What follows belongs to an exercise in optimizing a design on an open flow for small area; a production flow would make more cautious choices.
At most, simulation tests tie the RTL to the original design; equivalence was not proved.
Some runs may be left out. An edit can pass the tests and still lose a function that they never use.
The RTL of runs 8 and 9 was laid out without a check of its function.
Power and IR drop assume default switching activity.

==> design/flow/design.v <==
module alu (
    input wire clk,
    input wire reset,
    input wire [3:0] opcode,
    input wire [15:0] operand_a,
    input wire [15:0] operand_b,
    output reg [15:0] result,
    output wire overflow_flag
);
    wire [15:0] add_result, sub_result, and_result, or_result, xor_result;
    wire [15:0] shift_left, shift_right;
    wire [15:0] mult_result;
    wire carry_out, borrow;
    wire overflow_add, overflow_sub, overflow_mult;
    assign add_result = operand_a + operand_b;
    assign sub_result = operand_a - operand_b;
    assign and_result = operand_a & operand_b;
    assign or_result = operand_a | operand_b;
    assign xor_result = operand_a ^ operand_b;
    assign shift_left = operand_a << operand_b[3:0];
    assign shift_right = operand_a >> operand_b[3:0];
    assign mult_result = operand_a * operand_b;
    assign carry_out = (operand_a + operand_b) > 16'hFFFF;
    assign borrow = operand_a < operand_b;
    assign overflow_add = (operand_a[15] == operand_b[15]) && (add_result[15] != operand_a[15]);
    assign overflow_sub = (operand_a[15] != operand_b[15]) && (sub_result[15] != operand_a[15]);
    assign overflow_mult = (mult_result[15:0] != mult_result);
    assign overflow_flag = (opcode == 4'b0000) ? overflow_add :
                          (opcode == 4'b0001) ? overflow_sub :
                          (opcode == 4'b0010) ? overflow_mult :
                          (opcode == 4'b0011) ? carry_out :
                          (opcode == 4'b0100) ? borrow : 1'b0;
    always @(posedge clk or posedge reset) begin
        if (reset) begin
            result <= 16'h0000;
        end else begin
            case (opcode)
                4'b0000: result <= add_result;
                4'b0001: result <= sub_result;
                4'b0010: result <= mult_result[15:0];
                4'b0011: result <= and_result;
                4'b0100: result <= or_result;
                4'b0101: result <= xor_result;
                4'b0110: result <= shift_left;
                4'b0111: result <= shift_right;
                default: result <= 16'h0000;
            endcase
        end
    end
endmodule 
==> design/flow/run.sh <==
#!/bin/bash
# synth_recipe.tcl (not shown) runs the flow's synth.tcl, then flattens the netlist and writes it again
# the make line also repeats each setting of config.mk as NAME=value (left out here)
make -C /OpenROAD-flow-scripts/flow DESIGN_CONFIG=/design/flow/config.mk WORK_HOME=/design/flow/orfs CLKGATE_MAP_FILE= SYNTH_SCRIPT=/design/flow/synth_recipe.tcl finish
==> design/flow/config.mk <==
export PLATFORM = sky130hd
export DESIGN_NAME = alu
export DESIGN_NICKNAME = alu
export VERILOG_FILES = /design/flow/design.v
export SDC_FILE = /design/flow/constraint.sdc
export NUM_CORES = 4
export LEC_CHECK = 0
export CAP_MARGIN = 20
export CORE_MARGIN = 2
export CORE_UTILIZATION = 40
export SLEW_MARGIN = 20
==> design/flow/constraint.sdc <==
create_clock -name core_clock -period 6.5 [get_ports {clk}]
set_input_delay 1.3000 -clock core_clock [delete_from_list [all_inputs] [get_ports {clk}]]
set_output_delay 1.3000 -clock core_clock [all_outputs]
set_load 0.01 [all_outputs]
**Run 1: M2 wires**

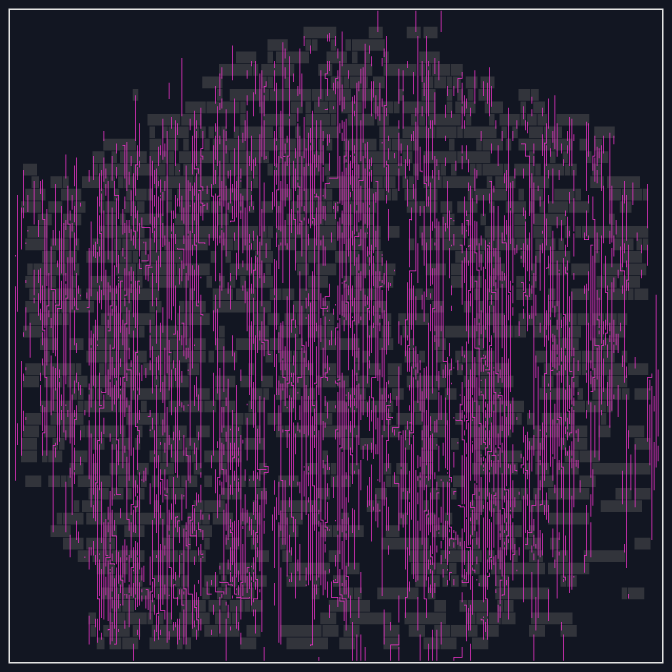
main direction: vertical
longest straight run: 60.5 um
nets with wire on the layer: 1150
wire length on this layer: 13300 um
share of all routed wire: 45%

**Run 1: nets reached from selected ports**

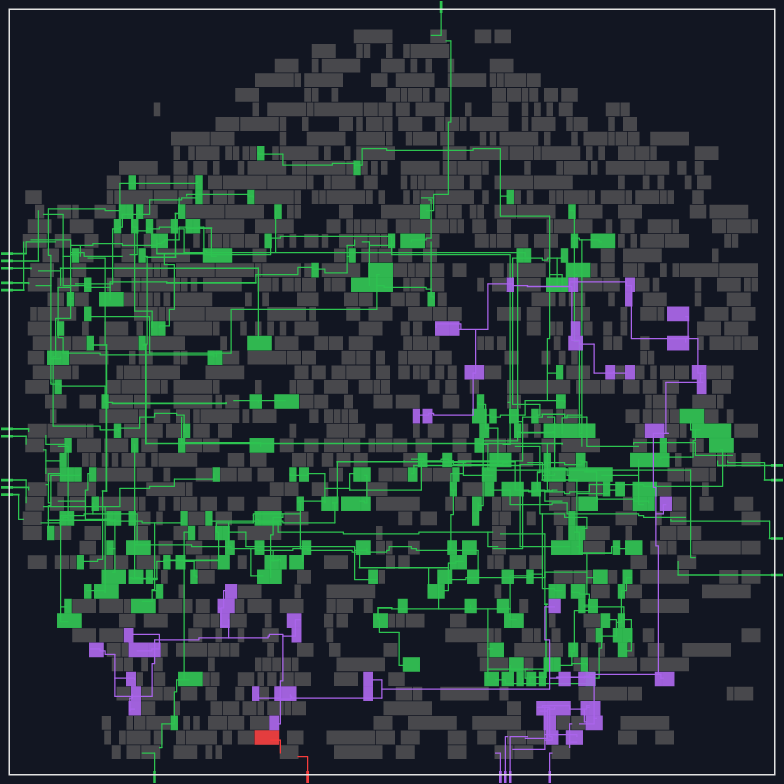
[`overflow_flag`] red | bits: 1 | direction: output | end cells: 1 | buffers: 1 | wire: 8.90 um
[`opcode`] purple | bits: 4 | direction: input | end cells: 52 | buffers: 5 | wire: 529 um
[`operand_b`] green | bits: 16 | direction: input | end cells: 214 | buffers: 43 | wire: 3170 um
Top Ports: 55
port bufs: 54

==> metrics.csv, run 1 <==
stage,metric,value,unit
yosys,ys_ff_latch,16,
power_and_ir_drop,cellPowerDensity,323,nW/um^2
layout,area_delta_synth_final,25.4,%
clocking,cts_buffers,3,
timing,slew_violations,0,
yosys,synthFlopType,dfrtp_1,
global_routing,gr-usage-met3,4.17,%
critical_path,cp_slowest_cell,fa_1,
critical_path,cp-endpoint,result[15],
critical_path,cp_common_cell,fa_1,
critical_path,cp.arrival,6490,ps
critical_path,slowest_delay,550,ps
timing,finalHoldViolCount,0,
timing,rsz0062_at_grt,true,
placement,place.gp.congestion,1.00,
critical_path,critPathMaxFanout,4,
die,core_area,18700,um^2
routing,drc_errors,0,
yosys,yosys.area.top_type,fa_1,
yosys,synth_common_cells,"inv_1, nor2_1, nand2_1",
global_routing,use_met2,46.2,%
routing,ant_nets,0,
placement,placed_area,9240,um^2
clocking,hold_buffers,0,
timing,finalSetupViolCount,0,
timing,period_share,98.1,%
timing,timing.hold.ws,1460,ps
layout,final_cell_mix,"inv_1, buf_4, nor2_1, nand2_1, ha_1",
layout,largest_reg_flops,16,
yosys,ys_async_sr_fraction,100,%
clocking,cts_resized,36,
timing,worstMarginPinSlew,999,ps
timing,fin_crit,6380,ps
clocking,clkSinkCount,16,
layout,finalNonFillerCells,1403,
global_routing,grt_max_degree,47,
critical_path,worstSetupPathType,primary input to register,
timing,slew_headroom,33.4,%
routing,vias_per_cell,5.69,
placement,pre_cts_ws,-507,ps
clocking,post_cts_buffers,11,
critical_path,endpoint_kind,register,
die,dieArea,20200,um^2
yosys,yosysWarnings,1,
yosys,synth_edf_count,0,
job,max_cap_violations,0,
yosys,netlist_instances,1016,
yosys,ys_top_cells_by_area,"fa_1, ha_1, inv_1",
clocking,cts_tree,done,
timing,fmax,0.157,GHz
yosys,syn_nets,1235,
layout,regMostFlops,result,
layout,fin_nets,1390,
routing,top_layer_used,met4,
placement,hpwl,24.9,mm
routing,wl,29.9,mm
layout,diodes,0,
routing,wl_met2,13.3,mm
die,die_h,142,um
global_routing,grt_overflow,0,
clocking,path_clk_slew,50,ps
critical_path,required,6610,ps
yosys,synth_seq_area_share,5.24,%
yosys,syn_area,7650,um^2
layout,fin_area,9590,um^2
yosys,syn_avg_cell_area,7.53,um^2
clocking,cts-root-buf,clkbuf_16,
timing,final.setup.tns,0,ps
placement,dp_cells,1383,
global_routing,grt_use_met1,41.0,%
die,core.rowCount,50,
timing,setup_slack,121,ps
worst_hold_path,hp-class,primary input to asynchronous set/reset pin,
layout,final_common_cell,inv_1,
layout,final_layout_size_suffix_gt1_share,18.3,%
critical_path,crit_buf_inv,7,
die,start_util,40.9,%
critical_path,critical_path.top_delay_family,adder cells,
critical_path,worst-path-stages,21,
power_and_ir_drop,leakage,4.74,nW
clocking,clockBufferDepth,2,
routing,route.met3.wl,2.40,mm
global_routing,antenna_found_initial,0,
yosys,ys_types,71,
routing,initialDrtViolationCount,921,
global_routing,grt_pass1_vias,7749,
yosys,synth_top_area_share,21.2,%
die,die_w,142,um
status,outcome,timing/DRC/antenna clean,
layout,reg_top3,result: 16 flops,
routing,routedWlPerCell,21.3,um
routing,wl_met1,13.0,mm
global_routing,top_usage_layer,met2,
critical_path,start_kind,primary input,
global_routing,grt_usage,29.4,%
global_routing,grt_pass1_wl,44.7,mm
critical_path,critPathLaunch,operand_a[0],
routing,drt_pass1_iterations,5,
power_and_ir_drop,peakVddDrop,0.375,mV
clocking,htreeDepth,1,
routing,vias,7984,
yosys,yosysMostFrequentCell,inv_1,
critical_path,cp_cell_sequence,"clkdlybuf4s50_1, buf_4, inv_1, buf_4, buf_4, nor2_1, ha_1, ha_1, fa_1, fa_1, inv_1, fa_1, fa_1, inv_1, ha_1, or4_4, o21ai_2, a31oi_2, xnor2_1, a211oi_2, o211ai_1",
power_and_ir_drop,p_total,3.10,mW
layout,fin_util,51.3,%
**Run 1: clock wires, drivers and flops**

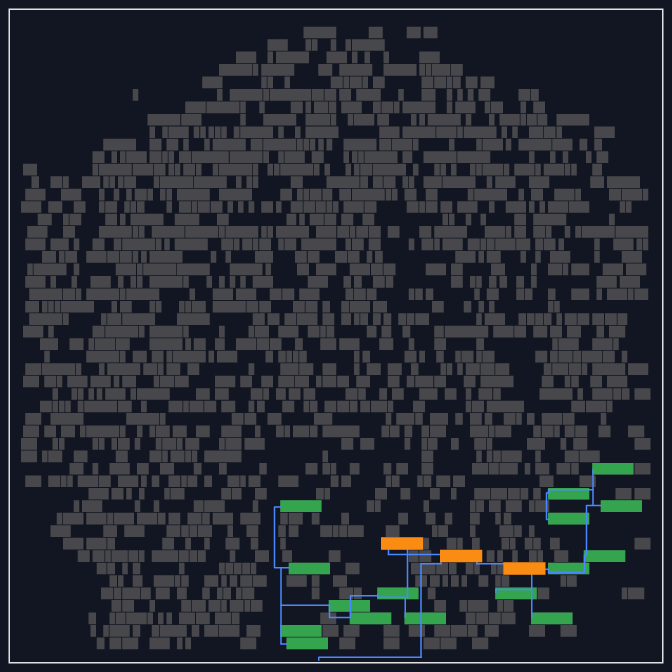
[flip-flops] green | count: 16
[clock-net drivers] orange | count: 3
[clock wires] blue | length: 247 um
routed clock nets: 4
Clock net power: 0.118 mW
Clock power frac: 3.8%

-- run 1: kinds of logic (layout without fill, tap and decap cells) --
family | Yosys count | count (layout) | share of synthesized area [%]
mux | 22 | 22 | 3.34
buf+inv | 215 | 368 | 10.9
compound gates | 227 | 227 | 19.8
xor+xnor | 52 | 52 | 6.14
fa+ha+maj | 181 | 181 | 37.6
simple gates | 303 | 303 | 17.0
flops | 16 | 16 | 5.24
-- run 1: worst min-delay path by stage --
stage | to | slack [ps] | cells past startpoint
final | result[11] | 1460 | 2
after global routing | result[2] | 1530 | 2
after CTS | result[6] | 1480 | 2
after detailed placement | result[10] | 1740 | 2
after global placement | result[10] | 1720 | 2
after floorplan | result[0] | 1210 | 1
-- run 1: final cells by class --
type / count / area (um^2)
fill: 1895 / 9120
multi-input combinational: 785 / 6520
timing repair buffer: 203 / 1690
inverter: 162 / 614
sequential: 16 / 400
tap: 234 / 293
clock buffer: 3 / 75.1
-- run 1: report_power, final --
part / switching (mW) / total, mW / internal (mW)
sequential: 0.00707 / 0.130 / 0.123
clock: 0.0375 / 0.118 / 0.0807
combinational: 1.49 / 2.85 / 1.37
==> run 2: a larger rewrite; changed files in full <==
==> design/flow/design.v <==
module alu (
    input wire clk,
    input wire reset,
    input wire [3:0] opcode,
    input wire [15:0] operand_a,
    input wire [15:0] operand_b,
    output reg [15:0] result,
    output wire overflow_flag
);
  wire        sub = opcode[0] | opcode[2];
  wire [15:0] bx = operand_b ^ {16{sub}};
  wire [16:0] sum = {1'b0, operand_a} + {1'b0, bx} + {16'd0, sub};
  wire        ovf = (operand_a[15] == bx[15]) & (sum[15] != operand_a[15]);
  wire        lt = ~sum[16];
  assign overflow_flag = (opcode[3:1] == 3'b000) ? ovf :
                         (opcode == 4'b0100) ? lt : 1'b0;
  wire [15:0] mul;
  wire        is_sh = opcode[2] & opcode[1];
  wire        is_shr = is_sh & opcode[0];
  wire [15:0] onehot = 16'd1 << operand_b[3:0];
  wire [15:0] arev;
  genvar gi;
  generate for (gi = 0; gi < 16; gi = gi + 1) begin : g_rev
    assign arev[gi] = operand_a[15 - gi];
  end endgenerate
  wire [15:0] ma = is_shr ? arev : operand_a;
  wire [15:0] mb = is_sh ? onehot : operand_b;
  wire [15:0] mrev;
  generate for (gi = 0; gi < 16; gi = gi + 1) begin : g_mrev
    assign mrev[gi] = mul[15 - gi];
  end endgenerate
  wire pp0_0 = ma[0] & mb[0];
  wire pp0_1 = ma[0] & mb[1];
  wire pp0_2 = ma[0] & mb[2];
  wire pp0_3 = ma[0] & mb[3];
  wire pp0_4 = ma[0] & mb[4];
  wire pp0_5 = ma[0] & mb[5];
  wire pp0_6 = ma[0] & mb[6];
  wire pp0_7 = ma[0] & mb[7];
  wire pp0_8 = ma[0] & mb[8];
  wire pp0_9 = ma[0] & mb[9];
  wire pp0_10 = ma[0] & mb[10];
  wire pp0_11 = ma[0] & mb[11];
  wire pp0_12 = ma[0] & mb[12];
  wire pp0_13 = ma[0] & mb[13];
  wire pp0_14 = ma[0] & mb[14];
  wire pp0_15 = ma[0] & mb[15];
  wire pp1_0 = ma[1] & mb[0];
  wire pp1_1 = ma[1] & mb[1];
  wire pp1_2 = ma[1] & mb[2];
  wire pp1_3 = ma[1] & mb[3];
  wire pp1_4 = ma[1] & mb[4];
  wire pp1_5 = ma[1] & mb[5];
  wire pp1_6 = ma[1] & mb[6];
  wire pp1_7 = ma[1] & mb[7];
  wire pp1_8 = ma[1] & mb[8];
  wire pp1_9 = ma[1] & mb[9];
  wire pp1_10 = ma[1] & mb[10];
  wire pp1_11 = ma[1] & mb[11];
  wire pp1_12 = ma[1] & mb[12];
  wire pp1_13 = ma[1] & mb[13];
  wire pp1_14 = ma[1] & mb[14];
  wire pp2_0 = ma[2] & mb[0];
  wire pp2_1 = ma[2] & mb[1];
  wire pp2_2 = ma[2] & mb[2];
  wire pp2_3 = ma[2] & mb[3];
  wire pp2_4 = ma[2] & mb[4];
  wire pp2_5 = ma[2] & mb[5];
  wire pp2_6 = ma[2] & mb[6];
  wire pp2_7 = ma[2] & mb[7];
  wire pp2_8 = ma[2] & mb[8];
  wire pp2_9 = ma[2] & mb[9];
  wire pp2_10 = ma[2] & mb[10];
  wire pp2_11 = ma[2] & mb[11];
  wire pp2_12 = ma[2] & mb[12];
  wire pp2_13 = ma[2] & mb[13];
  wire pp3_0 = ma[3] & mb[0];
  wire pp3_1 = ma[3] & mb[1];
  wire pp3_2 = ma[3] & mb[2];
  wire pp3_3 = ma[3] & mb[3];
  wire pp3_4 = ma[3] & mb[4];
  wire pp3_5 = ma[3] & mb[5];
  wire pp3_6 = ma[3] & mb[6];
  wire pp3_7 = ma[3] & mb[7];
  wire pp3_8 = ma[3] & mb[8];
  wire pp3_9 = ma[3] & mb[9];
  wire pp3_10 = ma[3] & mb[10];
  wire pp3_11 = ma[3] & mb[11];
  wire pp3_12 = ma[3] & mb[12];
  wire pp4_0 = ma[4] & mb[0];
  wire pp4_1 = ma[4] & mb[1];
  wire pp4_2 = ma[4] & mb[2];
  wire pp4_3 = ma[4] & mb[3];
  wire pp4_4 = ma[4] & mb[4];
  wire pp4_5 = ma[4] & mb[5];
  wire pp4_6 = ma[4] & mb[6];
  wire pp4_7 = ma[4] & mb[7];
  wire pp4_8 = ma[4] & mb[8];
  wire pp4_9 = ma[4] & mb[9];
  wire pp4_10 = ma[4] & mb[10];
  wire pp4_11 = ma[4] & mb[11];
  wire pp5_0 = ma[5] & mb[0];
  wire pp5_1 = ma[5] & mb[1];
  wire pp5_2 = ma[5] & mb[2];
  wire pp5_3 = ma[5] & mb[3];
  wire pp5_4 = ma[5] & mb[4];
  wire pp5_5 = ma[5] & mb[5];
  wire pp5_6 = ma[5] & mb[6];
  wire pp5_7 = ma[5] & mb[7];
  wire pp5_8 = ma[5] & mb[8];
  wire pp5_9 = ma[5] & mb[9];
  wire pp5_10 = ma[5] & mb[10];
  wire pp6_0 = ma[6] & mb[0];
  wire pp6_1 = ma[6] & mb[1];
  wire pp6_2 = ma[6] & mb[2];
  wire pp6_3 = ma[6] & mb[3];
  wire pp6_4 = ma[6] & mb[4];
  wire pp6_5 = ma[6] & mb[5];
  wire pp6_6 = ma[6] & mb[6];
  wire pp6_7 = ma[6] & mb[7];
  wire pp6_8 = ma[6] & mb[8];
  wire pp6_9 = ma[6] & mb[9];
  wire pp7_0 = ma[7] & mb[0];
  wire pp7_1 = ma[7] & mb[1];
  wire pp7_2 = ma[7] & mb[2];
  wire pp7_3 = ma[7] & mb[3];
  wire pp7_4 = ma[7] & mb[4];
  wire pp7_5 = ma[7] & mb[5];
  wire pp7_6 = ma[7] & mb[6];
  wire pp7_7 = ma[7] & mb[7];
  wire pp7_8 = ma[7] & mb[8];
  wire pp8_0 = ma[8] & mb[0];
  wire pp8_1 = ma[8] & mb[1];
  wire pp8_2 = ma[8] & mb[2];
  wire pp8_3 = ma[8] & mb[3];
  wire pp8_4 = ma[8] & mb[4];
  wire pp8_5 = ma[8] & mb[5];
  wire pp8_6 = ma[8] & mb[6];
  wire pp8_7 = ma[8] & mb[7];
  wire pp9_0 = ma[9] & mb[0];
  wire pp9_1 = ma[9] & mb[1];
  wire pp9_2 = ma[9] & mb[2];
  wire pp9_3 = ma[9] & mb[3];
  wire pp9_4 = ma[9] & mb[4];
  wire pp9_5 = ma[9] & mb[5];
  wire pp9_6 = ma[9] & mb[6];
  wire pp10_0 = ma[10] & mb[0];
  wire pp10_1 = ma[10] & mb[1];
  wire pp10_2 = ma[10] & mb[2];
  wire pp10_3 = ma[10] & mb[3];
  wire pp10_4 = ma[10] & mb[4];
  wire pp10_5 = ma[10] & mb[5];
  wire pp11_0 = ma[11] & mb[0];
  wire pp11_1 = ma[11] & mb[1];
  wire pp11_2 = ma[11] & mb[2];
  wire pp11_3 = ma[11] & mb[3];
  wire pp11_4 = ma[11] & mb[4];
  wire pp12_0 = ma[12] & mb[0];
  wire pp12_1 = ma[12] & mb[1];
  wire pp12_2 = ma[12] & mb[2];
  wire pp12_3 = ma[12] & mb[3];
  wire pp13_0 = ma[13] & mb[0];
  wire pp13_1 = ma[13] & mb[1];
  wire pp13_2 = ma[13] & mb[2];
  wire pp14_0 = ma[14] & mb[0];
  wire pp14_1 = ma[14] & mb[1];
  wire pp15_0 = ma[15] & mb[0];
  wire s1, c2;
  assign {c2, s1} = pp0_13 + pp10_3;
  wire s3, c4;
  assign {c4, s3} = pp0_14 + pp10_4 + pp11_3;
  wire s5, c6;
  assign {c6, s5} = pp12_2 + pp13_1;
  wire s7 = pp0_15 ^ pp10_5 ^ pp11_4;
  wire s8 = pp12_3 ^ pp13_2 ^ pp14_1;
  wire s9 = pp15_0 ^ pp1_14;
  wire s10, c11;
  assign {c11, s10} = pp0_9 + pp1_8;
  wire s12, c13;
  assign {c13, s12} = pp0_10 + pp10_0 + pp1_9;
  wire s14, c15;
  assign {c15, s14} = pp2_8 + pp3_7;
  wire s16, c17;
  assign {c17, s16} = pp0_11 + pp10_1 + pp11_0;
  wire s18, c19;
  assign {c19, s18} = pp1_10 + pp2_9 + pp3_8;
  wire s20, c21;
  assign {c21, s20} = pp4_7 + pp5_6;
  wire s22, c23;
  assign {c23, s22} = pp0_12 + pp10_2 + pp11_1;
  wire s24, c25;
  assign {c25, s24} = pp12_0 + pp1_11 + pp2_10;
  wire s26, c27;
  assign {c27, s26} = pp3_9 + pp4_8 + pp5_7;
  wire s28, c29;
  assign {c29, s28} = pp6_6 + pp7_5;
  wire s30, c31;
  assign {c31, s30} = pp11_2 + pp12_1 + pp13_0;
  wire s32, c33;
  assign {c33, s32} = pp1_12 + pp2_11 + pp3_10;
  wire s34, c35;
  assign {c35, s34} = pp4_9 + pp5_8 + pp6_7;
  wire s36, c37;
  assign {c37, s36} = pp7_6 + pp8_5 + pp9_4;
  wire s38, c39;
  assign {c39, s38} = pp14_0 + pp1_13 + pp2_12;
  wire s40, c41;
  assign {c41, s40} = pp3_11 + pp4_10 + pp5_9;
  wire s42, c43;
  assign {c43, s42} = pp6_8 + pp7_7 + pp8_6;
  wire s44, c45;
  assign {c45, s44} = pp9_5 + c2 + s5;
  wire s46 = pp2_13 ^ pp3_12 ^ pp4_11;
  wire s47 = pp5_10 ^ pp6_9 ^ pp7_8;
  wire s48 = pp8_7 ^ pp9_6 ^ c6;
  wire s49 = s9 ^ c4 ^ s7;
  wire s50, c51;
  assign {c51, s50} = pp0_6 + pp1_5;
  wire s52, c53;
  assign {c53, s52} = pp0_7 + pp1_6 + pp2_5;
  wire s54, c55;
  assign {c55, s54} = pp3_4 + pp4_3;
  wire s56, c57;
  assign {c57, s56} = pp0_8 + pp1_7 + pp2_6;
  wire s58, c59;
  assign {c59, s58} = pp3_5 + pp4_4 + pp5_3;
  wire s60, c61;
  assign {c61, s60} = pp6_2 + pp7_1;
  wire s62, c63;
  assign {c63, s62} = pp2_7 + pp3_6 + pp4_5;
  wire s64, c65;
  assign {c65, s64} = pp5_4 + pp6_3 + pp7_2;
  wire s66, c67;
  assign {c67, s66} = pp8_1 + pp9_0 + s10;
  wire s68, c69;
  assign {c69, s68} = pp4_6 + pp5_5 + pp6_4;
  wire s70, c71;
  assign {c71, s70} = pp7_3 + pp8_2 + pp9_1;
  wire s72, c73;
  assign {c73, s72} = c11 + s14 + s12;
  wire s74, c75;
  assign {c75, s74} = pp6_5 + pp7_4 + pp8_3;
  wire s76, c77;
  assign {c77, s76} = pp9_2 + c15 + s20;
  wire s78, c79;
  assign {c79, s78} = c13 + s16 + s18;
  wire s80, c81;
  assign {c81, s80} = pp8_4 + pp9_3 + c21;
  wire s82, c83;
  assign {c83, s82} = s28 + c17 + c19;
  wire s84, c85;
  assign {c85, s84} = s22 + s24 + s26;
  wire s86, c87;
  assign {c87, s86} = c29 + s1 + c23;
  wire s88, c89;
  assign {c89, s88} = c25 + c27 + s30;
  wire s90, c91;
  assign {c91, s90} = s32 + s34 + s36;
  wire s92, c93;
  assign {c93, s92} = c31 + c33 + c35;
  wire s94, c95;
  assign {c95, s94} = c37 + s3 + s38;
  wire s96, c97;
  assign {c97, s96} = s40 + s42 + s44;
  wire s98 = c39 ^ c41 ^ c43;
  wire s99 = s46 ^ s47 ^ s8;
  wire s100 = c45 ^ s48 ^ s49;
  wire s101, c102;
  assign {c102, s101} = pp0_4 + pp1_3;
  wire s103, c104;
  assign {c104, s103} = pp0_5 + pp1_4 + pp2_3;
  wire s105, c106;
  assign {c106, s105} = pp3_2 + pp4_1;
  wire s107, c108;
  assign {c108, s107} = pp2_4 + pp3_3 + pp4_2;
  wire s109, c110;
  assign {c110, s109} = pp5_1 + pp6_0 + s50;
  wire s111, c112;
  assign {c112, s111} = pp5_2 + pp6_1 + pp7_0;
  wire s113, c114;
  assign {c114, s113} = c51 + s54 + s52;
  wire s115, c116;
  assign {c116, s115} = pp8_0 + c55 + s60;
  wire s117, c118;
  assign {c118, s117} = c53 + s56 + s58;
  wire s119, c120;
  assign {c120, s119} = c61 + c57 + c59;
  wire s121, c122;
  assign {c122, s121} = s62 + s64 + s66;
  wire s123, c124;
  assign {c124, s123} = c63 + c65 + s68;
  wire s125, c126;
  assign {c126, s125} = s70 + c67 + s72;
  wire s127, c128;
  assign {c128, s127} = c69 + c71 + s74;
  wire s129, c130;
  assign {c130, s129} = s76 + c73 + s78;
  wire s131, c132;
  assign {c132, s131} = c75 + c77 + s80;
  wire s133, c134;
  assign {c134, s133} = c79 + s82 + s84;
  wire s135, c136;
  assign {c136, s135} = c81 + c83 + c85;
  wire s137, c138;
  assign {c138, s137} = s86 + s88 + s90;
  wire s139, c140;
  assign {c140, s139} = c87 + c89 + c91;
  wire s141, c142;
  assign {c142, s141} = s92 + s94 + s96;
  wire s143 = c93 ^ c95 ^ s98;
  wire s144 = s99 ^ c97 ^ s100;
  wire s145, c146;
  assign {c146, s145} = pp0_3 + pp1_2;
  wire s147, c148;
  assign {c148, s147} = pp2_2 + pp3_1 + pp4_0;
  wire s149, c150;
  assign {c150, s149} = pp5_0 + c102 + s105;
  wire s151, c152;
  assign {c152, s151} = c106 + c104 + s107;
  wire s153, c154;
  assign {c154, s153} = c108 + s111 + c110;
  wire s155, c156;
  assign {c156, s155} = c112 + s115 + c114;
  wire s157, c158;
  assign {c158, s157} = c116 + c118 + s119;
  wire s159, c160;
  assign {c160, s159} = c120 + s123 + c122;
  wire s161, c162;
  assign {c162, s161} = c124 + s127 + c126;
  wire s163, c164;
  assign {c164, s163} = c128 + s131 + c130;
  wire s165, c166;
  assign {c166, s165} = c132 + c134 + s135;
  wire s167, c168;
  assign {c168, s167} = c136 + c138 + s139;
  wire s169 = c140 ^ s143 ^ c142;
  wire s170, c171;
  assign {c171, s170} = pp0_2 + pp1_1;
  wire s172, c173;
  assign {c173, s172} = pp2_1 + pp3_0 + s145;
  wire s174, c175;
  assign {c175, s174} = c146 + s101 + s147;
  wire s176, c177;
  assign {c177, s176} = c148 + s103 + s149;
  wire s178, c179;
  assign {c179, s178} = c150 + s109 + s151;
  wire s180, c181;
  assign {c181, s180} = c152 + s113 + s153;
  wire s182, c183;
  assign {c183, s182} = s117 + c154 + s155;
  wire s184, c185;
  assign {c185, s184} = s121 + c156 + s157;
  wire s186, c187;
  assign {c187, s186} = c158 + s125 + s159;
  wire s188, c189;
  assign {c189, s188} = s129 + c160 + s161;
  wire s190, c191;
  assign {c191, s190} = s133 + c162 + s163;
  wire s192, c193;
  assign {c193, s192} = s137 + c164 + s165;
  wire s194, c195;
  assign {c195, s194} = s141 + c166 + s167;
  wire s196 = c168 ^ s144 ^ s169;
  assign mul = {c195, c193, c191, c189, c187, c185, c183, c181, c179, c177, c175, c173, c171, s170, pp0_1, pp0_0} + {s196, s194, s192, s190, s188, s186, s184, s182, s180, s178, s176, s174, s172, pp2_0, pp1_0, 1'b0};
  always @(posedge clk or posedge reset) begin
    if (reset) begin
      result <= 16'h0000;
    end else begin
      case (opcode)
        4'b0000: result <= sum[15:0];
        4'b0001: result <= sum[15:0];
        4'b0010: result <= mul;
        4'b0011: result <= operand_a & operand_b;
        4'b0100: result <= operand_a | operand_b;
        4'b0101: result <= operand_a ^ operand_b;
        4'b0110: result <= mul;
        4'b0111: result <= mrev;
        default: result <= 16'h0000;
      endcase
    end
  end
endmodule
**Run 2: worst path highlighted**

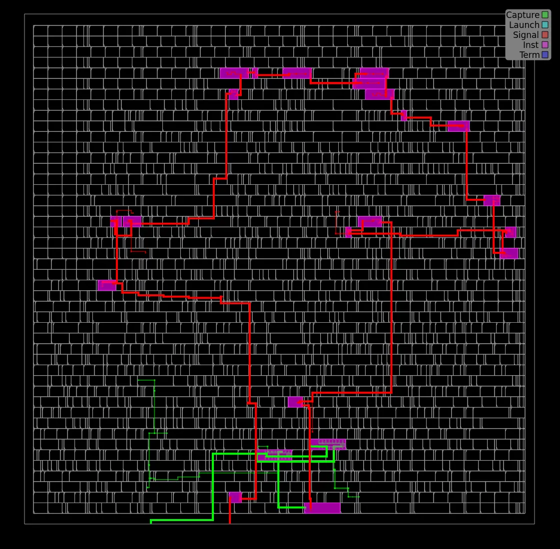
Fin Setup TNS: 0 ps
min Tclk post-route: 6240 ps
setup ws final: 257 ps
Layout Utilization: 56.4%

**Run 2: clock wires, drivers and flops**

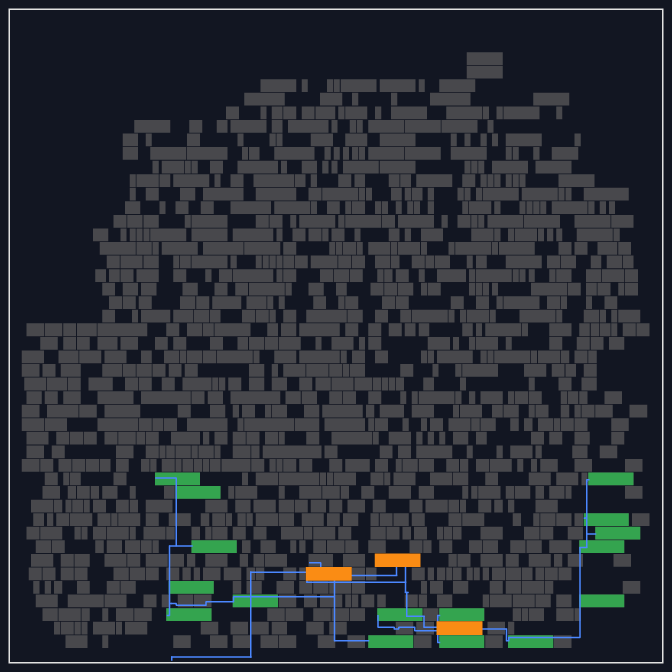
[clock wires] blue | length: 301 um
[clock-net drivers] orange | count: 3
[flip-flops] green | count: 16
routed clock nets: 4

==> run 2 against run 1 <==
Highest routed layer unchanged. Still clean on timing, DRC and antenna. Critical endpoint is now result[3]. Global-route usage down 4.3 points. Die area down 16%. Cell area down 7.2%. Critical path type unchanged. Area after synthesis down 16%.
==> metrics.csv, run 2 <==
stage,metric,value,unit
die,ios,55,
placement,hpwl,17.5,mm
timing,period_share,96.1,%
yosys,syn_nets,947,
die,start_util,40.8,%
layout,final_cell_mix,"buf_4, nor2_1, inv_1, ha_1, fa_1",
layout,diodes,0,
critical_path,slowest_delay,500,ps
yosys,ys_ff_latch,16,
routing,top_layer_used,met4,
power_and_ir_drop,p_clk_share,4.8,%
layout,reg_top3,result: 16 flops,
yosys,yosysMostFrequentCell,nor2_1,
routing,drc_errors,0,
layout,final_common_cell,buf_4,
layout,largest_reg_flops,16,
clocking,clkSinkCount,16,
power_and_ir_drop,p_comb,2.56,mW
routing,wl_met1,9.14,mm
yosys,yosysWarnings,1,
critical_path,cp_cell_sequence,"dlygate4sd2_1, and4bb_2, buf_4, a22oi_2, nor2_2, fa_1, inv_1, fa_1, fa_2, fa_1, fa_1, inv_1, ha_2, or3_4, a211oi_2, buf_4, nor2_1, xor2_2, a221o_1",
routing,vias_per_cell,5.11,
yosys,synth_seq_area_share,6.23,%
clocking,clockBufferDepth,2,
global_routing,grt_usage,25.1,%
critical_path,critPathMaxFanout,4,
critical_path,worstSetupPathType,primary input to register,
status,outcome,timing/DRC/antenna clean,
layout,fin_area,8900,um^2
routing,vias,6079,
global_routing,gr-usage-met3,4.15,%
timing,finalSetupViolCount,0,
global_routing,grt_use_met1,33.6,%
clocking,hold_buffers,0,
job,max_cap_violations,0,
global_routing,antenna_found_initial,0,
placement,io_buffers,54,
timing,fmax,0.160,GHz
layout,fill_cells,1460,
yosys,yosys.area.top_type,fa_1,
power_and_ir_drop,switching_share,46.7,%
clocking,path_clk_slew,50,ps
power_and_ir_drop,power_switching,1.33,mW
clocking,htreeDepth,1,
critical_path,cp_common_cell,fa_1,
power_and_ir_drop,pwr-share-seq,5.2,%
timing,finalHoldViolCount,0,
layout,finalNonFillerCells,1189,
timing,rsz0062_at_grt,false,
critical_path,cp.arrival,6370,ps
placement,dp_cells,1175,
global_routing,grt_pass1_vias,6219,
routing,initialDrtViolationCount,302,
critical_path,endpoint_kind,register,
power_and_ir_drop,cellPowerDensity,320,nW/um^2
clocking,cts_buffers,3,
placement,place.gp.congestion,0.918,
critical_path,cp-endpoint,result[3],
die,dieArea,17100,um^2
layout,regMostFlops,result,
yosys,ys_async_sr_fraction,100,%
clocking,post_cts_buffers,3,
power_and_ir_drop,comb_power_share,90.0,%
==> run 2: logic make-up (layout without fill, tap and decap cells) <==
family,after synthesis,in the layout,share of synthesized area (%)
AO/OA/AOI/OAI,141,141,16.4
XOR/XNOR,68,68,9.60
adder cells (fa/ha/maj),154,154,39.3
buffers and inverters,138,356,9.11
flip-flops,16,16,6.23
multiplexers,14,14,2.96
AND/OR/NAND/NOR,224,224,16.4
==> run 2: worst min path at each step <==
stage / from / to / slack (ps) / cells after the start
final: reset / result[3] / 1440 / 2
after global routing: reset / result[10] / 1490 / 2
after CTS: reset / result[3] / 1460 / 2
after detailed placement: reset / result[10] / 1730 / 2
after global placement: reset / result[10] / 1720 / 2
after floorplan: reset / result[0] / 1210 / 1
==> run 2: area by class of cell <==
| class | count | area [um^2] | area share [%] |
|---|---|---|---|
| Sequential cell | 16 | 400 | 4.50 |
| Clock buffer | 4 | 88.8 | 0.998 |
| Timing Repair Buffer | 246 | 2110 | 23.7 |
| Inverter | 106 | 398 | 4.47 |
| Multi-Input combinational cell | 601 | 5630 | 63.3 |
| Tap cell | 216 | 270 | 3.04 |
## Run 3: what changed since run 2
--- a/design/flow/config.mk
+++ b/design/flow/config.mk
@@ -10,2 +10,3 @@
 export CORE_UTILIZATION = 40
+export GPL_TIMING_DRIVEN = 0
 export SLEW_MARGIN = 20
**Run 3: clock wires, drivers and flops**

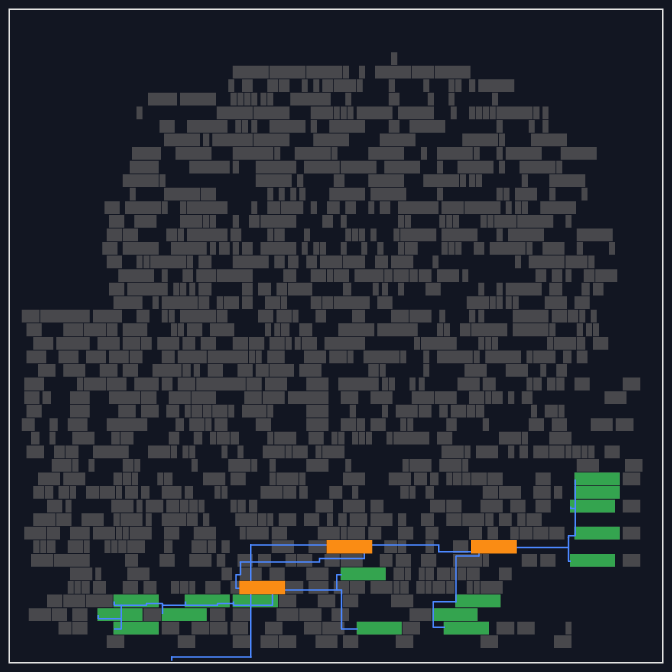
[clock wires] blue | length: 265 um
[flip-flops] green | count: 16
[clock-net drivers] orange | count: 3
routed clock nets: 4
Clock net power: 0.120 mW
Clock power frac: 5.1%

**Run 3: nets reached from selected ports**

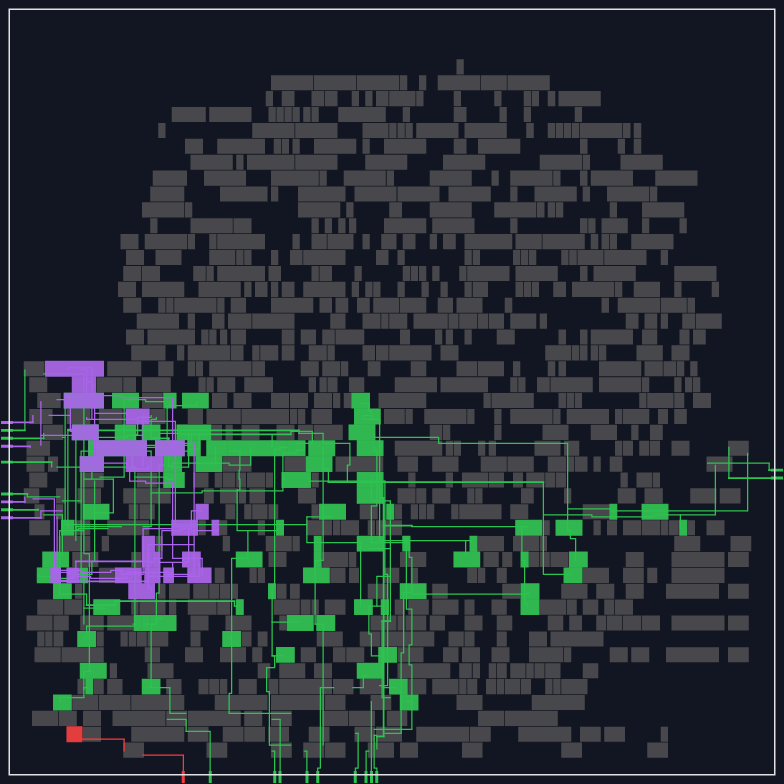
[`operand_b`] green | bits: 16 | direction: input | end cells: 79 | buffers: 25 | wire: 1680 um
[`overflow_flag`] red | bits: 1 | direction: output | end cells: 1 | buffers: 1 | wire: 19.6 um
[`opcode`] purple | bits: 4 | direction: input | end cells: 26 | buffers: 6 | wire: 438 um

==> run 3 against run 2 <==
Still clean. Utilization decreased by 7.5 points. Critical path depth decreased by 2. Via count decreased by 7.5%. Sequential share of layout area increased by 0.69 points. Cell area decreased by 13%. Sequential cell count unchanged. Sequential power about the same. Global-route usage decreased by 0.93 points. Critical endpoint is now result[15]. Largest power group unchanged. Highest routed layer unchanged.
==> metrics.csv, run 3 <==
stage,metric,value,unit
status,outcome,timing/DRC/antenna clean,
critical_path,endpoint_kind,register,
critical_path,cp.arrival,6460,ps
routing,ant_nets,0,
routing,routedWlPerCell,18.8,um
clocking,clockBufferDepth,2,
layout,largest_reg_flops,16,
yosys,syn_nets,947,
global_routing,use_met2,40.1,%
clocking,cts_buffers,3,
critical_path,start_kind,primary input,
yosys,netlist_instances,755,
routing,top_layer_used,met4,
routing,drt_pass1_iterations,5,
yosys,synth_top_area_share,24.9,%
clocking,cts_tree,done,
power_and_ir_drop,p_total,2.36,mW
routing,wl,19.6,mm
timing,timing.hold.ws,1430,ps
job,max_cap_violations,0,
power_and_ir_drop,p_int,1.11,mW
power_and_ir_drop,maxPowerGroup,combinational cells,
routing,route.met3.wl,1.55,mm
routing,vias_per_cell,5.41,
power_and_ir_drop,p_comb,2.10,mW
clocking,cts-root-buf,clkbuf_16,
layout,area_delta_synth_final,20.0,%
critical_path,worstSetupPathType,primary input to register,
timing,period_share,97.7,%
timing,slew_headroom,34.9,%
layout,fin_nets,1018,
global_routing,gr-usage-met3,5.25,%
layout,final_cell_mix,"nor2_1, inv_1, ha_1, fa_1",
global_routing,grt_max_degree,17,
routing,vias,5625,
clocking,htreeDepth,1,
critical_path,required,6610,ps
layout,fin_util,48.9,%
yosys,synth-simple-area-share,16.4,%
power_and_ir_drop,cellPowerDensity,307,nW/um^2
critical_path,critPathLaunch,operand_a[9],
routing,wl_met1,8.73,mm
## run 3: cell counts after synthesis
Identical to the previous run, type by type.
## run 3: what timing repair did
| item | CTS | global route |
|---|---|---|
| endpoints found under the setup margin | 13 | 9 |
| pin swaps | 22 | 10 |
| gates resized for setup | 76 | 37 |
| setup buffers | 15 | 1 |
## run 3: cell type report
cell class | instances | area, um^2
plain buffers | 32 | 294
clock buffers | 3 | 75.1
fillers | 1587 | 8060
inverters | 106 | 398
multi-input cells | 601 | 5650
flip-flops and latches | 16 | 400
well taps | 216 | 270
repair buffers | 66 | 631
## run 3: worst max-delay path by stage
| stage | depth (start not counted) | to |
|---|---|---|
| 2_1_floorplan | 22 | result[15] |
| 3_3_place_gp | 20 | result[0] |
| 3_5_place_dp | 20 | result[0] |
| 4_1_cts | 19 | result[15] |
| 5_1_grt | 22 | result[15] |
| 6_report | 17 | result[15] |
## run 3: worst max-delay path, stage by stage
cell             delay, ps
clkdlybuf4s50_1        720
mux2i_4                190
or2_2                  340
fa_1                   550
fa_2                   460
fa_2                   350
fa_1                   470
fa_2                   370
xnor2_2                150
xnor2_2                150
xnor2_2                240
xnor2_2                160
xnor2_2                150
xnor2_1                150
xnor3_1                270
xor2_2                 280
o221ai_2               120
==> run 4: a larger rewrite; changed files in full <==
removed: design/flow/run.sh
==> design/flow/design.v <==
module alu (
    input wire clk,
    input wire reset,
    input wire [3:0] opcode,
    input wire [15:0] operand_a,
    input wire [15:0] operand_b,
    output reg [15:0] result,
    output wire overflow_flag
);
  wire        sub = opcode[0] | opcode[2];
  wire [15:0] bx = operand_b ^ {16{sub}};
  wire [16:0] sum = {1'b0, operand_a} + {1'b0, bx} + {16'd0, sub};
  wire        ovf = (operand_a[15] == bx[15]) & (sum[15] != operand_a[15]);
  wire        lt = ~sum[16];
  assign overflow_flag = (opcode[3:1] == 3'b000) ? ovf :
                         (opcode == 4'b0100) ? lt : 1'b0;
  wire [15:0] mul;
  wire        is_sh = opcode[2] & opcode[1];
  wire        is_shr = is_sh & opcode[0];
  wire [15:0] onehot = 16'd1 << operand_b[3:0];
  wire [15:0] arev;
  genvar gi;
  generate for (gi = 0; gi < 16; gi = gi + 1) begin : g_rev
    assign arev[gi] = operand_a[15 - gi];
  end endgenerate
  wire [15:0] ma = is_shr ? arev : operand_a;
  wire [15:0] mb = is_sh ? onehot : operand_b;
  wire [15:0] mrev;
  generate for (gi = 0; gi < 16; gi = gi + 1) begin : g_mrev
    assign mrev[gi] = mul[15 - gi];
  end endgenerate
  wire pp0_0 = ma[0] & mb[0];
  wire pp0_1 = ma[0] & mb[1];
  wire pp0_2 = ma[0] & mb[2];
  wire pp0_3 = ma[0] & mb[3];
  wire pp0_4 = ma[0] & mb[4];
  wire pp0_5 = ma[0] & mb[5];
  wire pp0_6 = ma[0] & mb[6];
  wire pp0_7 = ma[0] & mb[7];
  wire pp0_8 = ma[0] & mb[8];
  wire pp0_9 = ma[0] & mb[9];
  wire pp0_10 = ma[0] & mb[10];
  wire pp0_11 = ma[0] & mb[11];
  wire pp0_12 = ma[0] & mb[12];
  wire pp0_13 = ma[0] & mb[13];
  wire pp0_14 = ma[0] & mb[14];
  wire pp0_15 = ma[0] & mb[15];
  wire pp1_0 = ma[1] & mb[0];
  wire pp1_1 = ma[1] & mb[1];
  wire pp1_2 = ma[1] & mb[2];
  wire pp1_3 = ma[1] & mb[3];
  wire pp1_4 = ma[1] & mb[4];
  wire pp1_5 = ma[1] & mb[5];
  wire pp1_6 = ma[1] & mb[6];
  wire pp1_7 = ma[1] & mb[7];
  wire pp1_8 = ma[1] & mb[8];
  wire pp1_9 = ma[1] & mb[9];
  wire pp1_10 = ma[1] & mb[10];
  wire pp1_11 = ma[1] & mb[11];
  wire pp1_12 = ma[1] & mb[12];
  wire pp1_13 = ma[1] & mb[13];
  wire pp1_14 = ma[1] & mb[14];
  wire pp2_0 = ma[2] & mb[0];
  wire pp2_1 = ma[2] & mb[1];
  wire pp2_2 = ma[2] & mb[2];
  wire pp2_3 = ma[2] & mb[3];
  wire pp2_4 = ma[2] & mb[4];
  wire pp2_5 = ma[2] & mb[5];
  wire pp2_6 = ma[2] & mb[6];
  wire pp2_7 = ma[2] & mb[7];
  wire pp2_8 = ma[2] & mb[8];
  wire pp2_9 = ma[2] & mb[9];
  wire pp2_10 = ma[2] & mb[10];
  wire pp2_11 = ma[2] & mb[11];
  wire pp2_12 = ma[2] & mb[12];
  wire pp2_13 = ma[2] & mb[13];
  wire pp3_0 = ma[3] & mb[0];
  wire pp3_1 = ma[3] & mb[1];
  wire pp3_2 = ma[3] & mb[2];
  wire pp3_3 = ma[3] & mb[3];
  wire pp3_4 = ma[3] & mb[4];
  wire pp3_5 = ma[3] & mb[5];
  wire pp3_6 = ma[3] & mb[6];
  wire pp3_7 = ma[3] & mb[7];
  wire pp3_8 = ma[3] & mb[8];
  wire pp3_9 = ma[3] & mb[9];
  wire pp3_10 = ma[3] & mb[10];
  wire pp3_11 = ma[3] & mb[11];
  wire pp3_12 = ma[3] & mb[12];
  wire pp4_0 = ma[4] & mb[0];
  wire pp4_1 = ma[4] & mb[1];
  wire pp4_2 = ma[4] & mb[2];
  wire pp4_3 = ma[4] & mb[3];
  wire pp4_4 = ma[4] & mb[4];
  wire pp4_5 = ma[4] & mb[5];
  wire pp4_6 = ma[4] & mb[6];
  wire pp4_7 = ma[4] & mb[7];
  wire pp4_8 = ma[4] & mb[8];
  wire pp4_9 = ma[4] & mb[9];
  wire pp4_10 = ma[4] & mb[10];
  wire pp4_11 = ma[4] & mb[11];
  wire pp5_0 = ma[5] & mb[0];
  wire pp5_1 = ma[5] & mb[1];
  wire pp5_2 = ma[5] & mb[2];
  wire pp5_3 = ma[5] & mb[3];
  wire pp5_4 = ma[5] & mb[4];
  wire pp5_5 = ma[5] & mb[5];
  wire pp5_6 = ma[5] & mb[6];
  wire pp5_7 = ma[5] & mb[7];
  wire pp5_8 = ma[5] & mb[8];
  wire pp5_9 = ma[5] & mb[9];
  wire pp5_10 = ma[5] & mb[10];
  wire pp6_0 = ma[6] & mb[0];
  wire pp6_1 = ma[6] & mb[1];
  wire pp6_2 = ma[6] & mb[2];
  wire pp6_3 = ma[6] & mb[3];
  wire pp6_4 = ma[6] & mb[4];
  wire pp6_5 = ma[6] & mb[5];
  wire pp6_6 = ma[6] & mb[6];
  wire pp6_7 = ma[6] & mb[7];
  wire pp6_8 = ma[6] & mb[8];
  wire pp6_9 = ma[6] & mb[9];
  wire pp7_0 = ma[7] & mb[0];
  wire pp7_1 = ma[7] & mb[1];
  wire pp7_2 = ma[7] & mb[2];
  wire pp7_3 = ma[7] & mb[3];
  wire pp7_4 = ma[7] & mb[4];
  wire pp7_5 = ma[7] & mb[5];
  wire pp7_6 = ma[7] & mb[6];
  wire pp7_7 = ma[7] & mb[7];
  wire pp7_8 = ma[7] & mb[8];
  wire pp8_0 = ma[8] & mb[0];
  wire pp8_1 = ma[8] & mb[1];
  wire pp8_2 = ma[8] & mb[2];
  wire pp8_3 = ma[8] & mb[3];
  wire pp8_4 = ma[8] & mb[4];
  wire pp8_5 = ma[8] & mb[5];
  wire pp8_6 = ma[8] & mb[6];
  wire pp8_7 = ma[8] & mb[7];
  wire pp9_0 = ma[9] & mb[0];
  wire pp9_1 = ma[9] & mb[1];
  wire pp9_2 = ma[9] & mb[2];
  wire pp9_3 = ma[9] & mb[3];
  wire pp9_4 = ma[9] & mb[4];
  wire pp9_5 = ma[9] & mb[5];
  wire pp9_6 = ma[9] & mb[6];
  wire pp10_0 = ma[10] & mb[0];
  wire pp10_1 = ma[10] & mb[1];
  wire pp10_2 = ma[10] & mb[2];
  wire pp10_3 = ma[10] & mb[3];
  wire pp10_4 = ma[10] & mb[4];
  wire pp10_5 = ma[10] & mb[5];
  wire pp11_0 = ma[11] & mb[0];
  wire pp11_1 = ma[11] & mb[1];
  wire pp11_2 = ma[11] & mb[2];
  wire pp11_3 = ma[11] & mb[3];
  wire pp11_4 = ma[11] & mb[4];
  wire pp12_0 = ma[12] & mb[0];
  wire pp12_1 = ma[12] & mb[1];
  wire pp12_2 = ma[12] & mb[2];
  wire pp12_3 = ma[12] & mb[3];
  wire pp13_0 = ma[13] & mb[0];
  wire pp13_1 = ma[13] & mb[1];
  wire pp13_2 = ma[13] & mb[2];
  wire pp14_0 = ma[14] & mb[0];
  wire pp14_1 = ma[14] & mb[1];
  wire pp15_0 = ma[15] & mb[0];
  wire s1, c2;
  ha_cell us1 (.a(pp0_13), .b(pp10_3), .s(s1), .co(c2));
  wire s3, c4;
  fa_cell us3 (.a(pp0_14), .b(pp10_4), .c(pp11_3), .s(s3), .co(c4));
  wire s5, c6;
  ha_cell us5 (.a(pp12_2), .b(pp13_1), .s(s5), .co(c6));
  wire s7 = pp0_15 ^ pp10_5 ^ pp11_4;
  wire s8 = pp12_3 ^ pp13_2 ^ pp14_1;
  wire s9 = pp15_0 ^ pp1_14;
  wire s10, c11;
  ha_cell us10 (.a(pp0_9), .b(pp1_8), .s(s10), .co(c11));
  wire s12, c13;
  fa_cell us12 (.a(pp0_10), .b(pp10_0), .c(pp1_9), .s(s12), .co(c13));
  wire s14, c15;
  ha_cell us14 (.a(pp2_8), .b(pp3_7), .s(s14), .co(c15));
  wire s16, c17;
  fa_cell us16 (.a(pp0_11), .b(pp10_1), .c(pp11_0), .s(s16), .co(c17));
  wire s18, c19;
  fa_cell us18 (.a(pp1_10), .b(pp2_9), .c(pp3_8), .s(s18), .co(c19));
  wire s20, c21;
  ha_cell us20 (.a(pp4_7), .b(pp5_6), .s(s20), .co(c21));
  wire s22, c23;
  fa_cell us22 (.a(pp0_12), .b(pp10_2), .c(pp11_1), .s(s22), .co(c23));
  wire s24, c25;
  fa_cell us24 (.a(pp12_0), .b(pp1_11), .c(pp2_10), .s(s24), .co(c25));
  wire s26, c27;
  fa_cell us26 (.a(pp3_9), .b(pp4_8), .c(pp5_7), .s(s26), .co(c27));
  wire s28, c29;
  ha_cell us28 (.a(pp6_6), .b(pp7_5), .s(s28), .co(c29));
  wire s30, c31;
  fa_cell us30 (.a(pp11_2), .b(pp12_1), .c(pp13_0), .s(s30), .co(c31));
  wire s32, c33;
  fa_cell us32 (.a(pp1_12), .b(pp2_11), .c(pp3_10), .s(s32), .co(c33));
  wire s34, c35;
  fa_cell us34 (.a(pp4_9), .b(pp5_8), .c(pp6_7), .s(s34), .co(c35));
  wire s36, c37;
  fa_cell us36 (.a(pp7_6), .b(pp8_5), .c(pp9_4), .s(s36), .co(c37));
  wire s38, c39;
  fa_cell us38 (.a(pp14_0), .b(pp1_13), .c(pp2_12), .s(s38), .co(c39));
  wire s40, c41;
  fa_cell us40 (.a(pp3_11), .b(pp4_10), .c(pp5_9), .s(s40), .co(c41));
  wire s42, c43;
  fa_cell us42 (.a(pp6_8), .b(pp7_7), .c(pp8_6), .s(s42), .co(c43));
  wire s44, c45;
  fa_cell us44 (.a(pp9_5), .b(c2), .c(s5), .s(s44), .co(c45));
  wire s46 = pp2_13 ^ pp3_12 ^ pp4_11;
  wire s47 = pp5_10 ^ pp6_9 ^ pp7_8;
  wire s48 = pp8_7 ^ pp9_6 ^ c6;
  wire s49 = s9 ^ c4 ^ s7;
  wire s50, c51;
  ha_cell us50 (.a(pp0_6), .b(pp1_5), .s(s50), .co(c51));
  wire s52, c53;
  fa_cell us52 (.a(pp0_7), .b(pp1_6), .c(pp2_5), .s(s52), .co(c53));
  wire s54, c55;
  ha_cell us54 (.a(pp3_4), .b(pp4_3), .s(s54), .co(c55));
  wire s56, c57;
  fa_cell us56 (.a(pp0_8), .b(pp1_7), .c(pp2_6), .s(s56), .co(c57));
  wire s58, c59;
  fa_cell us58 (.a(pp3_5), .b(pp4_4), .c(pp5_3), .s(s58), .co(c59));
  wire s60, c61;
  ha_cell us60 (.a(pp6_2), .b(pp7_1), .s(s60), .co(c61));
  wire s62, c63;
  fa_cell us62 (.a(pp2_7), .b(pp3_6), .c(pp4_5), .s(s62), .co(c63));
  wire s64, c65;
  fa_cell us64 (.a(pp5_4), .b(pp6_3), .c(pp7_2), .s(s64), .co(c65));
  wire s66, c67;
  fa_cell us66 (.a(pp8_1), .b(pp9_0), .c(s10), .s(s66), .co(c67));
  wire s68, c69;
  fa_cell us68 (.a(pp4_6), .b(pp5_5), .c(pp6_4), .s(s68), .co(c69));
  wire s70, c71;
  fa_cell us70 (.a(pp7_3), .b(pp8_2), .c(pp9_1), .s(s70), .co(c71));
  wire s72, c73;
  fa_cell us72 (.a(c11), .b(s14), .c(s12), .s(s72), .co(c73));
  wire s74, c75;
  fa_cell us74 (.a(pp6_5), .b(pp7_4), .c(pp8_3), .s(s74), .co(c75));
  wire s76, c77;
  fa_cell us76 (.a(pp9_2), .b(c15), .c(s20), .s(s76), .co(c77));
  wire s78, c79;
  fa_cell us78 (.a(c13), .b(s16), .c(s18), .s(s78), .co(c79));
  wire s80, c81;
  fa_cell us80 (.a(pp8_4), .b(pp9_3), .c(c21), .s(s80), .co(c81));
  wire s82, c83;
  fa_cell us82 (.a(s28), .b(c17), .c(c19), .s(s82), .co(c83));
  wire s84, c85;
  fa_cell us84 (.a(s22), .b(s24), .c(s26), .s(s84), .co(c85));
  wire s86, c87;
  fa_cell us86 (.a(c29), .b(s1), .c(c23), .s(s86), .co(c87));
  wire s88, c89;
  fa_cell us88 (.a(c25), .b(c27), .c(s30), .s(s88), .co(c89));
  wire s90, c91;
  fa_cell us90 (.a(s32), .b(s34), .c(s36), .s(s90), .co(c91));
  wire s92, c93;
  fa_cell us92 (.a(c31), .b(c33), .c(c35), .s(s92), .co(c93));
  wire s94, c95;
  fa_cell us94 (.a(c37), .b(s3), .c(s38), .s(s94), .co(c95));
  wire s96, c97;
  fa_cell us96 (.a(s40), .b(s42), .c(s44), .s(s96), .co(c97));
  wire s98 = c39 ^ c41 ^ c43;
  wire s99 = s46 ^ s47 ^ s8;
  wire s100 = c45 ^ s48 ^ s49;
  wire s101, c102;
  ha_cell us101 (.a(pp0_4), .b(pp1_3), .s(s101), .co(c102));
  wire s103, c104;
  fa_cell us103 (.a(pp0_5), .b(pp1_4), .c(pp2_3), .s(s103), .co(c104));
  wire s105, c106;
  ha_cell us105 (.a(pp3_2), .b(pp4_1), .s(s105), .co(c106));
  wire s107, c108;
  fa_cell us107 (.a(pp2_4), .b(pp3_3), .c(pp4_2), .s(s107), .co(c108));
  wire s109, c110;
  fa_cell us109 (.a(pp5_1), .b(pp6_0), .c(s50), .s(s109), .co(c110));
  wire s111, c112;
  fa_cell us111 (.a(pp5_2), .b(pp6_1), .c(pp7_0), .s(s111), .co(c112));
  wire s113, c114;
  fa_cell us113 (.a(c51), .b(s54), .c(s52), .s(s113), .co(c114));
  wire s115, c116;
  fa_cell us115 (.a(pp8_0), .b(c55), .c(s60), .s(s115), .co(c116));
  wire s117, c118;
  fa_cell us117 (.a(c53), .b(s56), .c(s58), .s(s117), .co(c118));
  wire s119, c120;
  fa_cell us119 (.a(c61), .b(c57), .c(c59), .s(s119), .co(c120));
  wire s121, c122;
  fa_cell us121 (.a(s62), .b(s64), .c(s66), .s(s121), .co(c122));
  wire s123, c124;
  fa_cell us123 (.a(c63), .b(c65), .c(s68), .s(s123), .co(c124));
  wire s125, c126;
  fa_cell us125 (.a(s70), .b(c67), .c(s72), .s(s125), .co(c126));
  wire s127, c128;
  fa_cell us127 (.a(c69), .b(c71), .c(s74), .s(s127), .co(c128));
  wire s129, c130;
  fa_cell us129 (.a(s76), .b(c73), .c(s78), .s(s129), .co(c130));
  wire s131, c132;
  fa_cell us131 (.a(c75), .b(c77), .c(s80), .s(s131), .co(c132));
  wire s133, c134;
  fa_cell us133 (.a(c79), .b(s82), .c(s84), .s(s133), .co(c134));
  wire s135, c136;
  fa_cell us135 (.a(c81), .b(c83), .c(c85), .s(s135), .co(c136));
  wire s137, c138;
  fa_cell us137 (.a(s86), .b(s88), .c(s90), .s(s137), .co(c138));
  wire s139, c140;
  fa_cell us139 (.a(c87), .b(c89), .c(c91), .s(s139), .co(c140));
  wire s141, c142;
  fa_cell us141 (.a(s92), .b(s94), .c(s96), .s(s141), .co(c142));
  wire s143 = c93 ^ c95 ^ s98;
  wire s144 = s99 ^ c97 ^ s100;
  wire s145, c146;
  ha_cell us145 (.a(pp0_3), .b(pp1_2), .s(s145), .co(c146));
  wire s147, c148;
  fa_cell us147 (.a(pp2_2), .b(pp3_1), .c(pp4_0), .s(s147), .co(c148));
  wire s149, c150;
  fa_cell us149 (.a(pp5_0), .b(c102), .c(s105), .s(s149), .co(c150));
  wire s151, c152;
  fa_cell us151 (.a(c106), .b(c104), .c(s107), .s(s151), .co(c152));
  wire s153, c154;
  fa_cell us153 (.a(c108), .b(s111), .c(c110), .s(s153), .co(c154));
  wire s155, c156;
  fa_cell us155 (.a(c112), .b(s115), .c(c114), .s(s155), .co(c156));
  wire s157, c158;
  fa_cell us157 (.a(c116), .b(c118), .c(s119), .s(s157), .co(c158));
  wire s159, c160;
  fa_cell us159 (.a(c120), .b(s123), .c(c122), .s(s159), .co(c160));
  wire s161, c162;
  fa_cell us161 (.a(c124), .b(s127), .c(c126), .s(s161), .co(c162));
  wire s163, c164;
  fa_cell us163 (.a(c128), .b(s131), .c(c130), .s(s163), .co(c164));
  wire s165, c166;
  fa_cell us165 (.a(c132), .b(c134), .c(s135), .s(s165), .co(c166));
  wire s167, c168;
  fa_cell us167 (.a(c136), .b(c138), .c(s139), .s(s167), .co(c168));
  wire s169 = c140 ^ s143 ^ c142;
  wire s170, c171;
  ha_cell us170 (.a(pp0_2), .b(pp1_1), .s(s170), .co(c171));
  wire s172, c173;
  fa_cell us172 (.a(pp2_1), .b(pp3_0), .c(s145), .s(s172), .co(c173));
  wire s174, c175;
  fa_cell us174 (.a(c146), .b(s101), .c(s147), .s(s174), .co(c175));
  wire s176, c177;
  fa_cell us176 (.a(c148), .b(s103), .c(s149), .s(s176), .co(c177));
  wire s178, c179;
  fa_cell us178 (.a(c150), .b(s109), .c(s151), .s(s178), .co(c179));
  wire s180, c181;
  fa_cell us180 (.a(c152), .b(s113), .c(s153), .s(s180), .co(c181));
  wire s182, c183;
  fa_cell us182 (.a(s117), .b(c154), .c(s155), .s(s182), .co(c183));
  wire s184, c185;
  fa_cell us184 (.a(s121), .b(c156), .c(s157), .s(s184), .co(c185));
  wire s186, c187;
  fa_cell us186 (.a(c158), .b(s125), .c(s159), .s(s186), .co(c187));
  wire s188, c189;
  fa_cell us188 (.a(s129), .b(c160), .c(s161), .s(s188), .co(c189));
  wire s190, c191;
  fa_cell us190 (.a(s133), .b(c162), .c(s163), .s(s190), .co(c191));
  wire s192, c193;
  fa_cell us192 (.a(s137), .b(c164), .c(s165), .s(s192), .co(c193));
  wire s194, c195;
  fa_cell us194 (.a(s141), .b(c166), .c(s167), .s(s194), .co(c195));
  wire s196 = c168 ^ s144 ^ s169;
  assign mul = {c195, c193, c191, c189, c187, c185, c183, c181, c179, c177, c175, c173, c171, s170, pp0_1, pp0_0} + {s196, s194, s192, s190, s188, s186, s184, s182, s180, s178, s176, s174, s172, pp2_0, pp1_0, 1'b0};
  always @(posedge clk or posedge reset) begin
    if (reset) begin
      result <= 16'h0000;
    end else begin
      case (opcode)
        4'b0000: result <= sum[15:0];
        4'b0001: result <= sum[15:0];
        4'b0010: result <= mul;
        4'b0011: result <= operand_a & operand_b;
        4'b0100: result <= operand_a | operand_b;
        4'b0101: result <= operand_a ^ operand_b;
        4'b0110: result <= mul;
        4'b0111: result <= mrev;
        default: result <= 16'h0000;
      endcase
    end
  end
endmodule
module fa_cell (input wire a, input wire b, input wire c, output wire s, output wire co);
  assign s = a ^ b ^ c;
  assign co = (a & b) | (a & c) | (b & c);
endmodule
module ha_cell (input wire a, input wire b, output wire s, output wire co);
  assign s = a ^ b;
  assign co = a & b;
endmodule
==> design/flow/flow/run.sh <==
#!/bin/bash
# Layout flow: the standard flow (standard.sh), with two changes:
#  - synthesis is the standard synthesis script, except that the final ABC
#    mapping uses an area-oriented script (flow/abc_area.script) instead of
#    ORFS's delay-oriented one; timing is then repaired by OpenROAD as usual.
#  - port buffers are sky130_fd_sc_hd__buf_1 instead of the default choice.
# Each tool's output goes to a log file in this folder.
set -euo pipefail
W=$(pwd)
ABC=$W/flow/abc_area.script
# synthesis script: ORFS synth.tcl with the abc script swapped
sed "s#^  log_cmd abc {\*}\$abc_args#  lset abc_args 1 $ABC\n  log_cmd abc {*}\$abc_args#" \
  "$FLOW_HOME/scripts/synth.tcl" > "$W/synth_area.tcl"
grep -q "lset abc_args 1" "$W/synth_area.tcl"
sed "s#^source .*synth.tcl\$#source $W/synth_area.tcl#" "$W/synth_recipe.tcl" > "$W/synth_recipe_area.tcl"
grep -q "synth_area.tcl" "$W/synth_recipe_area.tcl"
bash standard.sh SYNTH_SCRIPT="$W/synth_recipe_area.tcl" \
  BUFFER_PORTS_ARGS="-buffer_cell sky130_fd_sc_hd__buf_1" finish > "$W/standard.log" 2>&1
==> design/flow/flow/abc_area.script <==
&get -n
&st
&dch
&nf -R 1000
&put
topo
stime -c
==> design/flow/standard.sh <==
#!/bin/bash
# synth_recipe.tcl (not shown) runs the flow's synth.tcl, then flattens the netlist and writes it again
# the make line also repeats each setting of config.mk as NAME=value (left out here)
make -C /OpenROAD-flow-scripts/flow DESIGN_CONFIG=/design/flow/config.mk WORK_HOME=/design/flow/orfs CLKGATE_MAP_FILE= SYNTH_SCRIPT=/design/flow/synth_recipe.tcl "${@:-finish}"
==> design/flow/config.mk <==
export PLATFORM = sky130hd
export DESIGN_NAME = alu
export DESIGN_NICKNAME = alu
export VERILOG_FILES = /design/flow/design.v
export SDC_FILE = /design/flow/constraint.sdc
export NUM_CORES = 4
export LEC_CHECK = 0
export CAP_MARGIN = 20
export CORE_MARGIN = 2
export CORE_UTILIZATION = 65
export CTS_BUF_LIST = sky130_fd_sc_hd__clkbuf_4
export GPL_TIMING_DRIVEN = 0
export SLEW_MARGIN = 20
export SYNTH_HIERARCHICAL = 1
export SYNTH_MINIMUM_KEEP_SIZE = 0
**Run 4: clock wires, drivers and flops**

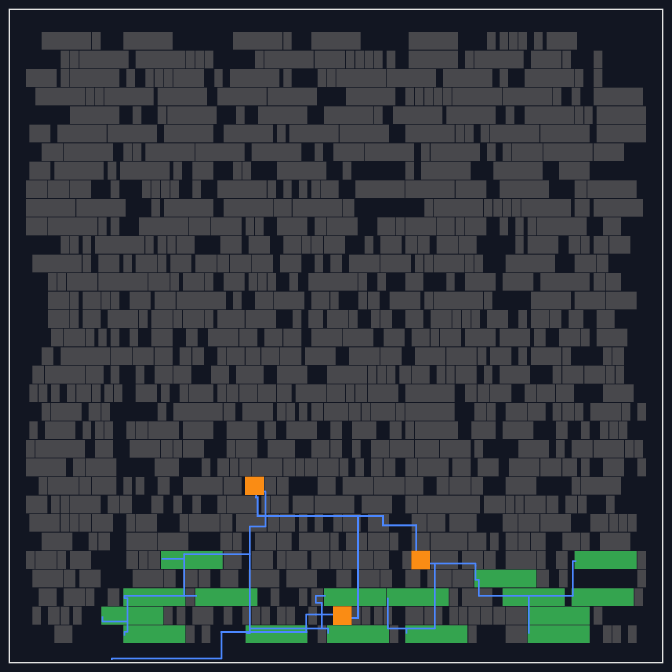
[flip-flops] green | count: 16
[clock wires] blue | length: 235 um
[clock-net drivers] orange | count: 3
routed clock nets: 4
Clock power frac: 3.1%
Clock net power: 0.0549 mW

**Run 4: M2 wires**

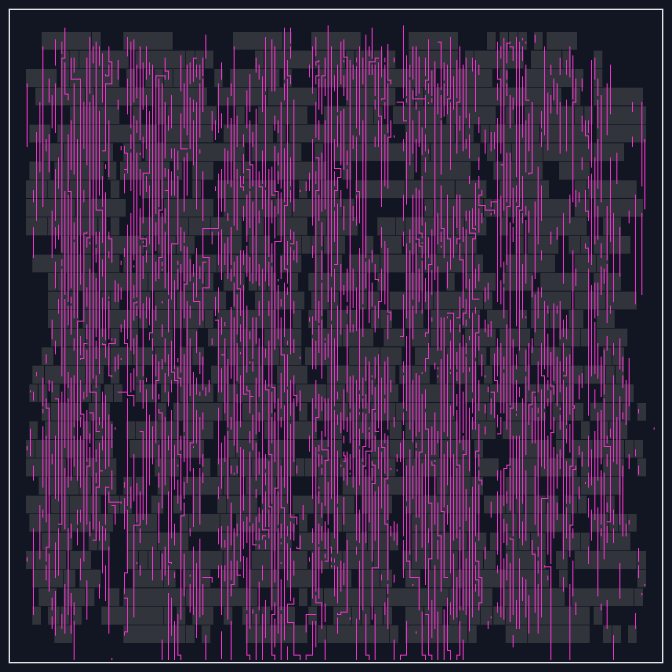
main direction: vertical
wire length on this layer: 8040 um
share of all routed wire: 48%

==> run 4 against run 3 <==
Still clean on timing, DRC and antenna. Clock-buffer cell count is the same. Synthesized cell count shrank 14%. Sequential cell count is the same. Via count shrank 5.3%. Largest cell class unchanged.
==> metrics.csv, run 4 <==
stage,metric,value,unit
clocking,path_clk_slew,100,ps
yosys,synth_top_family_by_area,adder cells,
critical_path,critical_path.top_delay_family,compound AO/OA/AOI/OAI gates,
global_routing,grt_pass1_wl,25.8,mm
placement,placed_area,5970,um^2
yosys,synth_common_cells,"nor2_1, fa_1, ha_1",
timing,final.setup.tns,0,ps
yosys,synthFlopType,dfrtp_1,
timing,worstMarginPinSlew,1010,ps
critical_path,cp.arrival,6510,ps
global_routing,grt_use_met1,49.7,%
global_routing,grt_pass1_vias,5239,
yosys,ys_ff_latch,16,
routing,drt_pass1_iterations,7,
layout,largest_reg_flops,16,
layout,final_layout_size_suffix_gt1_share,9.43,%
critical_path,worstSetupPathType,primary input to register,
routing,ant_nets,0,
yosys,synth-simple-area-share,17.6,%
die,dieArea,9150,um^2
layout,fill_cells,609,
critical_path,critPathMaxFanout,9,
layout,area_delta_synth_final,15.9,%
yosys,synth_compound_area_share,15.0,%
layout,regMostFlops,result,
power_and_ir_drop,switching_share,54.5,%
die,die_h,95.7,um
status,outcome,timing/DRC/antenna clean,
layout,fin_util,77.4,%
clocking,clkSinkCount,16,
job,max_cap_violations,0,
layout,final_common_cell,nor2_1,
routing,wl_met1,6.72,mm
routing,vias_per_cell,6.37,
routing,drc_errors,0,
timing,timing.hold.ws,937,ps
layout,final_cell_mix,"nor2_1, fa_1, ha_1, xnor2_1, buf_1",
global_routing,gr-usage-met3,4.98,%
timing,fmax,0.160,GHz
critical_path,crit_buf_inv,4,
critical_path,cp_slowest_cell,fa_1,
placement,hpwl,12.6,mm
yosys,yosysMostFrequentCell,nor2_1,
timing,finalHoldViolCount,0,
power_and_ir_drop,p_int,0.794,mW
yosys,yosysWarnings,7,
routing,route.met3.wl,1.54,mm
critical_path,cp_common_cell,a21oi_1,
layout,fin_nets,926,
global_routing,grt_max_degree,20,
yosys,syn_area,5460,um^2
yosys,synth_mux_area_share,0,%
global_routing,use_met2,60.3,%
power_and_ir_drop,power_switching,0.951,mW
worst_hold_path,hp-class,primary input to asynchronous set/reset pin,
global_routing,grt_overflow,0,
yosys,synth_seq_area_share,7.33,%
routing,wl,16.9,mm
routing,vias,5328,
routing,routedWlPerCell,20.2,um
die,core_area,8180,um^2
clocking,cts_buffers,3,
yosys,synth_adder_area_share,46.3,%
clocking,hold_buffers,0,
run 4: final timing paths:
check	from	to	slack (ps)	cells past startpoint
setup / recovery	operand_b[1]	result[15]	240	26
hold / removal	reset	result[12]	940	2
max in group asynchronous	reset	result[4]	5270	2
min in group core_clock	operand_b[15]	result[15]	1470	5
run 4: final cells by class:
class / instances / area (um^2) / area share (%)
Sequential cell: 16 / 400 / 6.33
Clock buffer: 3 / 22.5 / 0.356
Tap cell: 105 / 131 / 2.08
Multi-Input combinational cell: 592 / 5150 / 81.4
Inverter: 40 / 150 / 2.37
Timing Repair Buffer: 81 / 474 / 7.49
run 4: power by group through the flow:
stage | clock network [mW] | logic (mW) | registers [mW]
2_1_floorplan | 0 | 1.06 | 0.169
5_1_grt | 0.0595 | 1.68 | 0.148
6_report | 0.0549 | 1.55 | 0.144
4_1_cts | 0.0544 | 1.49 | 0.144
3_5_place_dp | 0 | 1.46 | 0.146
3_3_place_gp | 0 | 1.42 | 0.146
run 4: timing repair:
action | in CTS | in global routing
cloned | 1 | 1
pin swaps | 1 | 7
resized for setup | 24 | 11
setup endpoints to repair | 11 | 7
buffers inserted | 0 | 17
## Run 5: what changed since run 4
--- a/design/flow/config.mk
+++ b/design/flow/config.mk
@@ -7,3 +7,3 @@
 export LEC_CHECK = 0
-export CAP_MARGIN = 20
+export CAP_MARGIN = 0
 export CORE_MARGIN = 2
@@ -12,3 +12,3 @@
 export GPL_TIMING_DRIVEN = 0
-export SLEW_MARGIN = 20
+export SLEW_MARGIN = 0
 export SYNTH_HIERARCHICAL = 1
**Run 5: placement by cell class**

Scale bar: 20 um.
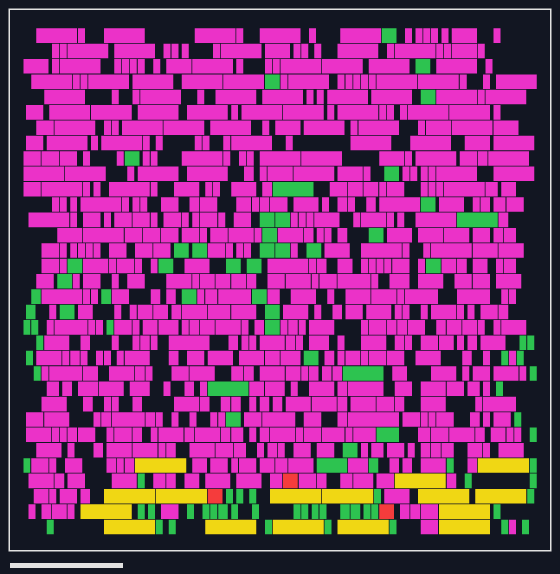
[clock-net drivers] red | cells: 3
[remaining buffers and delay cells] green | cells: 90
[remaining logic cells] magenta | cells: 632
[registers] yellow | cells: 16
Layout Utilization: 78.4%
sequential cell area share: 6.25%
Finished Cell Area: 6410 um^2

**Run 5: nets reached from selected ports**

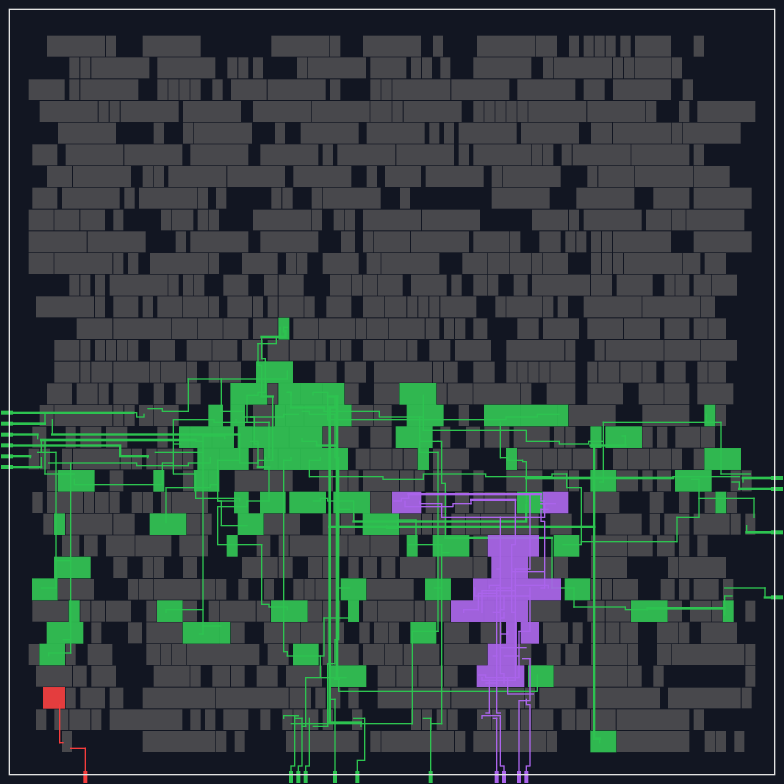
[`opcode`] purple | bits: 4 | direction: input | end cells: 14 | buffers: 4 | wire: 270 um
[`operand_b`] green | bits: 16 | direction: input | end cells: 75 | buffers: 16 | wire: 1230 um
[`overflow_flag`] red | bits: 1 | direction: output | end cells: 1 | buffers: 1 | wire: 9.90 um

==> run 5 against run 4 <==
Fmax shrank 0.30%. Utilization grew 0.98 points. Setup slack lost 19 ps. Synthesized cell count is the same. Now fails the layout checks on max-capacitance violations, max-slew violations. Critical endpoint unchanged. Global-route usage grew 0.052 points.
==> metrics.csv, run 5 <==
stage,metric,value,unit
power_and_ir_drop,pg_seq,0.144,mW
yosys,yosys.area.top_type,fa_1,
die,start_util,66.8,%
power_and_ir_drop,p_int,0.793,mW
clocking,path_clk_slew,90,ps
layout,fin_nets,935,
yosys,synth_common_cells,"nor2_1, fa_1, ha_1",
timing,slew_violations,10,
critical_path,cp_slowest_cell,a22oi_1,
die,dieArea,9150,um^2
routing,vias,5390,
power_and_ir_drop,comb_power_share,88.7,%
critical_path,critPathMaxFanout,19,
timing,fin_crit,6280,ps
placement,pre_cts_ws,-1690,ps
layout,area_delta_synth_final,17.4,%
power_and_ir_drop,switching_share,54.0,%
routing,route.met3.wl,1.80,mm
routing,wl,17.0,mm
routing,initialDrtViolationCount,488,
layout,non_clock_buffer_count,90,
global_routing,use_met2,59.8,%
layout,reg_top3,result: 16 flops,
layout,inv_count,40,
routing,wl_met2,7.93,mm
timing,worstMarginPinSlew,1550,ps
timing,period_share,96.7,%
yosys,syn_avg_cell_area,8.45,um^2
global_routing,grt_usage,37.0,%
status,failed_checks,"max-capacitance violations, max-slew violations",
layout,clock_buffers,3,
yosys,ys_async_sr_fraction,100,%
critical_path,slowest_delay,590,ps
power_and_ir_drop,p_total,1.72,mW
job,max_cap_violations,1,
layout,regMostFlops,result,
yosys,ys_top_cells_by_area,"fa_1, ha_1, nor2_1",
layout,final_cell_mix,"nor2_1, fa_1, ha_1, xnor2_1, buf_1",
critical_path,crit_buf_inv,2,
clocking,cts_resized,36,
die,die_h,95.7,um
power_and_ir_drop,maxPowerGroup,combinational cells,
status,outcome,failed layout checks,
clocking,clockBufferDepth,2,
layout,multi_input_area,5160,um^2
global_routing,antenna_found_initial,0,
layout,diodes,0,
layout,area_share_nonclk_buffers,8.47,%
critical_path,endpoint_kind,register,
yosys,yosysMostFrequentCell,nor2_1,
yosys,synthFlopType,dfrtp_1,
routing,drt_pass1_iterations,5,
layout,largest_reg_flops,16,
timing,slew_headroom,-4.03,%
critical_path,cp_cell_sequence,"clkbuf_2, nand2_4, nor2_2, a22oi_1, nor2_1, fa_1, fa_1, fa_1, fa_1, fa_1, ha_1, clkinv_1, o21bai_1, a21oi_1, o21bai_1, a21oi_1, xnor2_1, nand2_1, nand3_1",
yosys,synth_top_area_share,29.3,%
critical_path,cp.arrival,6500,ps
-- run 5: path summary, 6_finish.rpt --
kind                       slack, ps  cells after the start         end     startpoint
hold / removal                   960                      2  result[12]          reset
min in group core_clock         1500                      5  result[15]  operand_b[15]
max in group asynchronous       5260                      2  result[11]          reset
setup / recovery                 220                     19  result[15]      opcode[1]
-- run 5: kinds of logic (layout without fill, tap and decap cells) --
kind of cell / after synthesis / count (layout) / share of synthesized area, %
xor gates and xnor gates: 69 / 69 / 11.1
buffers and inverters: 40 / 133 / 2.75
adders and majority gates: 154 / 154 / 46.3
DFF: 16 / 16 / 7.33
and+or+nand+nor: 235 / 236 / 17.6
AOI/OAI and AO/OA: 132 / 133 / 15.0
-- run 5: per-module statistics from Yosys (local to each module, per instance) --
| module | cells inside | cell area (um^2) |
|---|---|---|
| alu | 555 | 3740 |
| fa_cell | 1 | 20.0 |
| ha_cell | 1 | 12.5 |
-- run 5: stage by stage --
stage / instance area, um^2 / std cells / hold slack (ps)
global route: 6410 / 846 / 987
global placement: 5790 / 805 / 1260
finish: 6410 / 846 / 957
floorplan: 5460 / 646 / 1150
CTS: 6180 / 826 / 970
detailed placement: 5860 / 809 / 1280
## Run 6: what changed since run 5
--- a/design/flow/config.mk
+++ b/design/flow/config.mk
@@ -9,3 +9,3 @@
 export CORE_MARGIN = 2
-export CORE_UTILIZATION = 65
+export CORE_UTILIZATION = 80
 export CTS_BUF_LIST = sky130_fd_sc_hd__clkbuf_4
==> run 6 against run 5 <==
The flow now stops in 5_1_grt. Synthesized cell count is the same. Area after synthesis is the same.
==> metrics.csv, run 6 <==
stage,metric,value,unit
yosys,synth_adder_area_share,46.3,%
clocking,htreeDepth,1,
yosys,syn_avg_cell_area,8.45,um^2
yosys,ys_types,35,
global_routing,grt_usage,101,%
yosys,netlist_instances,646,
die,die_h,86.6,um
yosys,synth_xor_area_share,11.1,%
yosys,synth_mux_area_share,0,%
placement,placed_area,5820,um^2
yosys,yosysMostFrequentCell,nor2_1,
yosys,syn_area,5460,um^2
yosys,ys_top_cells_by_area,"fa_1, ha_1, nor2_1",
yosys,yosys.area.top_type,fa_1,
global_routing,grt_overflow,644,
die,start_util,81.7,%
die,die_w,86.6,um
placement,pre_cts_ws,-1780,ps
clocking,clockBufferDepth,2,
yosys,synthFlopType,dfrtp_1,
die,core.rowCount,30,
yosys,syn_nets,838,
status,lastStage,5_1_grt,
yosys,synth_seq_area_share,7.33,%
placement,hpwl,13.2,mm
yosys,synth_common_cells,"nor2_1, fa_1, ha_1",
global_routing,grt_max_degree,20,
placement,place.gp.congestion,0.915,
yosys,synth-simple-area-share,17.6,%
die,ios,55,
yosys,synth_top_family_by_area,adder cells,
clocking,clkSinkCount,16,
yosys,synth_edf_count,0,
yosys,ys_ff_latch,16,
yosys,synth_compound_area_share,15.0,%
yosys,yosysWarnings,7,
clocking,hold_buffers,0,
placement,io_buffers,54,
yosys,ys_async_sr_fraction,100,%
status,error,[ERROR GRT-0232] Routing congestion too high. Check the congestion heatmap in the GUI.,
clocking,cts-root-buf,clkbuf_4,
clocking,cts_buffers,3,
status,outcome,did not finish,
yosys,synth_top_area_share,29.3,%
## run 6: cell counts after synthesis
Identical to the previous run, type by type.
## run 6: worst max-delay path by stage
stage | start | end | cells past startpoint | slack [ps]
after floorplan | opcode[0] | result[15] | 19 | 20
after global placement | opcode[1] | result[15] | 20 | -1360
after detailed placement | opcode[1] | result[15] | 20 | -1780
after CTS | operand_b[2] | result[15] | 21 | 40
## run 6: metrics by stage
step	std cells	util, %
4_1_cts	821	94.6
3_5_place_dp	782	87.1
3_3_place_gp	780	86.3
2_1_floorplan	646	-
## run 6: cell families after synthesis
kind of cell,Yosys count
AO/OA/AOI/OAI,132
buffers and inverters,40
flip-flops,16
adder cells (fa/ha/maj),154
AND/OR/NAND/NOR,235
XOR/XNOR,69
## run 6: Yosys stat by module, one instance, submodules excluded
module	flops+latches	times used
ha_cell	0	13
alu	16	1
fa_cell	0	78
## run 6: what timing repair did
item	in CTS
cloned	1
endpoints found under the hold margin	0
setup endpoints to repair	17
gates resized for setup	39
pin swaps	13
buffers inserted	34
## run 6: per-layer routing
metal  GRT overflow  GRT usage [%]
met1             14           88.9
met2            425            128
met3             14           76.8
met4            188            121
met5              3           44.8
## Run 7: what changed since run 6
--- a/design/flow/config.mk
+++ b/design/flow/config.mk
@@ -7,8 +7,7 @@
 export LEC_CHECK = 0
-export CAP_MARGIN = 0
+export CAP_MARGIN = 20
 export CORE_MARGIN = 2
-export CORE_UTILIZATION = 80
-export CTS_BUF_LIST = sky130_fd_sc_hd__clkbuf_4
+export CORE_UTILIZATION = 40
 export GPL_TIMING_DRIVEN = 0
-export SLEW_MARGIN = 0
+export SLEW_MARGIN = 20
 export SYNTH_HIERARCHICAL = 1
**Run 7: placement by cell class**

Scale bar: 20 um.
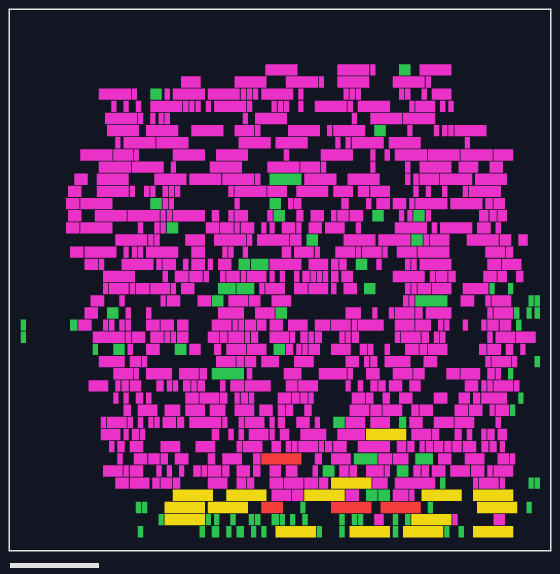
[remaining buffers and delay cells] green | cells: 85
[remaining logic cells] magenta | cells: 631
[registers] yellow | cells: 16
[clock drivers and dummy loads] red | cells: 4

**Run 7: clock wires, drivers and flops**

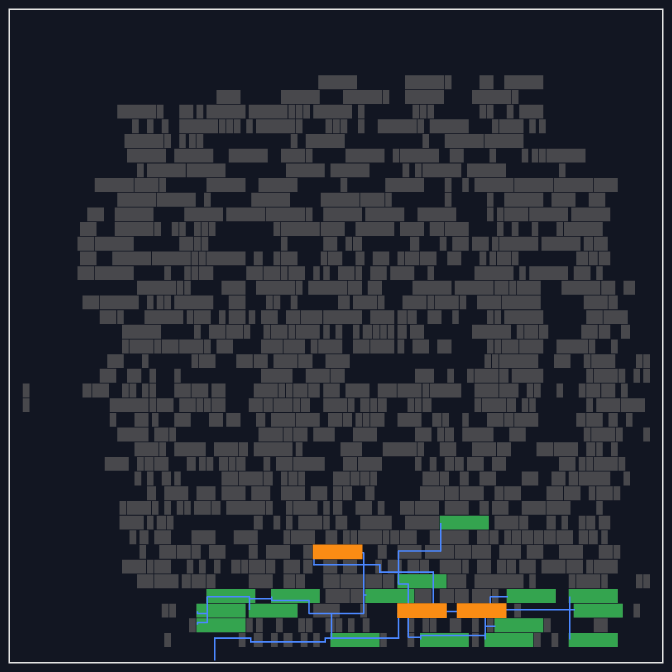
[clock-net drivers] orange | count: 3
[flip-flops] green | count: 16
[clock wires] blue | length: 219 um
routed clock nets: 4

==> run 7 against run 6 <==
Now clean on timing, DRC and antenna. Synthesized cell count is the same. Area after synthesis is the same.
==> metrics.csv, run 7 <==
stage,metric,value,unit
timing,finalHoldViolCount,0,
routing,wl,17.5,mm
clocking,hold_buffers,0,
critical_path,critPathMaxFanout,17,
critical_path,cp-endpoint,result[15],
global_routing,grt_pass1_wl,27.7,mm
yosys,syn_area,5460,um^2
routing,drc_errors,0,
critical_path,slowest_delay,600,ps
yosys,syn_nets,838,
yosys,synthFlopType,dfrtp_1,
layout,fin_nets,929,
power_and_ir_drop,p_clk_share,7.1,%
power_and_ir_drop,switching_share,52.8,%
critical_path,cp_common_cell,fa_1,
worst_hold_path,hp-class,primary input to asynchronous set/reset pin,
die,dieArea,14600,um^2
placement,io_buffers,54,
critical_path,start_kind,primary input,
die,die_h,121,um
yosys,synth_edf_count,0,
layout,final_layout_size_suffix_gt1_share,11.0,%
global_routing,grt_pass1_vias,5247,
status,outcome,timing/DRC/antenna clean,
layout,final_cell_mix,"nor2_1, fa_1, ha_1, xnor2_1, buf_1",
routing,routedWlPerCell,19.2,um
yosys,synth_seq_area_share,7.33,%
global_routing,grt_overflow,0,
clocking,path_clk_slew,50,ps
global_routing,top_usage_layer,met2,
layout,reg_top3,result: 16 flops,
power_and_ir_drop,power_switching,0.976,mW
global_routing,grt_max_degree,20,
timing,slew_violations,0,
critical_path,critical_path.top_delay_family,adder cells,
clocking,clockBufferDepth,2,
placement,hpwl,13.3,mm
timing,finalSetupViolCount,0,
clocking,post_cts_buffers,17,
yosys,yosysWarnings,7,
routing,wl_met1,7.38,mm
yosys,yosys.area.top_type,fa_1,
layout,area_delta_synth_final,20.5,%
critical_path,cp_cell_sequence,"buf_2, nand3_4, a21oi_4, nor2_1, fa_1, fa_1, fa_1, fa_1, fa_1, ha_1, clkinv_1, o21bai_1, a21oi_2, o21bai_1, a21oi_1, xnor2_1, nand2_1, nand3_1",
power_and_ir_drop,cellPowerDensity,281,nW/um^2
clocking,cts-root-buf,clkbuf_16,
layout,fill_cells,1286,
routing,top_layer_used,met4,
critical_path,endpoint_kind,register,
timing,fin_crit,6240,ps
yosys,synth_common_cells,"nor2_1, fa_1, ha_1",
critical_path,cp.arrival,6400,ps
routing,vias_per_cell,5.67,
placement,dp_cells,884,
clocking,cts_buffers,3,
critical_path,required,6670,ps
yosys,ys_types,35,
clocking,clkSinkCount,16,
critical_path,worstSetupPathType,primary input to register,
die,core.rowCount,42,
yosys,synth_top_area_share,29.3,%
-- run 7: layout make-up --
| cell class | count | area (um^2) | share of cell area (%) |
|---|---|---|---|
| multi-input cells | 591 | 5200 | 79.1 |
| well taps | 176 | 220 | 3.35 |
| clock buffers | 4 | 88.8 | 1.35 |
| flip-flops and latches | 16 | 400 | 6.09 |
| inverters | 40 | 154 | 2.34 |
| repair buffers | 85 | 509 | 7.74 |
-- run 7: Yosys stat by module (local to each module, per instance) --
module,cells,cell area [um^2]
alu,555,3740
fa_cell,1,20.0
ha_cell,1,12.5
-- run 7: cell families (layout without fill, tap and decap cells) --
family,count (synthesis),after routing,synth area share (%)
AO/OA/AOI/OAI,132,132,15.0
XOR/XNOR,69,69,11.1
adder cells (fa/ha/maj),154,154,46.3
buffers and inverters,40,129,2.75
flip-flops,16,16,7.33
AND/OR/NAND/NOR,235,236,17.6
-- run 7: per-stage QoR --
step,instance area [um^2],setup WS [ps],hold WS [ps],setup TNS (ps)
after floorplan,5460,18.0,1150,0
after global placement,5880,-1610,1260,-17950
after detailed placement,6050,-888,1280,-7370
after CTS,6450,8.34,1030,0
after global routing,6580,-2.62,1060,-2.62
final,6580,265,1030,0
## Run 8: large edit since run 7, in outline
design/flow/design.v: 390 -> 391 lines; modules unchanged: 2
  alu: edited, 382 -> 377 lines
  carry_p: new, 3 lines
  carry_n: new, 3 lines
==> module carry_n as of run 8 <==
module carry_n (input wire x, input wire y, input wire cin, output wire co);
  assign co = ~(~(x & y) & (~(x | y) | cin));
endmodule
==> module carry_p as of run 8 <==
module carry_p (input wire x, input wire y, input wire p, input wire ci, output wire con);
  assign con = ~((x & y) | (p & ci));
endmodule
**Run 8: clock wires, drivers and flops**

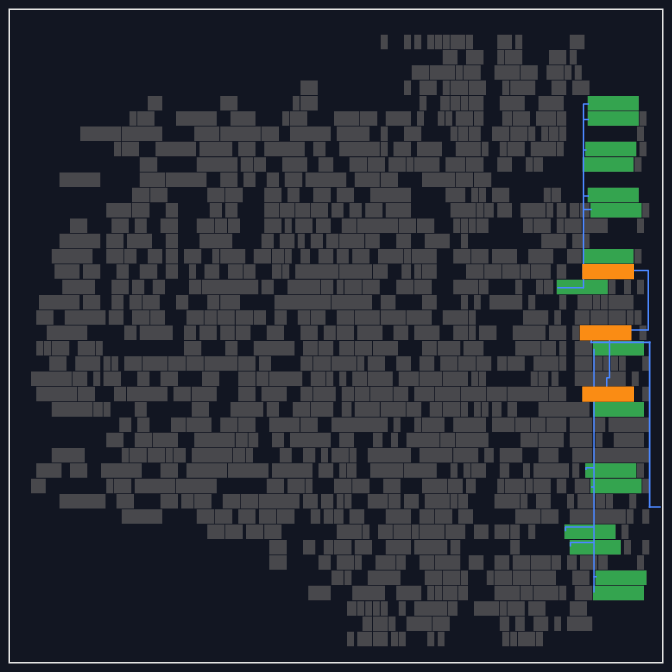
[clock wires] blue | length: 199 um
[flip-flops] green | count: 16
[clock-net drivers] orange | count: 3
routed clock nets: 4
Clock net power: 0.114 mW
Clock power frac: 3.3%

**Run 8: M2 wires**

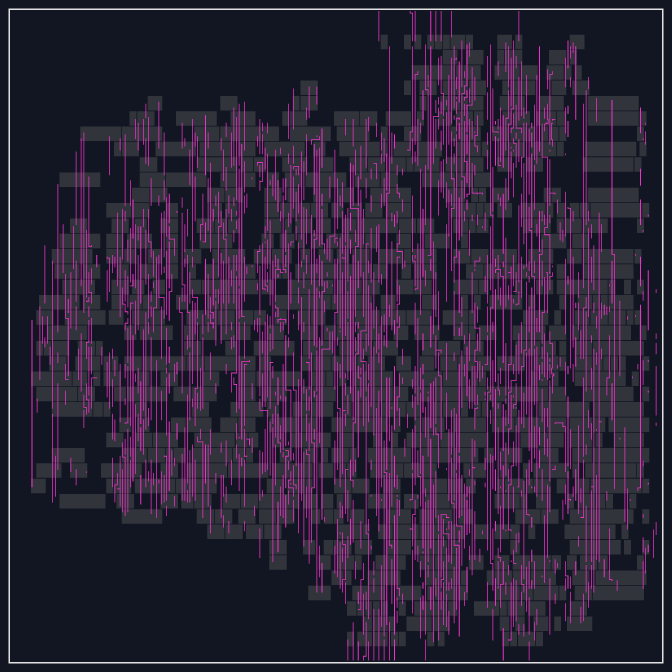
longest straight run: 61.9 um
nets with wire on the layer: 725
main direction: vertical
wire length on this layer: 7950 um
share of all routed wire: 49%

==> run 8 against run 7 <==
Area after synthesis is 8.4% lower. Critical endpoint is now overflow_flag. Clock power decreased by 14%. Synthesized cell count fell by 5.3%. Via count rose by 1.2%. Still clean. Power increased by 85%.
==> metrics.csv, run 8 <==
stage,metric,value,unit
status,outcome,timing/DRC/antenna clean,
critical_path,cp_cell_sequence,"buf_16, xnor2_4, nor2_4, xnor2_2, xnor2_1, a22oi_2, o21ai_2, a22oi_2, o21ai_2, a22oi_2, o21ai_2, a22oi_2, o21ai_2, a22oi_2, o21ai_2, a22oi_2, o21ai_2, a22oi_2, o21ai_2, a22oi_2, xor2_1, or3_1, o21ai_2, buf_2",
power_and_ir_drop,comb_power_share,92.4,%
layout,area_delta_synth_final,35.7,%
worst_hold_path,hp-class,primary input to asynchronous set/reset pin,
layout,largest_reg_flops,16,
placement,pre_cts_ws,-1850,ps
power_and_ir_drop,pg_seq,0.147,mW
power_and_ir_drop,cellPowerDensity,504,nW/um^2
critical_path,critical_path.top_delay_family,compound AO/OA/AOI/OAI gates,
layout,ff_latch_area,400,um^2
clocking,post_cts_buffers,26,
yosys,synth_seq_area_share,8.00,%
layout,fin_util,56.0,%
timing,slew_violations,0,
layout,final_layout_size_suffix_gt1_share,24.1,%
critical_path,start_kind,primary input,
layout,fill_cells,1111,
layout,multi_input_area,5130,um^2
power_and_ir_drop,p_total,3.42,mW
layout,area_share_nonclk_buffers,11.9,%
clocking,path_clk_slew,50,ps
job,max_cap_violations,0,
placement,io_buffers,54,
power_and_ir_drop,pwr-share-seq,4.3,%
die,start_util,41.3,%
die,die_h,116,um
yosys,yosysMostFrequentCell,xnor2_1,
yosys,syn_area,5000,um^2
yosys,syn_avg_cell_area,8.17,um^2
global_routing,grt_max_degree,20,
routing,wl,16.4,mm
power_and_ir_drop,peakVddDrop,0.976,mV
critical_path,cp_slowest_cell,or3_1,
layout,finalNonFillerCells,903,
clocking,clkSinkCount,16,
clocking,cts_tree,done,
clocking,hold_buffers,0,
power_and_ir_drop,p_comb,3.16,mW
yosys,syn_nets,732,
power_and_ir_drop,power_switching,1.85,mW
timing,fmax,0.157,GHz
clocking,clockBufferDepth,2,
global_routing,antenna_found_initial,0,
critical_path,worst-path-stages,24,
global_routing,grt_overflow,0,
layout,clock_buffers,3,
placement,hpwl,11.8,mm
global_routing,grt_usage,24.2,%
yosys,yosysWarnings,7,
yosys,synth_edf_count,0,
critical_path,crit_buf_inv,2,
global_routing,grt_pass1_wl,25.8,mm
clocking,cts_resized,67,
timing,fin_crit,6380,ps
die,die_w,116,um
routing,initialDrtViolationCount,485,
yosys,ys_top_cells_by_area,"xnor2_1, fa_1, ha_1",
power_and_ir_drop,switching_share,54.1,%
die,tap_cells,168,
routing,drt_pass1_iterations,8,
global_routing,grt_pass1_vias,5048,
power_and_ir_drop,leakage,2.54,nW
placement,placed_area,5670,um^2
layout,seq_cell_count,16,
die,dieArea,13400,um^2
timing,finalHoldViolCount,0,
clocking,cts-root-buf,clkbuf_16,
timing,rsz0062_at_grt,true,
critical_path,critPathMaxFanout,5,
critical_path,critPathLaunch,opcode[2],
yosys,ys_types,32,
critical_path,cp-endpoint,overflow_flag,
layout,seq_share,5.90,%
layout,regMostFlops,result,
yosys,yosys.area.top_type,xnor2_1,
timing,period_share,98.2,%
layout,reg_top3,result: 16 flops,
clocking,htreeDepth,1,
run 8: changes by cell type after synthesis, sizes merged, moves of 6 or more:
| cell | delta |
|---|---|
| a21o | -7 |
| a21oi | -20 |
| a222oi | +6 |
| a22oi | +17 |
| fa | -44 |
| ha | -28 |
| nor2 | -114 |
| o21ai | +8 |
| o22ai | +62 |
| xnor2 | +80 |
| xor2 | +13 |
run 8: kinds of logic after synthesis:
logic type	count (synthesis)	share of synthesized area [%]
AOI/OAI and AO/OA	191	24.4
xor gates and xnor gates	162	28.4
adders and majority gates	82	25.9
buffers and inverters	41	3.08
DFF	16	8.00
muxes	1	0.200
other	1	0.0750
and+or+nand+nor	118	10.0
run 8: per-module statistics from Yosys, one instance, submodules excluded:
module,times used,flops+latches,cells inside
fa_cell,36,0,1
alu,1,16,502
carry_p,15,0,1
ha_cell,14,0,1
carry_n,15,0,3
run 8: per-layer routing:
metal	routed length, um	global-route usage, %	up-vias
li1	-	-	2468
met1	7370	33.6	2551
met2	7950	41.3	187
met3	768	1.52	25
met4	293	5.87	0
met5	0	0	-
## Run 9: what changed since run 8
--- a/design/flow/design.v
+++ b/design/flow/design.v
@@ -12,66 +12,134 @@
   wire ap0 = operand_a[0] ^ bx[0];
-  wire ac1;
-  wire as0 = ap0 ^ sub;
-  carry_p uac0 (.x(operand_a[0]), .y(bx[0]), .p(ap0), .ci(sub), .con(ac1));
+  wire ag0 = operand_a[0] & bx[0];
   wire ap1 = operand_a[1] ^ bx[1];
-  wire ac2;
-  wire as1 = ~(ap1 ^ ac1);
-  carry_n uac1 (.x(operand_a[1]), .y(bx[1]), .cin(ac1), .co(ac2));
+  wire ag1 = operand_a[1] & bx[1];
   wire ap2 = operand_a[2] ^ bx[2];
-  wire ac3;
-  wire as2 = ap2 ^ ac2;
-  carry_p uac2 (.x(operand_a[2]), .y(bx[2]), .p(ap2), .ci(ac2), .con(ac3));
+  wire ag2 = operand_a[2] & bx[2];
   wire ap3 = operand_a[3] ^ bx[3];
-  wire ac4;
-  wire as3 = ~(ap3 ^ ac3);
-  carry_n uac3 (.x(operand_a[3]), .y(bx[3]), .cin(ac3), .co(ac4));
+  wire ag3 = operand_a[3] & bx[3];
   wire ap4 = operand_a[4] ^ bx[4];
-  wire ac5;
-  wire as4 = ap4 ^ ac4;
-  carry_p uac4 (.x(operand_a[4]), .y(bx[4]), .p(ap4), .ci(ac4), .con(ac5));
+  wire ag4 = operand_a[4] & bx[4];
   wire ap5 = operand_a[5] ^ bx[5];
-  wire ac6;
-  wire as5 = ~(ap5 ^ ac5);
-  carry_n uac5 (.x(operand_a[5]), .y(bx[5]), .cin(ac5), .co(ac6));
+  wire ag5 = operand_a[5] & bx[5];
   wire ap6 = operand_a[6] ^ bx[6];
-  wire ac7;
-  wire as6 = ap6 ^ ac6;
-  carry_p uac6 (.x(operand_a[6]), .y(bx[6]), .p(ap6), .ci(ac6), .con(ac7));
+  wire ag6 = operand_a[6] & bx[6];
   wire ap7 = operand_a[7] ^ bx[7];
-  wire ac8;
-  wire as7 = ~(ap7 ^ ac7);
-  carry_n uac7 (.x(operand_a[7]), .y(bx[7]), .cin(ac7), .co(ac8));
+  wire ag7 = operand_a[7] & bx[7];
   wire ap8 = operand_a[8] ^ bx[8];
-  wire ac9;
-  wire as8 = ap8 ^ ac8;
-  carry_p uac8 (.x(operand_a[8]), .y(bx[8]), .p(ap8), .ci(ac8), .con(ac9));
+  wire ag8 = operand_a[8] & bx[8];
   wire ap9 = operand_a[9] ^ bx[9];
-  wire ac10;
-  wire as9 = ~(ap9 ^ ac9);
-  carry_n uac9 (.x(operand_a[9]), .y(bx[9]), .cin(ac9), .co(ac10));
+  wire ag9 = operand_a[9] & bx[9];
   wire ap10 = operand_a[10] ^ bx[10];
-  wire ac11;
-  wire as10 = ap10 ^ ac10;
-  carry_p uac10 (.x(operand_a[10]), .y(bx[10]), .p(ap10), .ci(ac10), .con(ac11));
+  wire ag10 = operand_a[10] & bx[10];
   wire ap11 = operand_a[11] ^ bx[11];
-  wire ac12;
-  wire as11 = ~(ap11 ^ ac11);
-  carry_n uac11 (.x(operand_a[11]), .y(bx[11]), .cin(ac11), .co(ac12));
+  wire ag11 = operand_a[11] & bx[11];
   wire ap12 = operand_a[12] ^ bx[12];
-  wire ac13;
-  wire as12 = ap12 ^ ac12;
-  carry_p uac12 (.x(operand_a[12]), .y(bx[12]), .p(ap12), .ci(ac12), .con(ac13));
+  wire ag12 = operand_a[12] & bx[12];
   wire ap13 = operand_a[13] ^ bx[13];
-  wire ac14;
-  wire as13 = ~(ap13 ^ ac13);
-  carry_n uac13 (.x(operand_a[13]), .y(bx[13]), .cin(ac13), .co(ac14));
+  wire ag13 = operand_a[13] & bx[13];
   wire ap14 = operand_a[14] ^ bx[14];
-  wire ac15;
-  wire as14 = ap14 ^ ac14;
-  carry_p uac14 (.x(operand_a[14]), .y(bx[14]), .p(ap14), .ci(ac14), .con(ac15));
+  wire ag14 = operand_a[14] & bx[14];
   wire ap15 = operand_a[15] ^ bx[15];
-  wire ac16;
-  wire as15 = ~(ap15 ^ ac15);
-  carry_n uac15 (.x(operand_a[15]), .y(bx[15]), .cin(ac15), .co(ac16));
-  wire [16:0] sum = {ac16, as15, as14, as13, as12, as11, as10, as9, as8, as7, as6, as5, as4, as3, as2, as1, as0};
+  wire ag15 = operand_a[15] & bx[15];
+  wire agc0 = ag0 | (ap0 & sub);
+  wire aG1_1 = ag1 | (ap1 & agc0);
+  wire aP1_1 = ap1 & ap0;
+  wire aG1_3 = ag3 | (ap3 & ag2);
+  wire aP1_3 = ap3 & ap2;
+  wire aG1_5 = ag5 | (ap5 & ag4);
+  wire aP1_5 = ap5 & ap4;
+  wire aG1_7 = ag7 | (ap7 & ag6);
+  wire aP1_7 = ap7 & ap6;
+  wire aG1_9 = ag9 | (ap9 & ag8);
+  wire aP1_9 = ap9 & ap8;
+  wire aG1_11 = ag11 | (ap11 & ag10);
+  wire aP1_11 = ap11 & ap10;
+  wire aG1_13 = ag13 | (ap13 & ag12);
+  wire aP1_13 = ap13 & ap12;
+  wire aG1_15 = ag15 | (ap15 & ag14);
+  wire aP1_15 = ap15 & ap14;
+  wire aG2_2 = ag2 | (ap2 & aG1_1);
+  wire aP2_2 = ap2 & aP1_1;
+  wire aG2_3 = aG1_3 | (aP1_3 & aG1_1);
+  wire aP2_3 = aP1_3 & aP1_1;
+  wire aG2_6 = ag6 | (ap6 & aG1_5);
+  wire aP2_6 = ap6 & aP1_5;
+  wire aG2_7 = aG1_7 | (aP1_7 & aG1_5);
+  wire aP2_7 = aP1_7 & aP1_5;
+  wire aG2_10 = ag10 | (ap10 & aG1_9);
+  wire aP2_10 = ap10 & aP1_9;
+  wire aG2_11 = aG1_11 | (aP1_11 & aG1_9);
+  wire aP2_11 = aP1_11 & aP1_9;
+  wire aG2_14 = ag14 | (ap14 & aG1_13);
+  wire aP2_14 = ap14 & aP1_13;
+  wire aG2_15 = aG1_15 | (aP1_15 & aG1_13);
+  wire aP2_15 = aP1_15 & aP1_13;
+  wire aG3_4 = ag4 | (ap4 & aG2_3);
+  wire aP3_4 = ap4 & aP2_3;
+  wire aG3_5 = aG1_5 | (aP1_5 & aG2_3);
+  wire aP3_5 = aP1_5 & aP2_3;
+  wire aG3_6 = aG2_6 | (aP2_6 & aG2_3);
+  wire aP3_6 = aP2_6 & aP2_3;
+  wire aG3_7 = aG2_7 | (aP2_7 & aG2_3);
+  wire aP3_7 = aP2_7 & aP2_3;
+  wire aG3_12 = ag12 | (ap12 & aG2_11);
+  wire aP3_12 = ap12 & aP2_11;
+  wire aG3_13 = aG1_13 | (aP1_13 & aG2_11);
+  wire aP3_13 = aP1_13 & aP2_11;
+  wire aG3_14 = aG2_14 | (aP2_14 & aG2_11);
+  wire aP3_14 = aP2_14 & aP2_11;
+  wire aG3_15 = aG2_15 | (aP2_15 & aG2_11);
+  wire aP3_15 = aP2_15 & aP2_11;
+  wire aG4_8 = ag8 | (ap8 & aG3_7);
+  wire aP4_8 = ap8 & aP3_7;
+  wire aG4_9 = aG1_9 | (aP1_9 & aG3_7);
+  wire aP4_9 = aP1_9 & aP3_7;
+  wire aG4_10 = aG2_10 | (aP2_10 & aG3_7);
+  wire aP4_10 = aP2_10 & aP3_7;
+  wire aG4_11 = aG2_11 | (aP2_11 & aG3_7);
+  wire aP4_11 = aP2_11 & aP3_7;
+  wire aG4_12 = aG3_12 | (aP3_12 & aG3_7);
+  wire aP4_12 = aP3_12 & aP3_7;
+  wire aG4_13 = aG3_13 | (aP3_13 & aG3_7);
+  wire aP4_13 = aP3_13 & aP3_7;
+  wire aG4_14 = aG3_14 | (aP3_14 & aG3_7);
+  wire aP4_14 = aP3_14 & aP3_7;
+  wire aG4_15 = aG3_15 | (aP3_15 & aG3_7);
+  wire aP4_15 = aP3_15 & aP3_7;
+  wire ac0 = sub;
+  wire as0 = ap0 ^ sub;
+  wire ac1 = agc0;
+  wire as1 = ap1 ^ agc0;
+  wire ac2 = aG1_1;
+  wire as2 = ap2 ^ aG1_1;
+  wire ac3 = aG2_2;
+  wire as3 = ap3 ^ aG2_2;
+  wire ac4 = aG2_3;
+  wire as4 = ap4 ^ aG2_3;
+  wire ac5 = aG3_4;
+  wire as5 = ap5 ^ aG3_4;
+  wire ac6 = aG3_5;
+  wire as6 = ap6 ^ aG3_5;
+  wire ac7 = aG3_6;
+  wire as7 = ap7 ^ aG3_6;
+  wire ac8 = aG3_7;
+  wire as8 = ap8 ^ aG3_7;
+  wire ac9 = aG4_8;
+  wire as9 = ap9 ^ aG4_8;
+  wire ac10 = aG4_9;
+  wire as10 = ap10 ^ aG4_9;
+  wire ac11 = aG4_10;
+  wire as11 = ap11 ^ aG4_10;
+  wire ac12 = aG4_11;
+  wire as12 = ap12 ^ aG4_11;
+  wire ac13 = aG4_12;
+  wire as13 = ap13 ^ aG4_12;
+  wire ac14 = aG4_13;
+  wire as14 = ap14 ^ aG4_13;
+  wire ac15 = aG4_14;
+  wire as15 = ap15 ^ aG4_14;
+  wire [16:0] sum = {aG4_15, as15, as14, as13, as12, as11, as10, as9, as8, as7, as6, as5, as4, as3, as2, as1, as0};
+  wire [15:0] ap = {ap15, ap14, ap13, ap12, ap11, ap10, ap9, ap8, ap7, ap6, ap5, ap4, ap3, ap2, ap1, ap0};
+  wire [15:0] ag = {ag15, ag14, ag13, ag12, ag11, ag10, ag9, ag8, ag7, ag6, ag5, ag4, ag3, ag2, ag1, ag0};
+  wire [15:0] ac = {ac15, ac14, ac13, ac12, ac11, ac10, ac9, ac8, ac7, ac6, ac5, ac4, ac3, ac2, ac1, ac0};
   wire        ovf = (operand_a[15] == bx[15]) & (sum[15] != operand_a[15]);
@@ -81,4 +149,2 @@
   wire [15:0] mul;
-  wire        is_sh = opcode[2] & opcode[1];
-  wire        is_shr = is_sh & opcode[0];
   wire [15:0] onehot = 16'd1 << operand_b[3:0];
@@ -90,4 +156,4 @@
   end endgenerate
-  wire [15:0] ma = is_shr ? arev : operand_a;
-  wire [15:0] mb = is_sh ? onehot : operand_b;
+  wire [15:0] ma = opcode[0] ? arev : operand_a;
+  wire [15:0] mb = opcode[2] ? onehot : operand_b;
   wire one0 = mb[0] ^ 1'b0;
@@ -299,62 +365,13 @@
   wire x111 = x110 ^ c72;
-  wire s112, c113;
-  ha_cell us112 (.a(neg0), .b(pp0_0), .s(s112), .co(c113));
-  wire fp0 = pp0_1 ^ 1'b0;
-  wire fc1;
-  wire fs0 = fp0 ^ c113;
-  carry_p ufc0 (.x(pp0_1), .y(1'b0), .p(fp0), .ci(c113), .con(fc1));
-  wire fp1 = pp1_0 ^ s73;
-  wire fc2;
-  wire fs1 = ~(fp1 ^ fc1);
-  carry_n ufc1 (.x(pp1_0), .y(s73), .cin(fc1), .co(fc2));
-  wire fp2 = c74 ^ s75;
-  wire fc3;
-  wire fs2 = fp2 ^ fc2;
-  carry_p ufc2 (.x(c74), .y(s75), .p(fp2), .ci(fc2), .con(fc3));
-  wire fp3 = c76 ^ s77;
-  wire fc4;
-  wire fs3 = ~(fp3 ^ fc3);
-  carry_n ufc3 (.x(c76), .y(s77), .cin(fc3), .co(fc4));
-  wire fp4 = c78 ^ s79;
-  wire fc5;
-  wire fs4 = fp4 ^ fc4;
-  carry_p ufc4 (.x(c78), .y(s79), .p(fp4), .ci(fc4), .con(fc5));
-  wire fp5 = c80 ^ s81;
-  wire fc6;
-  wire fs5 = ~(fp5 ^ fc5);
-  carry_n ufc5 (.x(c80), .y(s81), .cin(fc5), .co(fc6));
-  wire fp6 = c82 ^ s83;
-  wire fc7;
-  wire fs6 = fp6 ^ fc6;
-  carry_p ufc6 (.x(c82), .y(s83), .p(fp6), .ci(fc6), .con(fc7));
-  wire fp7 = c84 ^ s85;
-  wire fc8;
-  wire fs7 = ~(fp7 ^ fc7);
-  carry_n ufc7 (.x(c84), .y(s85), .cin(fc7), .co(fc8));
-  wire fp8 = c86 ^ s87;
-  wire fc9;
-  wire fs8 = fp8 ^ fc8;
-  carry_p ufc8 (.x(c86), .y(s87), .p(fp8), .ci(fc8), .con(fc9));
-  wire fp9 = c88 ^ s89;
-  wire fc10;
-  wire fs9 = ~(fp9 ^ fc9);
-  carry_n ufc9 (.x(c88), .y(s89), .cin(fc9), .co(fc10));
-  wire fp10 = c90 ^ s91;
-  wire fc11;
-  wire fs10 = fp10 ^ fc10;
-  carry_p ufc10 (.x(c90), .y(s91), .p(fp10), .ci(fc10), .con(fc11));
-  wire fp11 = c92 ^ s93;
-  wire fc12;
-  wire fs11 = ~(fp11 ^ fc11);
-  carry_n ufc11 (.x(c92), .y(s93), .cin(fc11), .co(fc12));
-  wire fp12 = c94 ^ s95;
-  wire fc13;
-  wire fs12 = fp12 ^ fc12;
-  carry_p ufc12 (.x(c94), .y(s95), .p(fp12), .ci(fc12), .con(fc13));
-  wire fp13 = c96 ^ s97;
-  wire fc14;
-  wire fs13 = ~(fp13 ^ fc13);
-  carry_n ufc13 (.x(c96), .y(s97), .cin(fc13), .co(fc14));
-  wire s114 = c98 ^ x111 ^ fc14;
-  assign mul = {s114, fs13, fs12, fs11, fs10, fs9, fs8, fs7, fs6, fs5, fs4, fs3, fs2, fs1, fs0, s112};
+  wire [15:0] fsum = {c98, c96, c94, c92, c90, c88, c86, c84, c82, c80, c78, c76, c74, pp1_0, pp0_1, neg0} + {x111, s97, s95, s93, s91, s89, s87, s85, s83, s81, s79, s77, s75, s73, 1'b0, pp0_0};
+  assign mul = {fsum[15], fsum[14], fsum[13], fsum[12], fsum[11], fsum[10], fsum[9], fsum[8], fsum[7], fsum[6], fsum[5], fsum[4], fsum[3], fsum[2], fsum[1], fsum[0]};
+  wire        op_arith = ~opcode[3] & ~opcode[2] & ~opcode[1];
+  wire        sel_x = op_arith | (opcode == 4'b0101);
+  wire        sel_mul = ~opcode[3] & opcode[1] & ~opcode[0];
+  wire        sel_rev = (opcode == 4'b0111);
+  wire        sel_ag = (opcode == 4'b0011) | (opcode == 4'b0100);
+  wire        sel_or = (opcode == 4'b0100);
+  wire [15:0] xs = ap ^ (ac & {16{op_arith}});
+  wire [15:0] next = ({16{sel_x}} & xs) | ({16{sel_mul}} & mul) | ({16{sel_rev}} & mrev) |
+                     ({16{sel_ag}} & ag) | ({16{sel_or}} & operand_b);
   always @(posedge clk or posedge reset) begin
@@ -363,13 +380,3 @@
     end else begin
-      case (opcode)
-        4'b0000: result <= sum[15:0];
-        4'b0001: result <= sum[15:0];
-        4'b0010: result <= mul;
-        4'b0011: result <= operand_a & operand_b;
-        4'b0100: result <= operand_a | operand_b;
-        4'b0101: result <= operand_a ^ operand_b;
-        4'b0110: result <= mul;
-        4'b0111: result <= mrev;
-        default: result <= 16'h0000;
-      endcase
+      result <= next;
     end
==> design/flow/flow/abc_area.script (replaced) <==
&get -n
&st
&dc2
&dch -f
&nf -R 1000
&put
topo
stime -c
--- a/design/flow/config.mk
+++ b/design/flow/config.mk
@@ -9,3 +9,4 @@
 export CORE_MARGIN = 2
-export CORE_UTILIZATION = 40
+export CORE_UTILIZATION = 72
+export CTS_BUF_LIST = sky130_fd_sc_hd__clkbuf_4
 export GPL_TIMING_DRIVEN = 0
**Run 9: nets reached from selected ports**

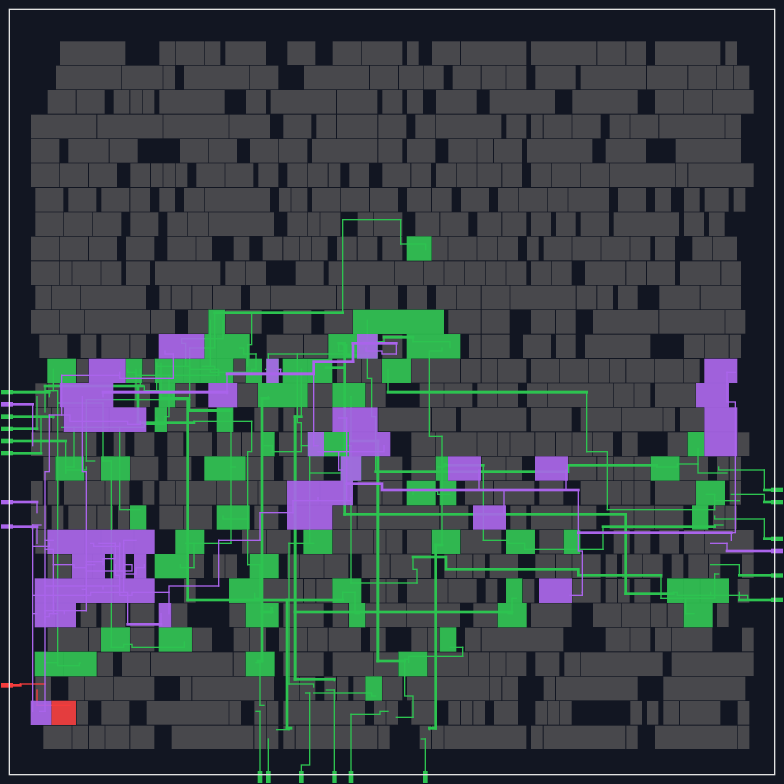
[`overflow_flag`] red | bits: 1 | direction: output | end cells: 1 | buffers: 1 | wire: 9.00 um
[`opcode`] purple | bits: 4 | direction: input | end cells: 38 | buffers: 4 | wire: 423 um
[`operand_b`] green | bits: 16 | direction: input | end cells: 65 | buffers: 16 | wire: 1130 um

**Run 9: placement by cell class**

Scale bar: 20 um.
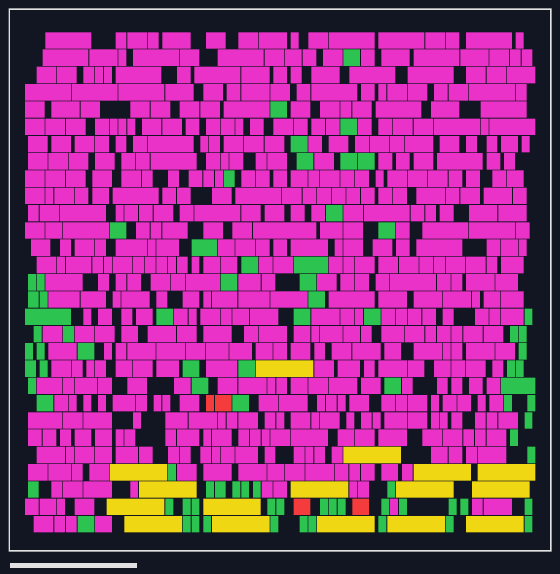
[clock drivers and dummy loads] red | cells: 4
[remaining buffers and delay cells] green | cells: 82
[remaining logic cells] magenta | cells: 541
[registers] yellow | cells: 16

==> run 9 against run 8 <==
Sequential power grew 3%. Hold slack lost 52 ps. Global-route usage grew 17 points. Still clean. Clock power shrank 52%. Critical path type is now primary input to register. Sequential share of layout area grew 1.4 points. Fmax grew 1.2%. Setup slack gained 75 ps. Synthesized cell count shrank 9.2%. Clock-buffer cell count is the same. Via count grew 0.19%. Largest power group unchanged. Area after synthesis shrank 5.5%.
==> metrics.csv, run 9 <==
stage,metric,value,unit
placement,placed_area,5130,um^2
yosys,ys_top_cells_by_area,"fa_1, ha_1, xnor2_1",
routing,vias,5241,
power_and_ir_drop,switching_share,57.3,%
layout,regMostFlops,result,
layout,clockNetworkAreaShare,0.480,%
critical_path,worstSetupPathType,primary input to register,
critical_path,slowest_delay,510,ps
job,max_cap_violations,0,
global_routing,antenna_found_initial,0,
routing,wl,15.6,mm
die,core_area,6350,um^2
die,core.rowCount,29,
placement,pre_cts_ws,-1710,ps
worst_hold_path,hp-class,primary input to asynchronous set/reset pin,
layout,reg_top3,result: 16 flops,
layout,inv_count,16,
yosys,synth_top_area_share,15.2,%
timing,slew_violations,0,
critical_path,cp_cell_sequence,"buf_12, clkinv_8, buf_4, nor2_1, a22oi_2, clkinv_2, a221o_1, mux2_2, o22ai_1, xor2_1, fa_1, fa_1, fa_1, ha_1, clkinv_1, o21bai_1, a21oi_2, o21bai_1, a21oi_1, xnor2_1, nand2_1, nand3_1",
yosys,yosysWarnings,7,
power_and_ir_drop,p_total,2.43,mW
timing,finalSetupViolCount,0,
global_routing,gr-usage-met3,9.73,%
layout,final_common_cell,o22ai_1,
placement,place.gp.congestion,0.942,
yosys,synth_common_cells,"o22ai_1, xnor2_1, a21oi_1",
layout,largest_reg_flops,16,
timing,period_share,97.0,%
layout,final_layout_size_suffix_gt1_share,11.0,%
routing,vias_per_cell,7.28,
yosys,synthFlopType,dfrtp_1,
power_and_ir_drop,comb_power_share,91.6,%
status,outcome,timing/DRC/antenna clean,
global_routing,use_met2,67.4,%
global_routing,top_usage_layer,met2,
routing,initialDrtViolationCount,935,
power_and_ir_drop,pwr-share-seq,6.2,%
power_and_ir_drop,cellPowerDensity,445,nW/um^2
yosys,netlist_instances,556,
layout,multi_input_area,4420,um^2
routing,routedWlPerCell,21.6,um
yosys,yosys.area.top_type,fa_1,
critical_path,required,6730,ps
routing,drt_pass1_iterations,9,
yosys,syn_nets,674,
layout,fill_cells,380,
power_and_ir_drop,leakage,2.30,nW
clocking,htreeDepth,1,
global_routing,grt_overflow,0,
critical_path,cp_slowest_cell,fa_1,
global_routing,grt_pass1_vias,4960,
layout,non_clock_buffer_count,82,
critical_path,critPathLaunch,opcode[2],
yosys,synth_edf_count,0,
layout,fin_util,86.2,%
layout,diodes,0,
timing,slew_headroom,21.8,%
global_routing,grt_use_met1,52.5,%
clocking,path_clk_slew,90,ps
critical_path,cp-endpoint,result[14],
die,ios,55,
die,tap_cells,77,
critical_path,critPathMaxFanout,15,
layout,area_share_nonclk_buffers,8.32,%
run 9: cell count changes after synthesis, sizes merged, moves of 14 or more:
cell | before | now
nor2 | 51 | 24
xnor2 | 135 | 61
o21ai | 34 | 15
nand2b | 1 | 19
clkinv | 41 | 16
mux2i | 1 | 15
a22oi | 37 | 11
a21oi | 30 | 55
xor2 | 27 | 52
run 9: timing repair:
item / CTS / global route
setup endpoints to repair: 17 / 11
gates resized for setup: 17 / 23
setup buffers: 8 / 13
gates cloned: 1 / 0
pin swaps: 2 / 8
hold endpoints to repair: 0 / 0
run 9: kinds of logic (layout without fill, tap and decap cells):
group                    Yosys count  count (layout)  share of synthesized area [%]
adder cells (fa/ha/maj)           80              80                           26.9
flip-flops                        16              16                           8.47
buffers and inverters             16             102                           1.27
multiplexers                      18              18                           3.89
AO/OA/AOI/OAI                    200             201                           27.1
AND/OR/NAND/NOR                  113             113                           11.5
XOR/XNOR                         113             113                           20.9
run 9: metal layers:
metal	wire [um]	part of all wire [%]
met1	5550	36
met3	1950	13
met4	914	5.9
met5	0	0
met2	7140	46

==> layout pictures side by side <==
M2 wires.
Plate I
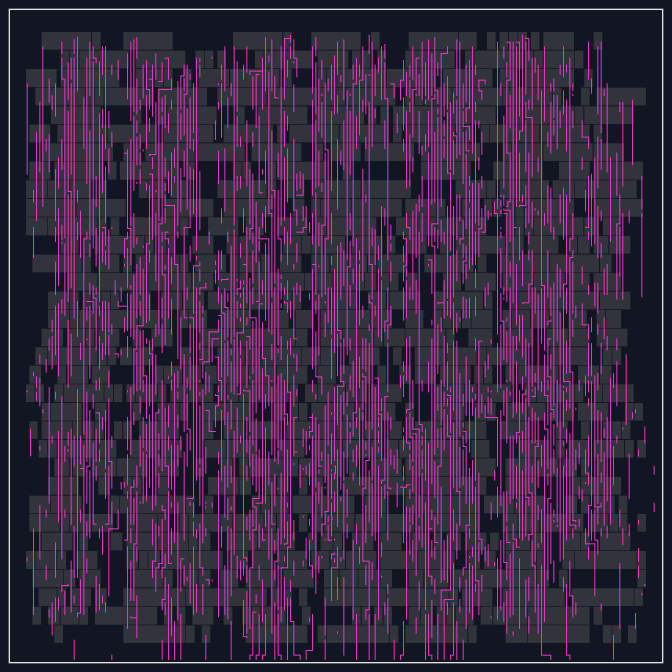
Plate II
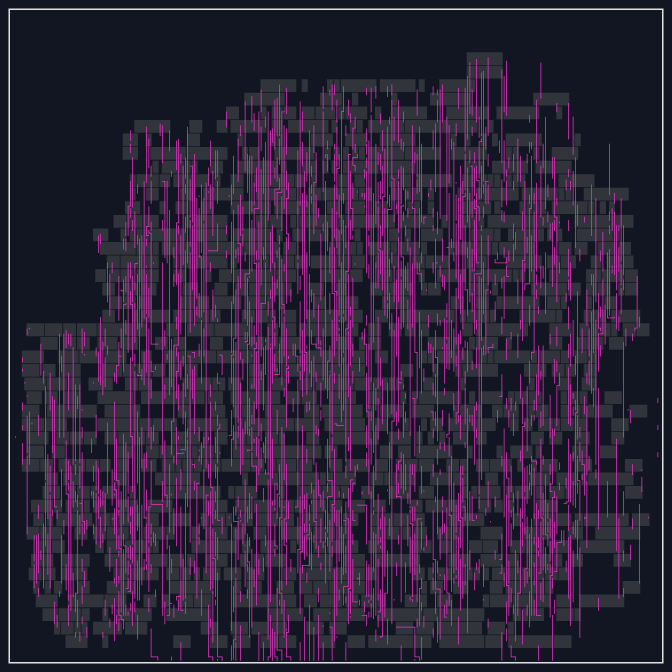
Plate III
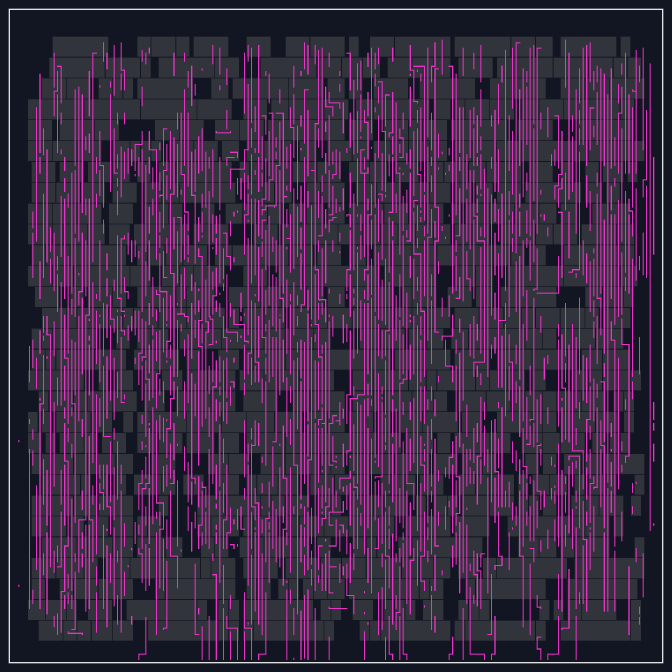
Plate IV
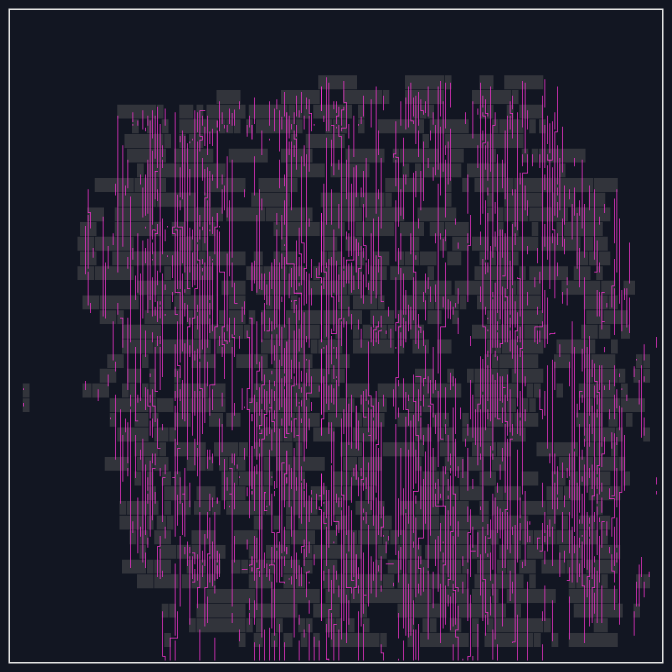
Plate IV: run 7
Plate III: run 9
Plate II: run 2
Plate I: run 5

Key to Plate II:
share of all routed wire: 48%
main direction: vertical
wire length on this layer: 10000 um


## Gallery

Placement by cell class.
(a)
Scale bar: 20 um.
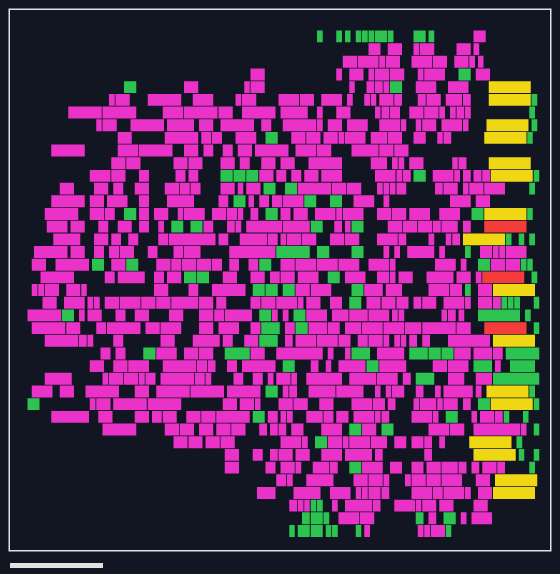
(b)
Scale bar: 50 um.
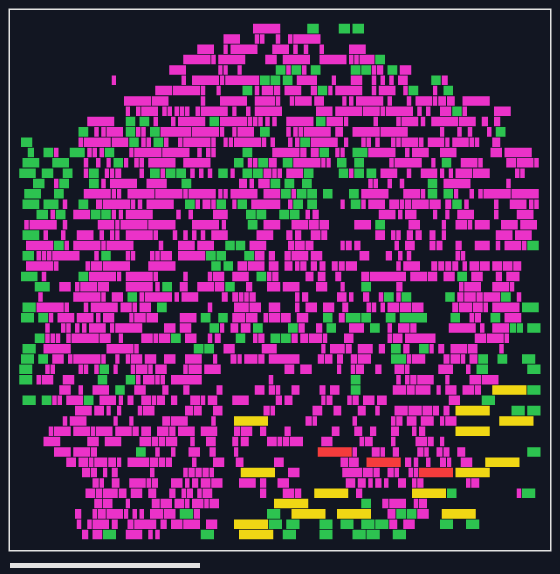
(c)
Scale bar: 50 um.
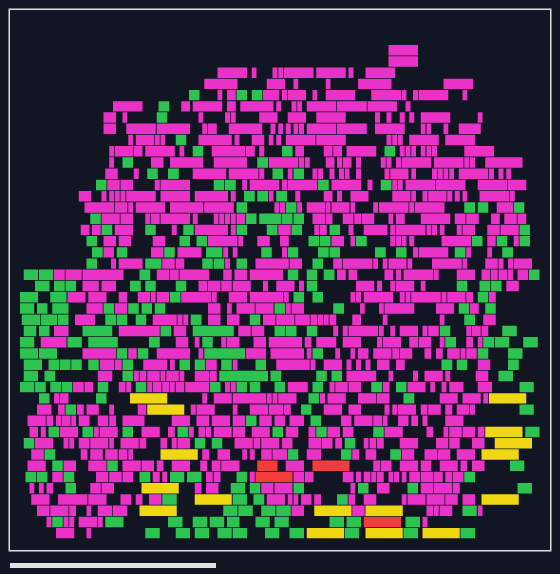
(d)
Scale bar: 20 um.
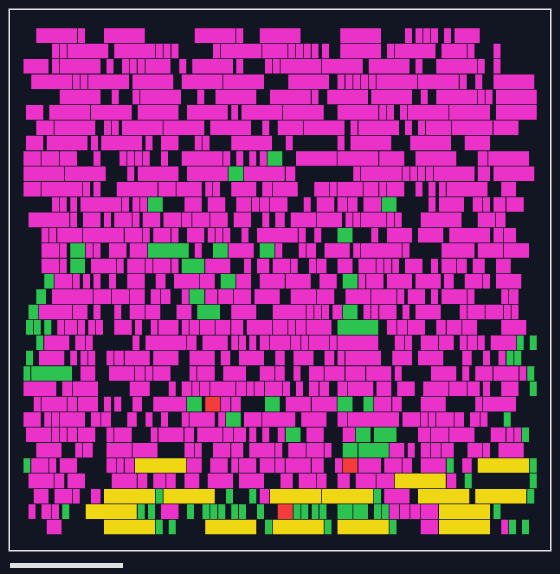
| picture | from |
|---|---|
| (d) | run 4 |
| (a) | run 8 |
| (b) | run 1 |
| (c) | run 2 |
- smallest die: (d)
- largest die: (b)

## separate check: timing with driven ports
The results above use ideal ports. As a check the final layouts listed here were re-extracted and re-timed, cells and wires unchanged. Step 1: set_driving_cell puts a clkbuf_16 on clk and a buf_2 on each other input, an assumption about the parent block. Step 2 adds t to the input delays and takes it off the output delays; t is the mean of the earliest and latest rising clock arrival at the registers after step 1. Input paths then give back, and output paths get back, about the clock's delay inside the block. Three values: ideal, step 1, step 2; two values: the first two.
run | t, ns | slack for setup (ns) | hold WS [ns]
run 1 | 0.273 | 0.121 / 0.120 / -0.153 | 1.457 / 1.451 / 1.724
run 2 | 0.283 | 0.257 / 0.268 / -0.015 | 1.441 / 1.431 / 1.714
run 3 | 0.280 | 0.149 / 0.153 / -0.127 | 1.428 / 1.418 / 1.698
run 4 | 0.319 | 0.235 / 0.230 / -0.088 | 0.937 / 0.936 / 1.254
run 5 | 0.304 | 0.216 / 0.211 / -0.093 | 0.957 / 0.957 / 1.261
run 7 | 0.272 | 0.265 / 0.245 / -0.027 | 1.026 / 1.023 / 1.295
run 8 | 0.270 | 0.119 / 0.028 / -0.162 | 1.006 / 0.996 / 1.266
run 9 | 0.310 | 0.194 / 0.134 / -0.144 | 0.954 / 0.958 / 1.268
For run 9, which loses most, drivers alone change the setup slack by -0.060 ns; drivers and shift together by -0.338 ns.
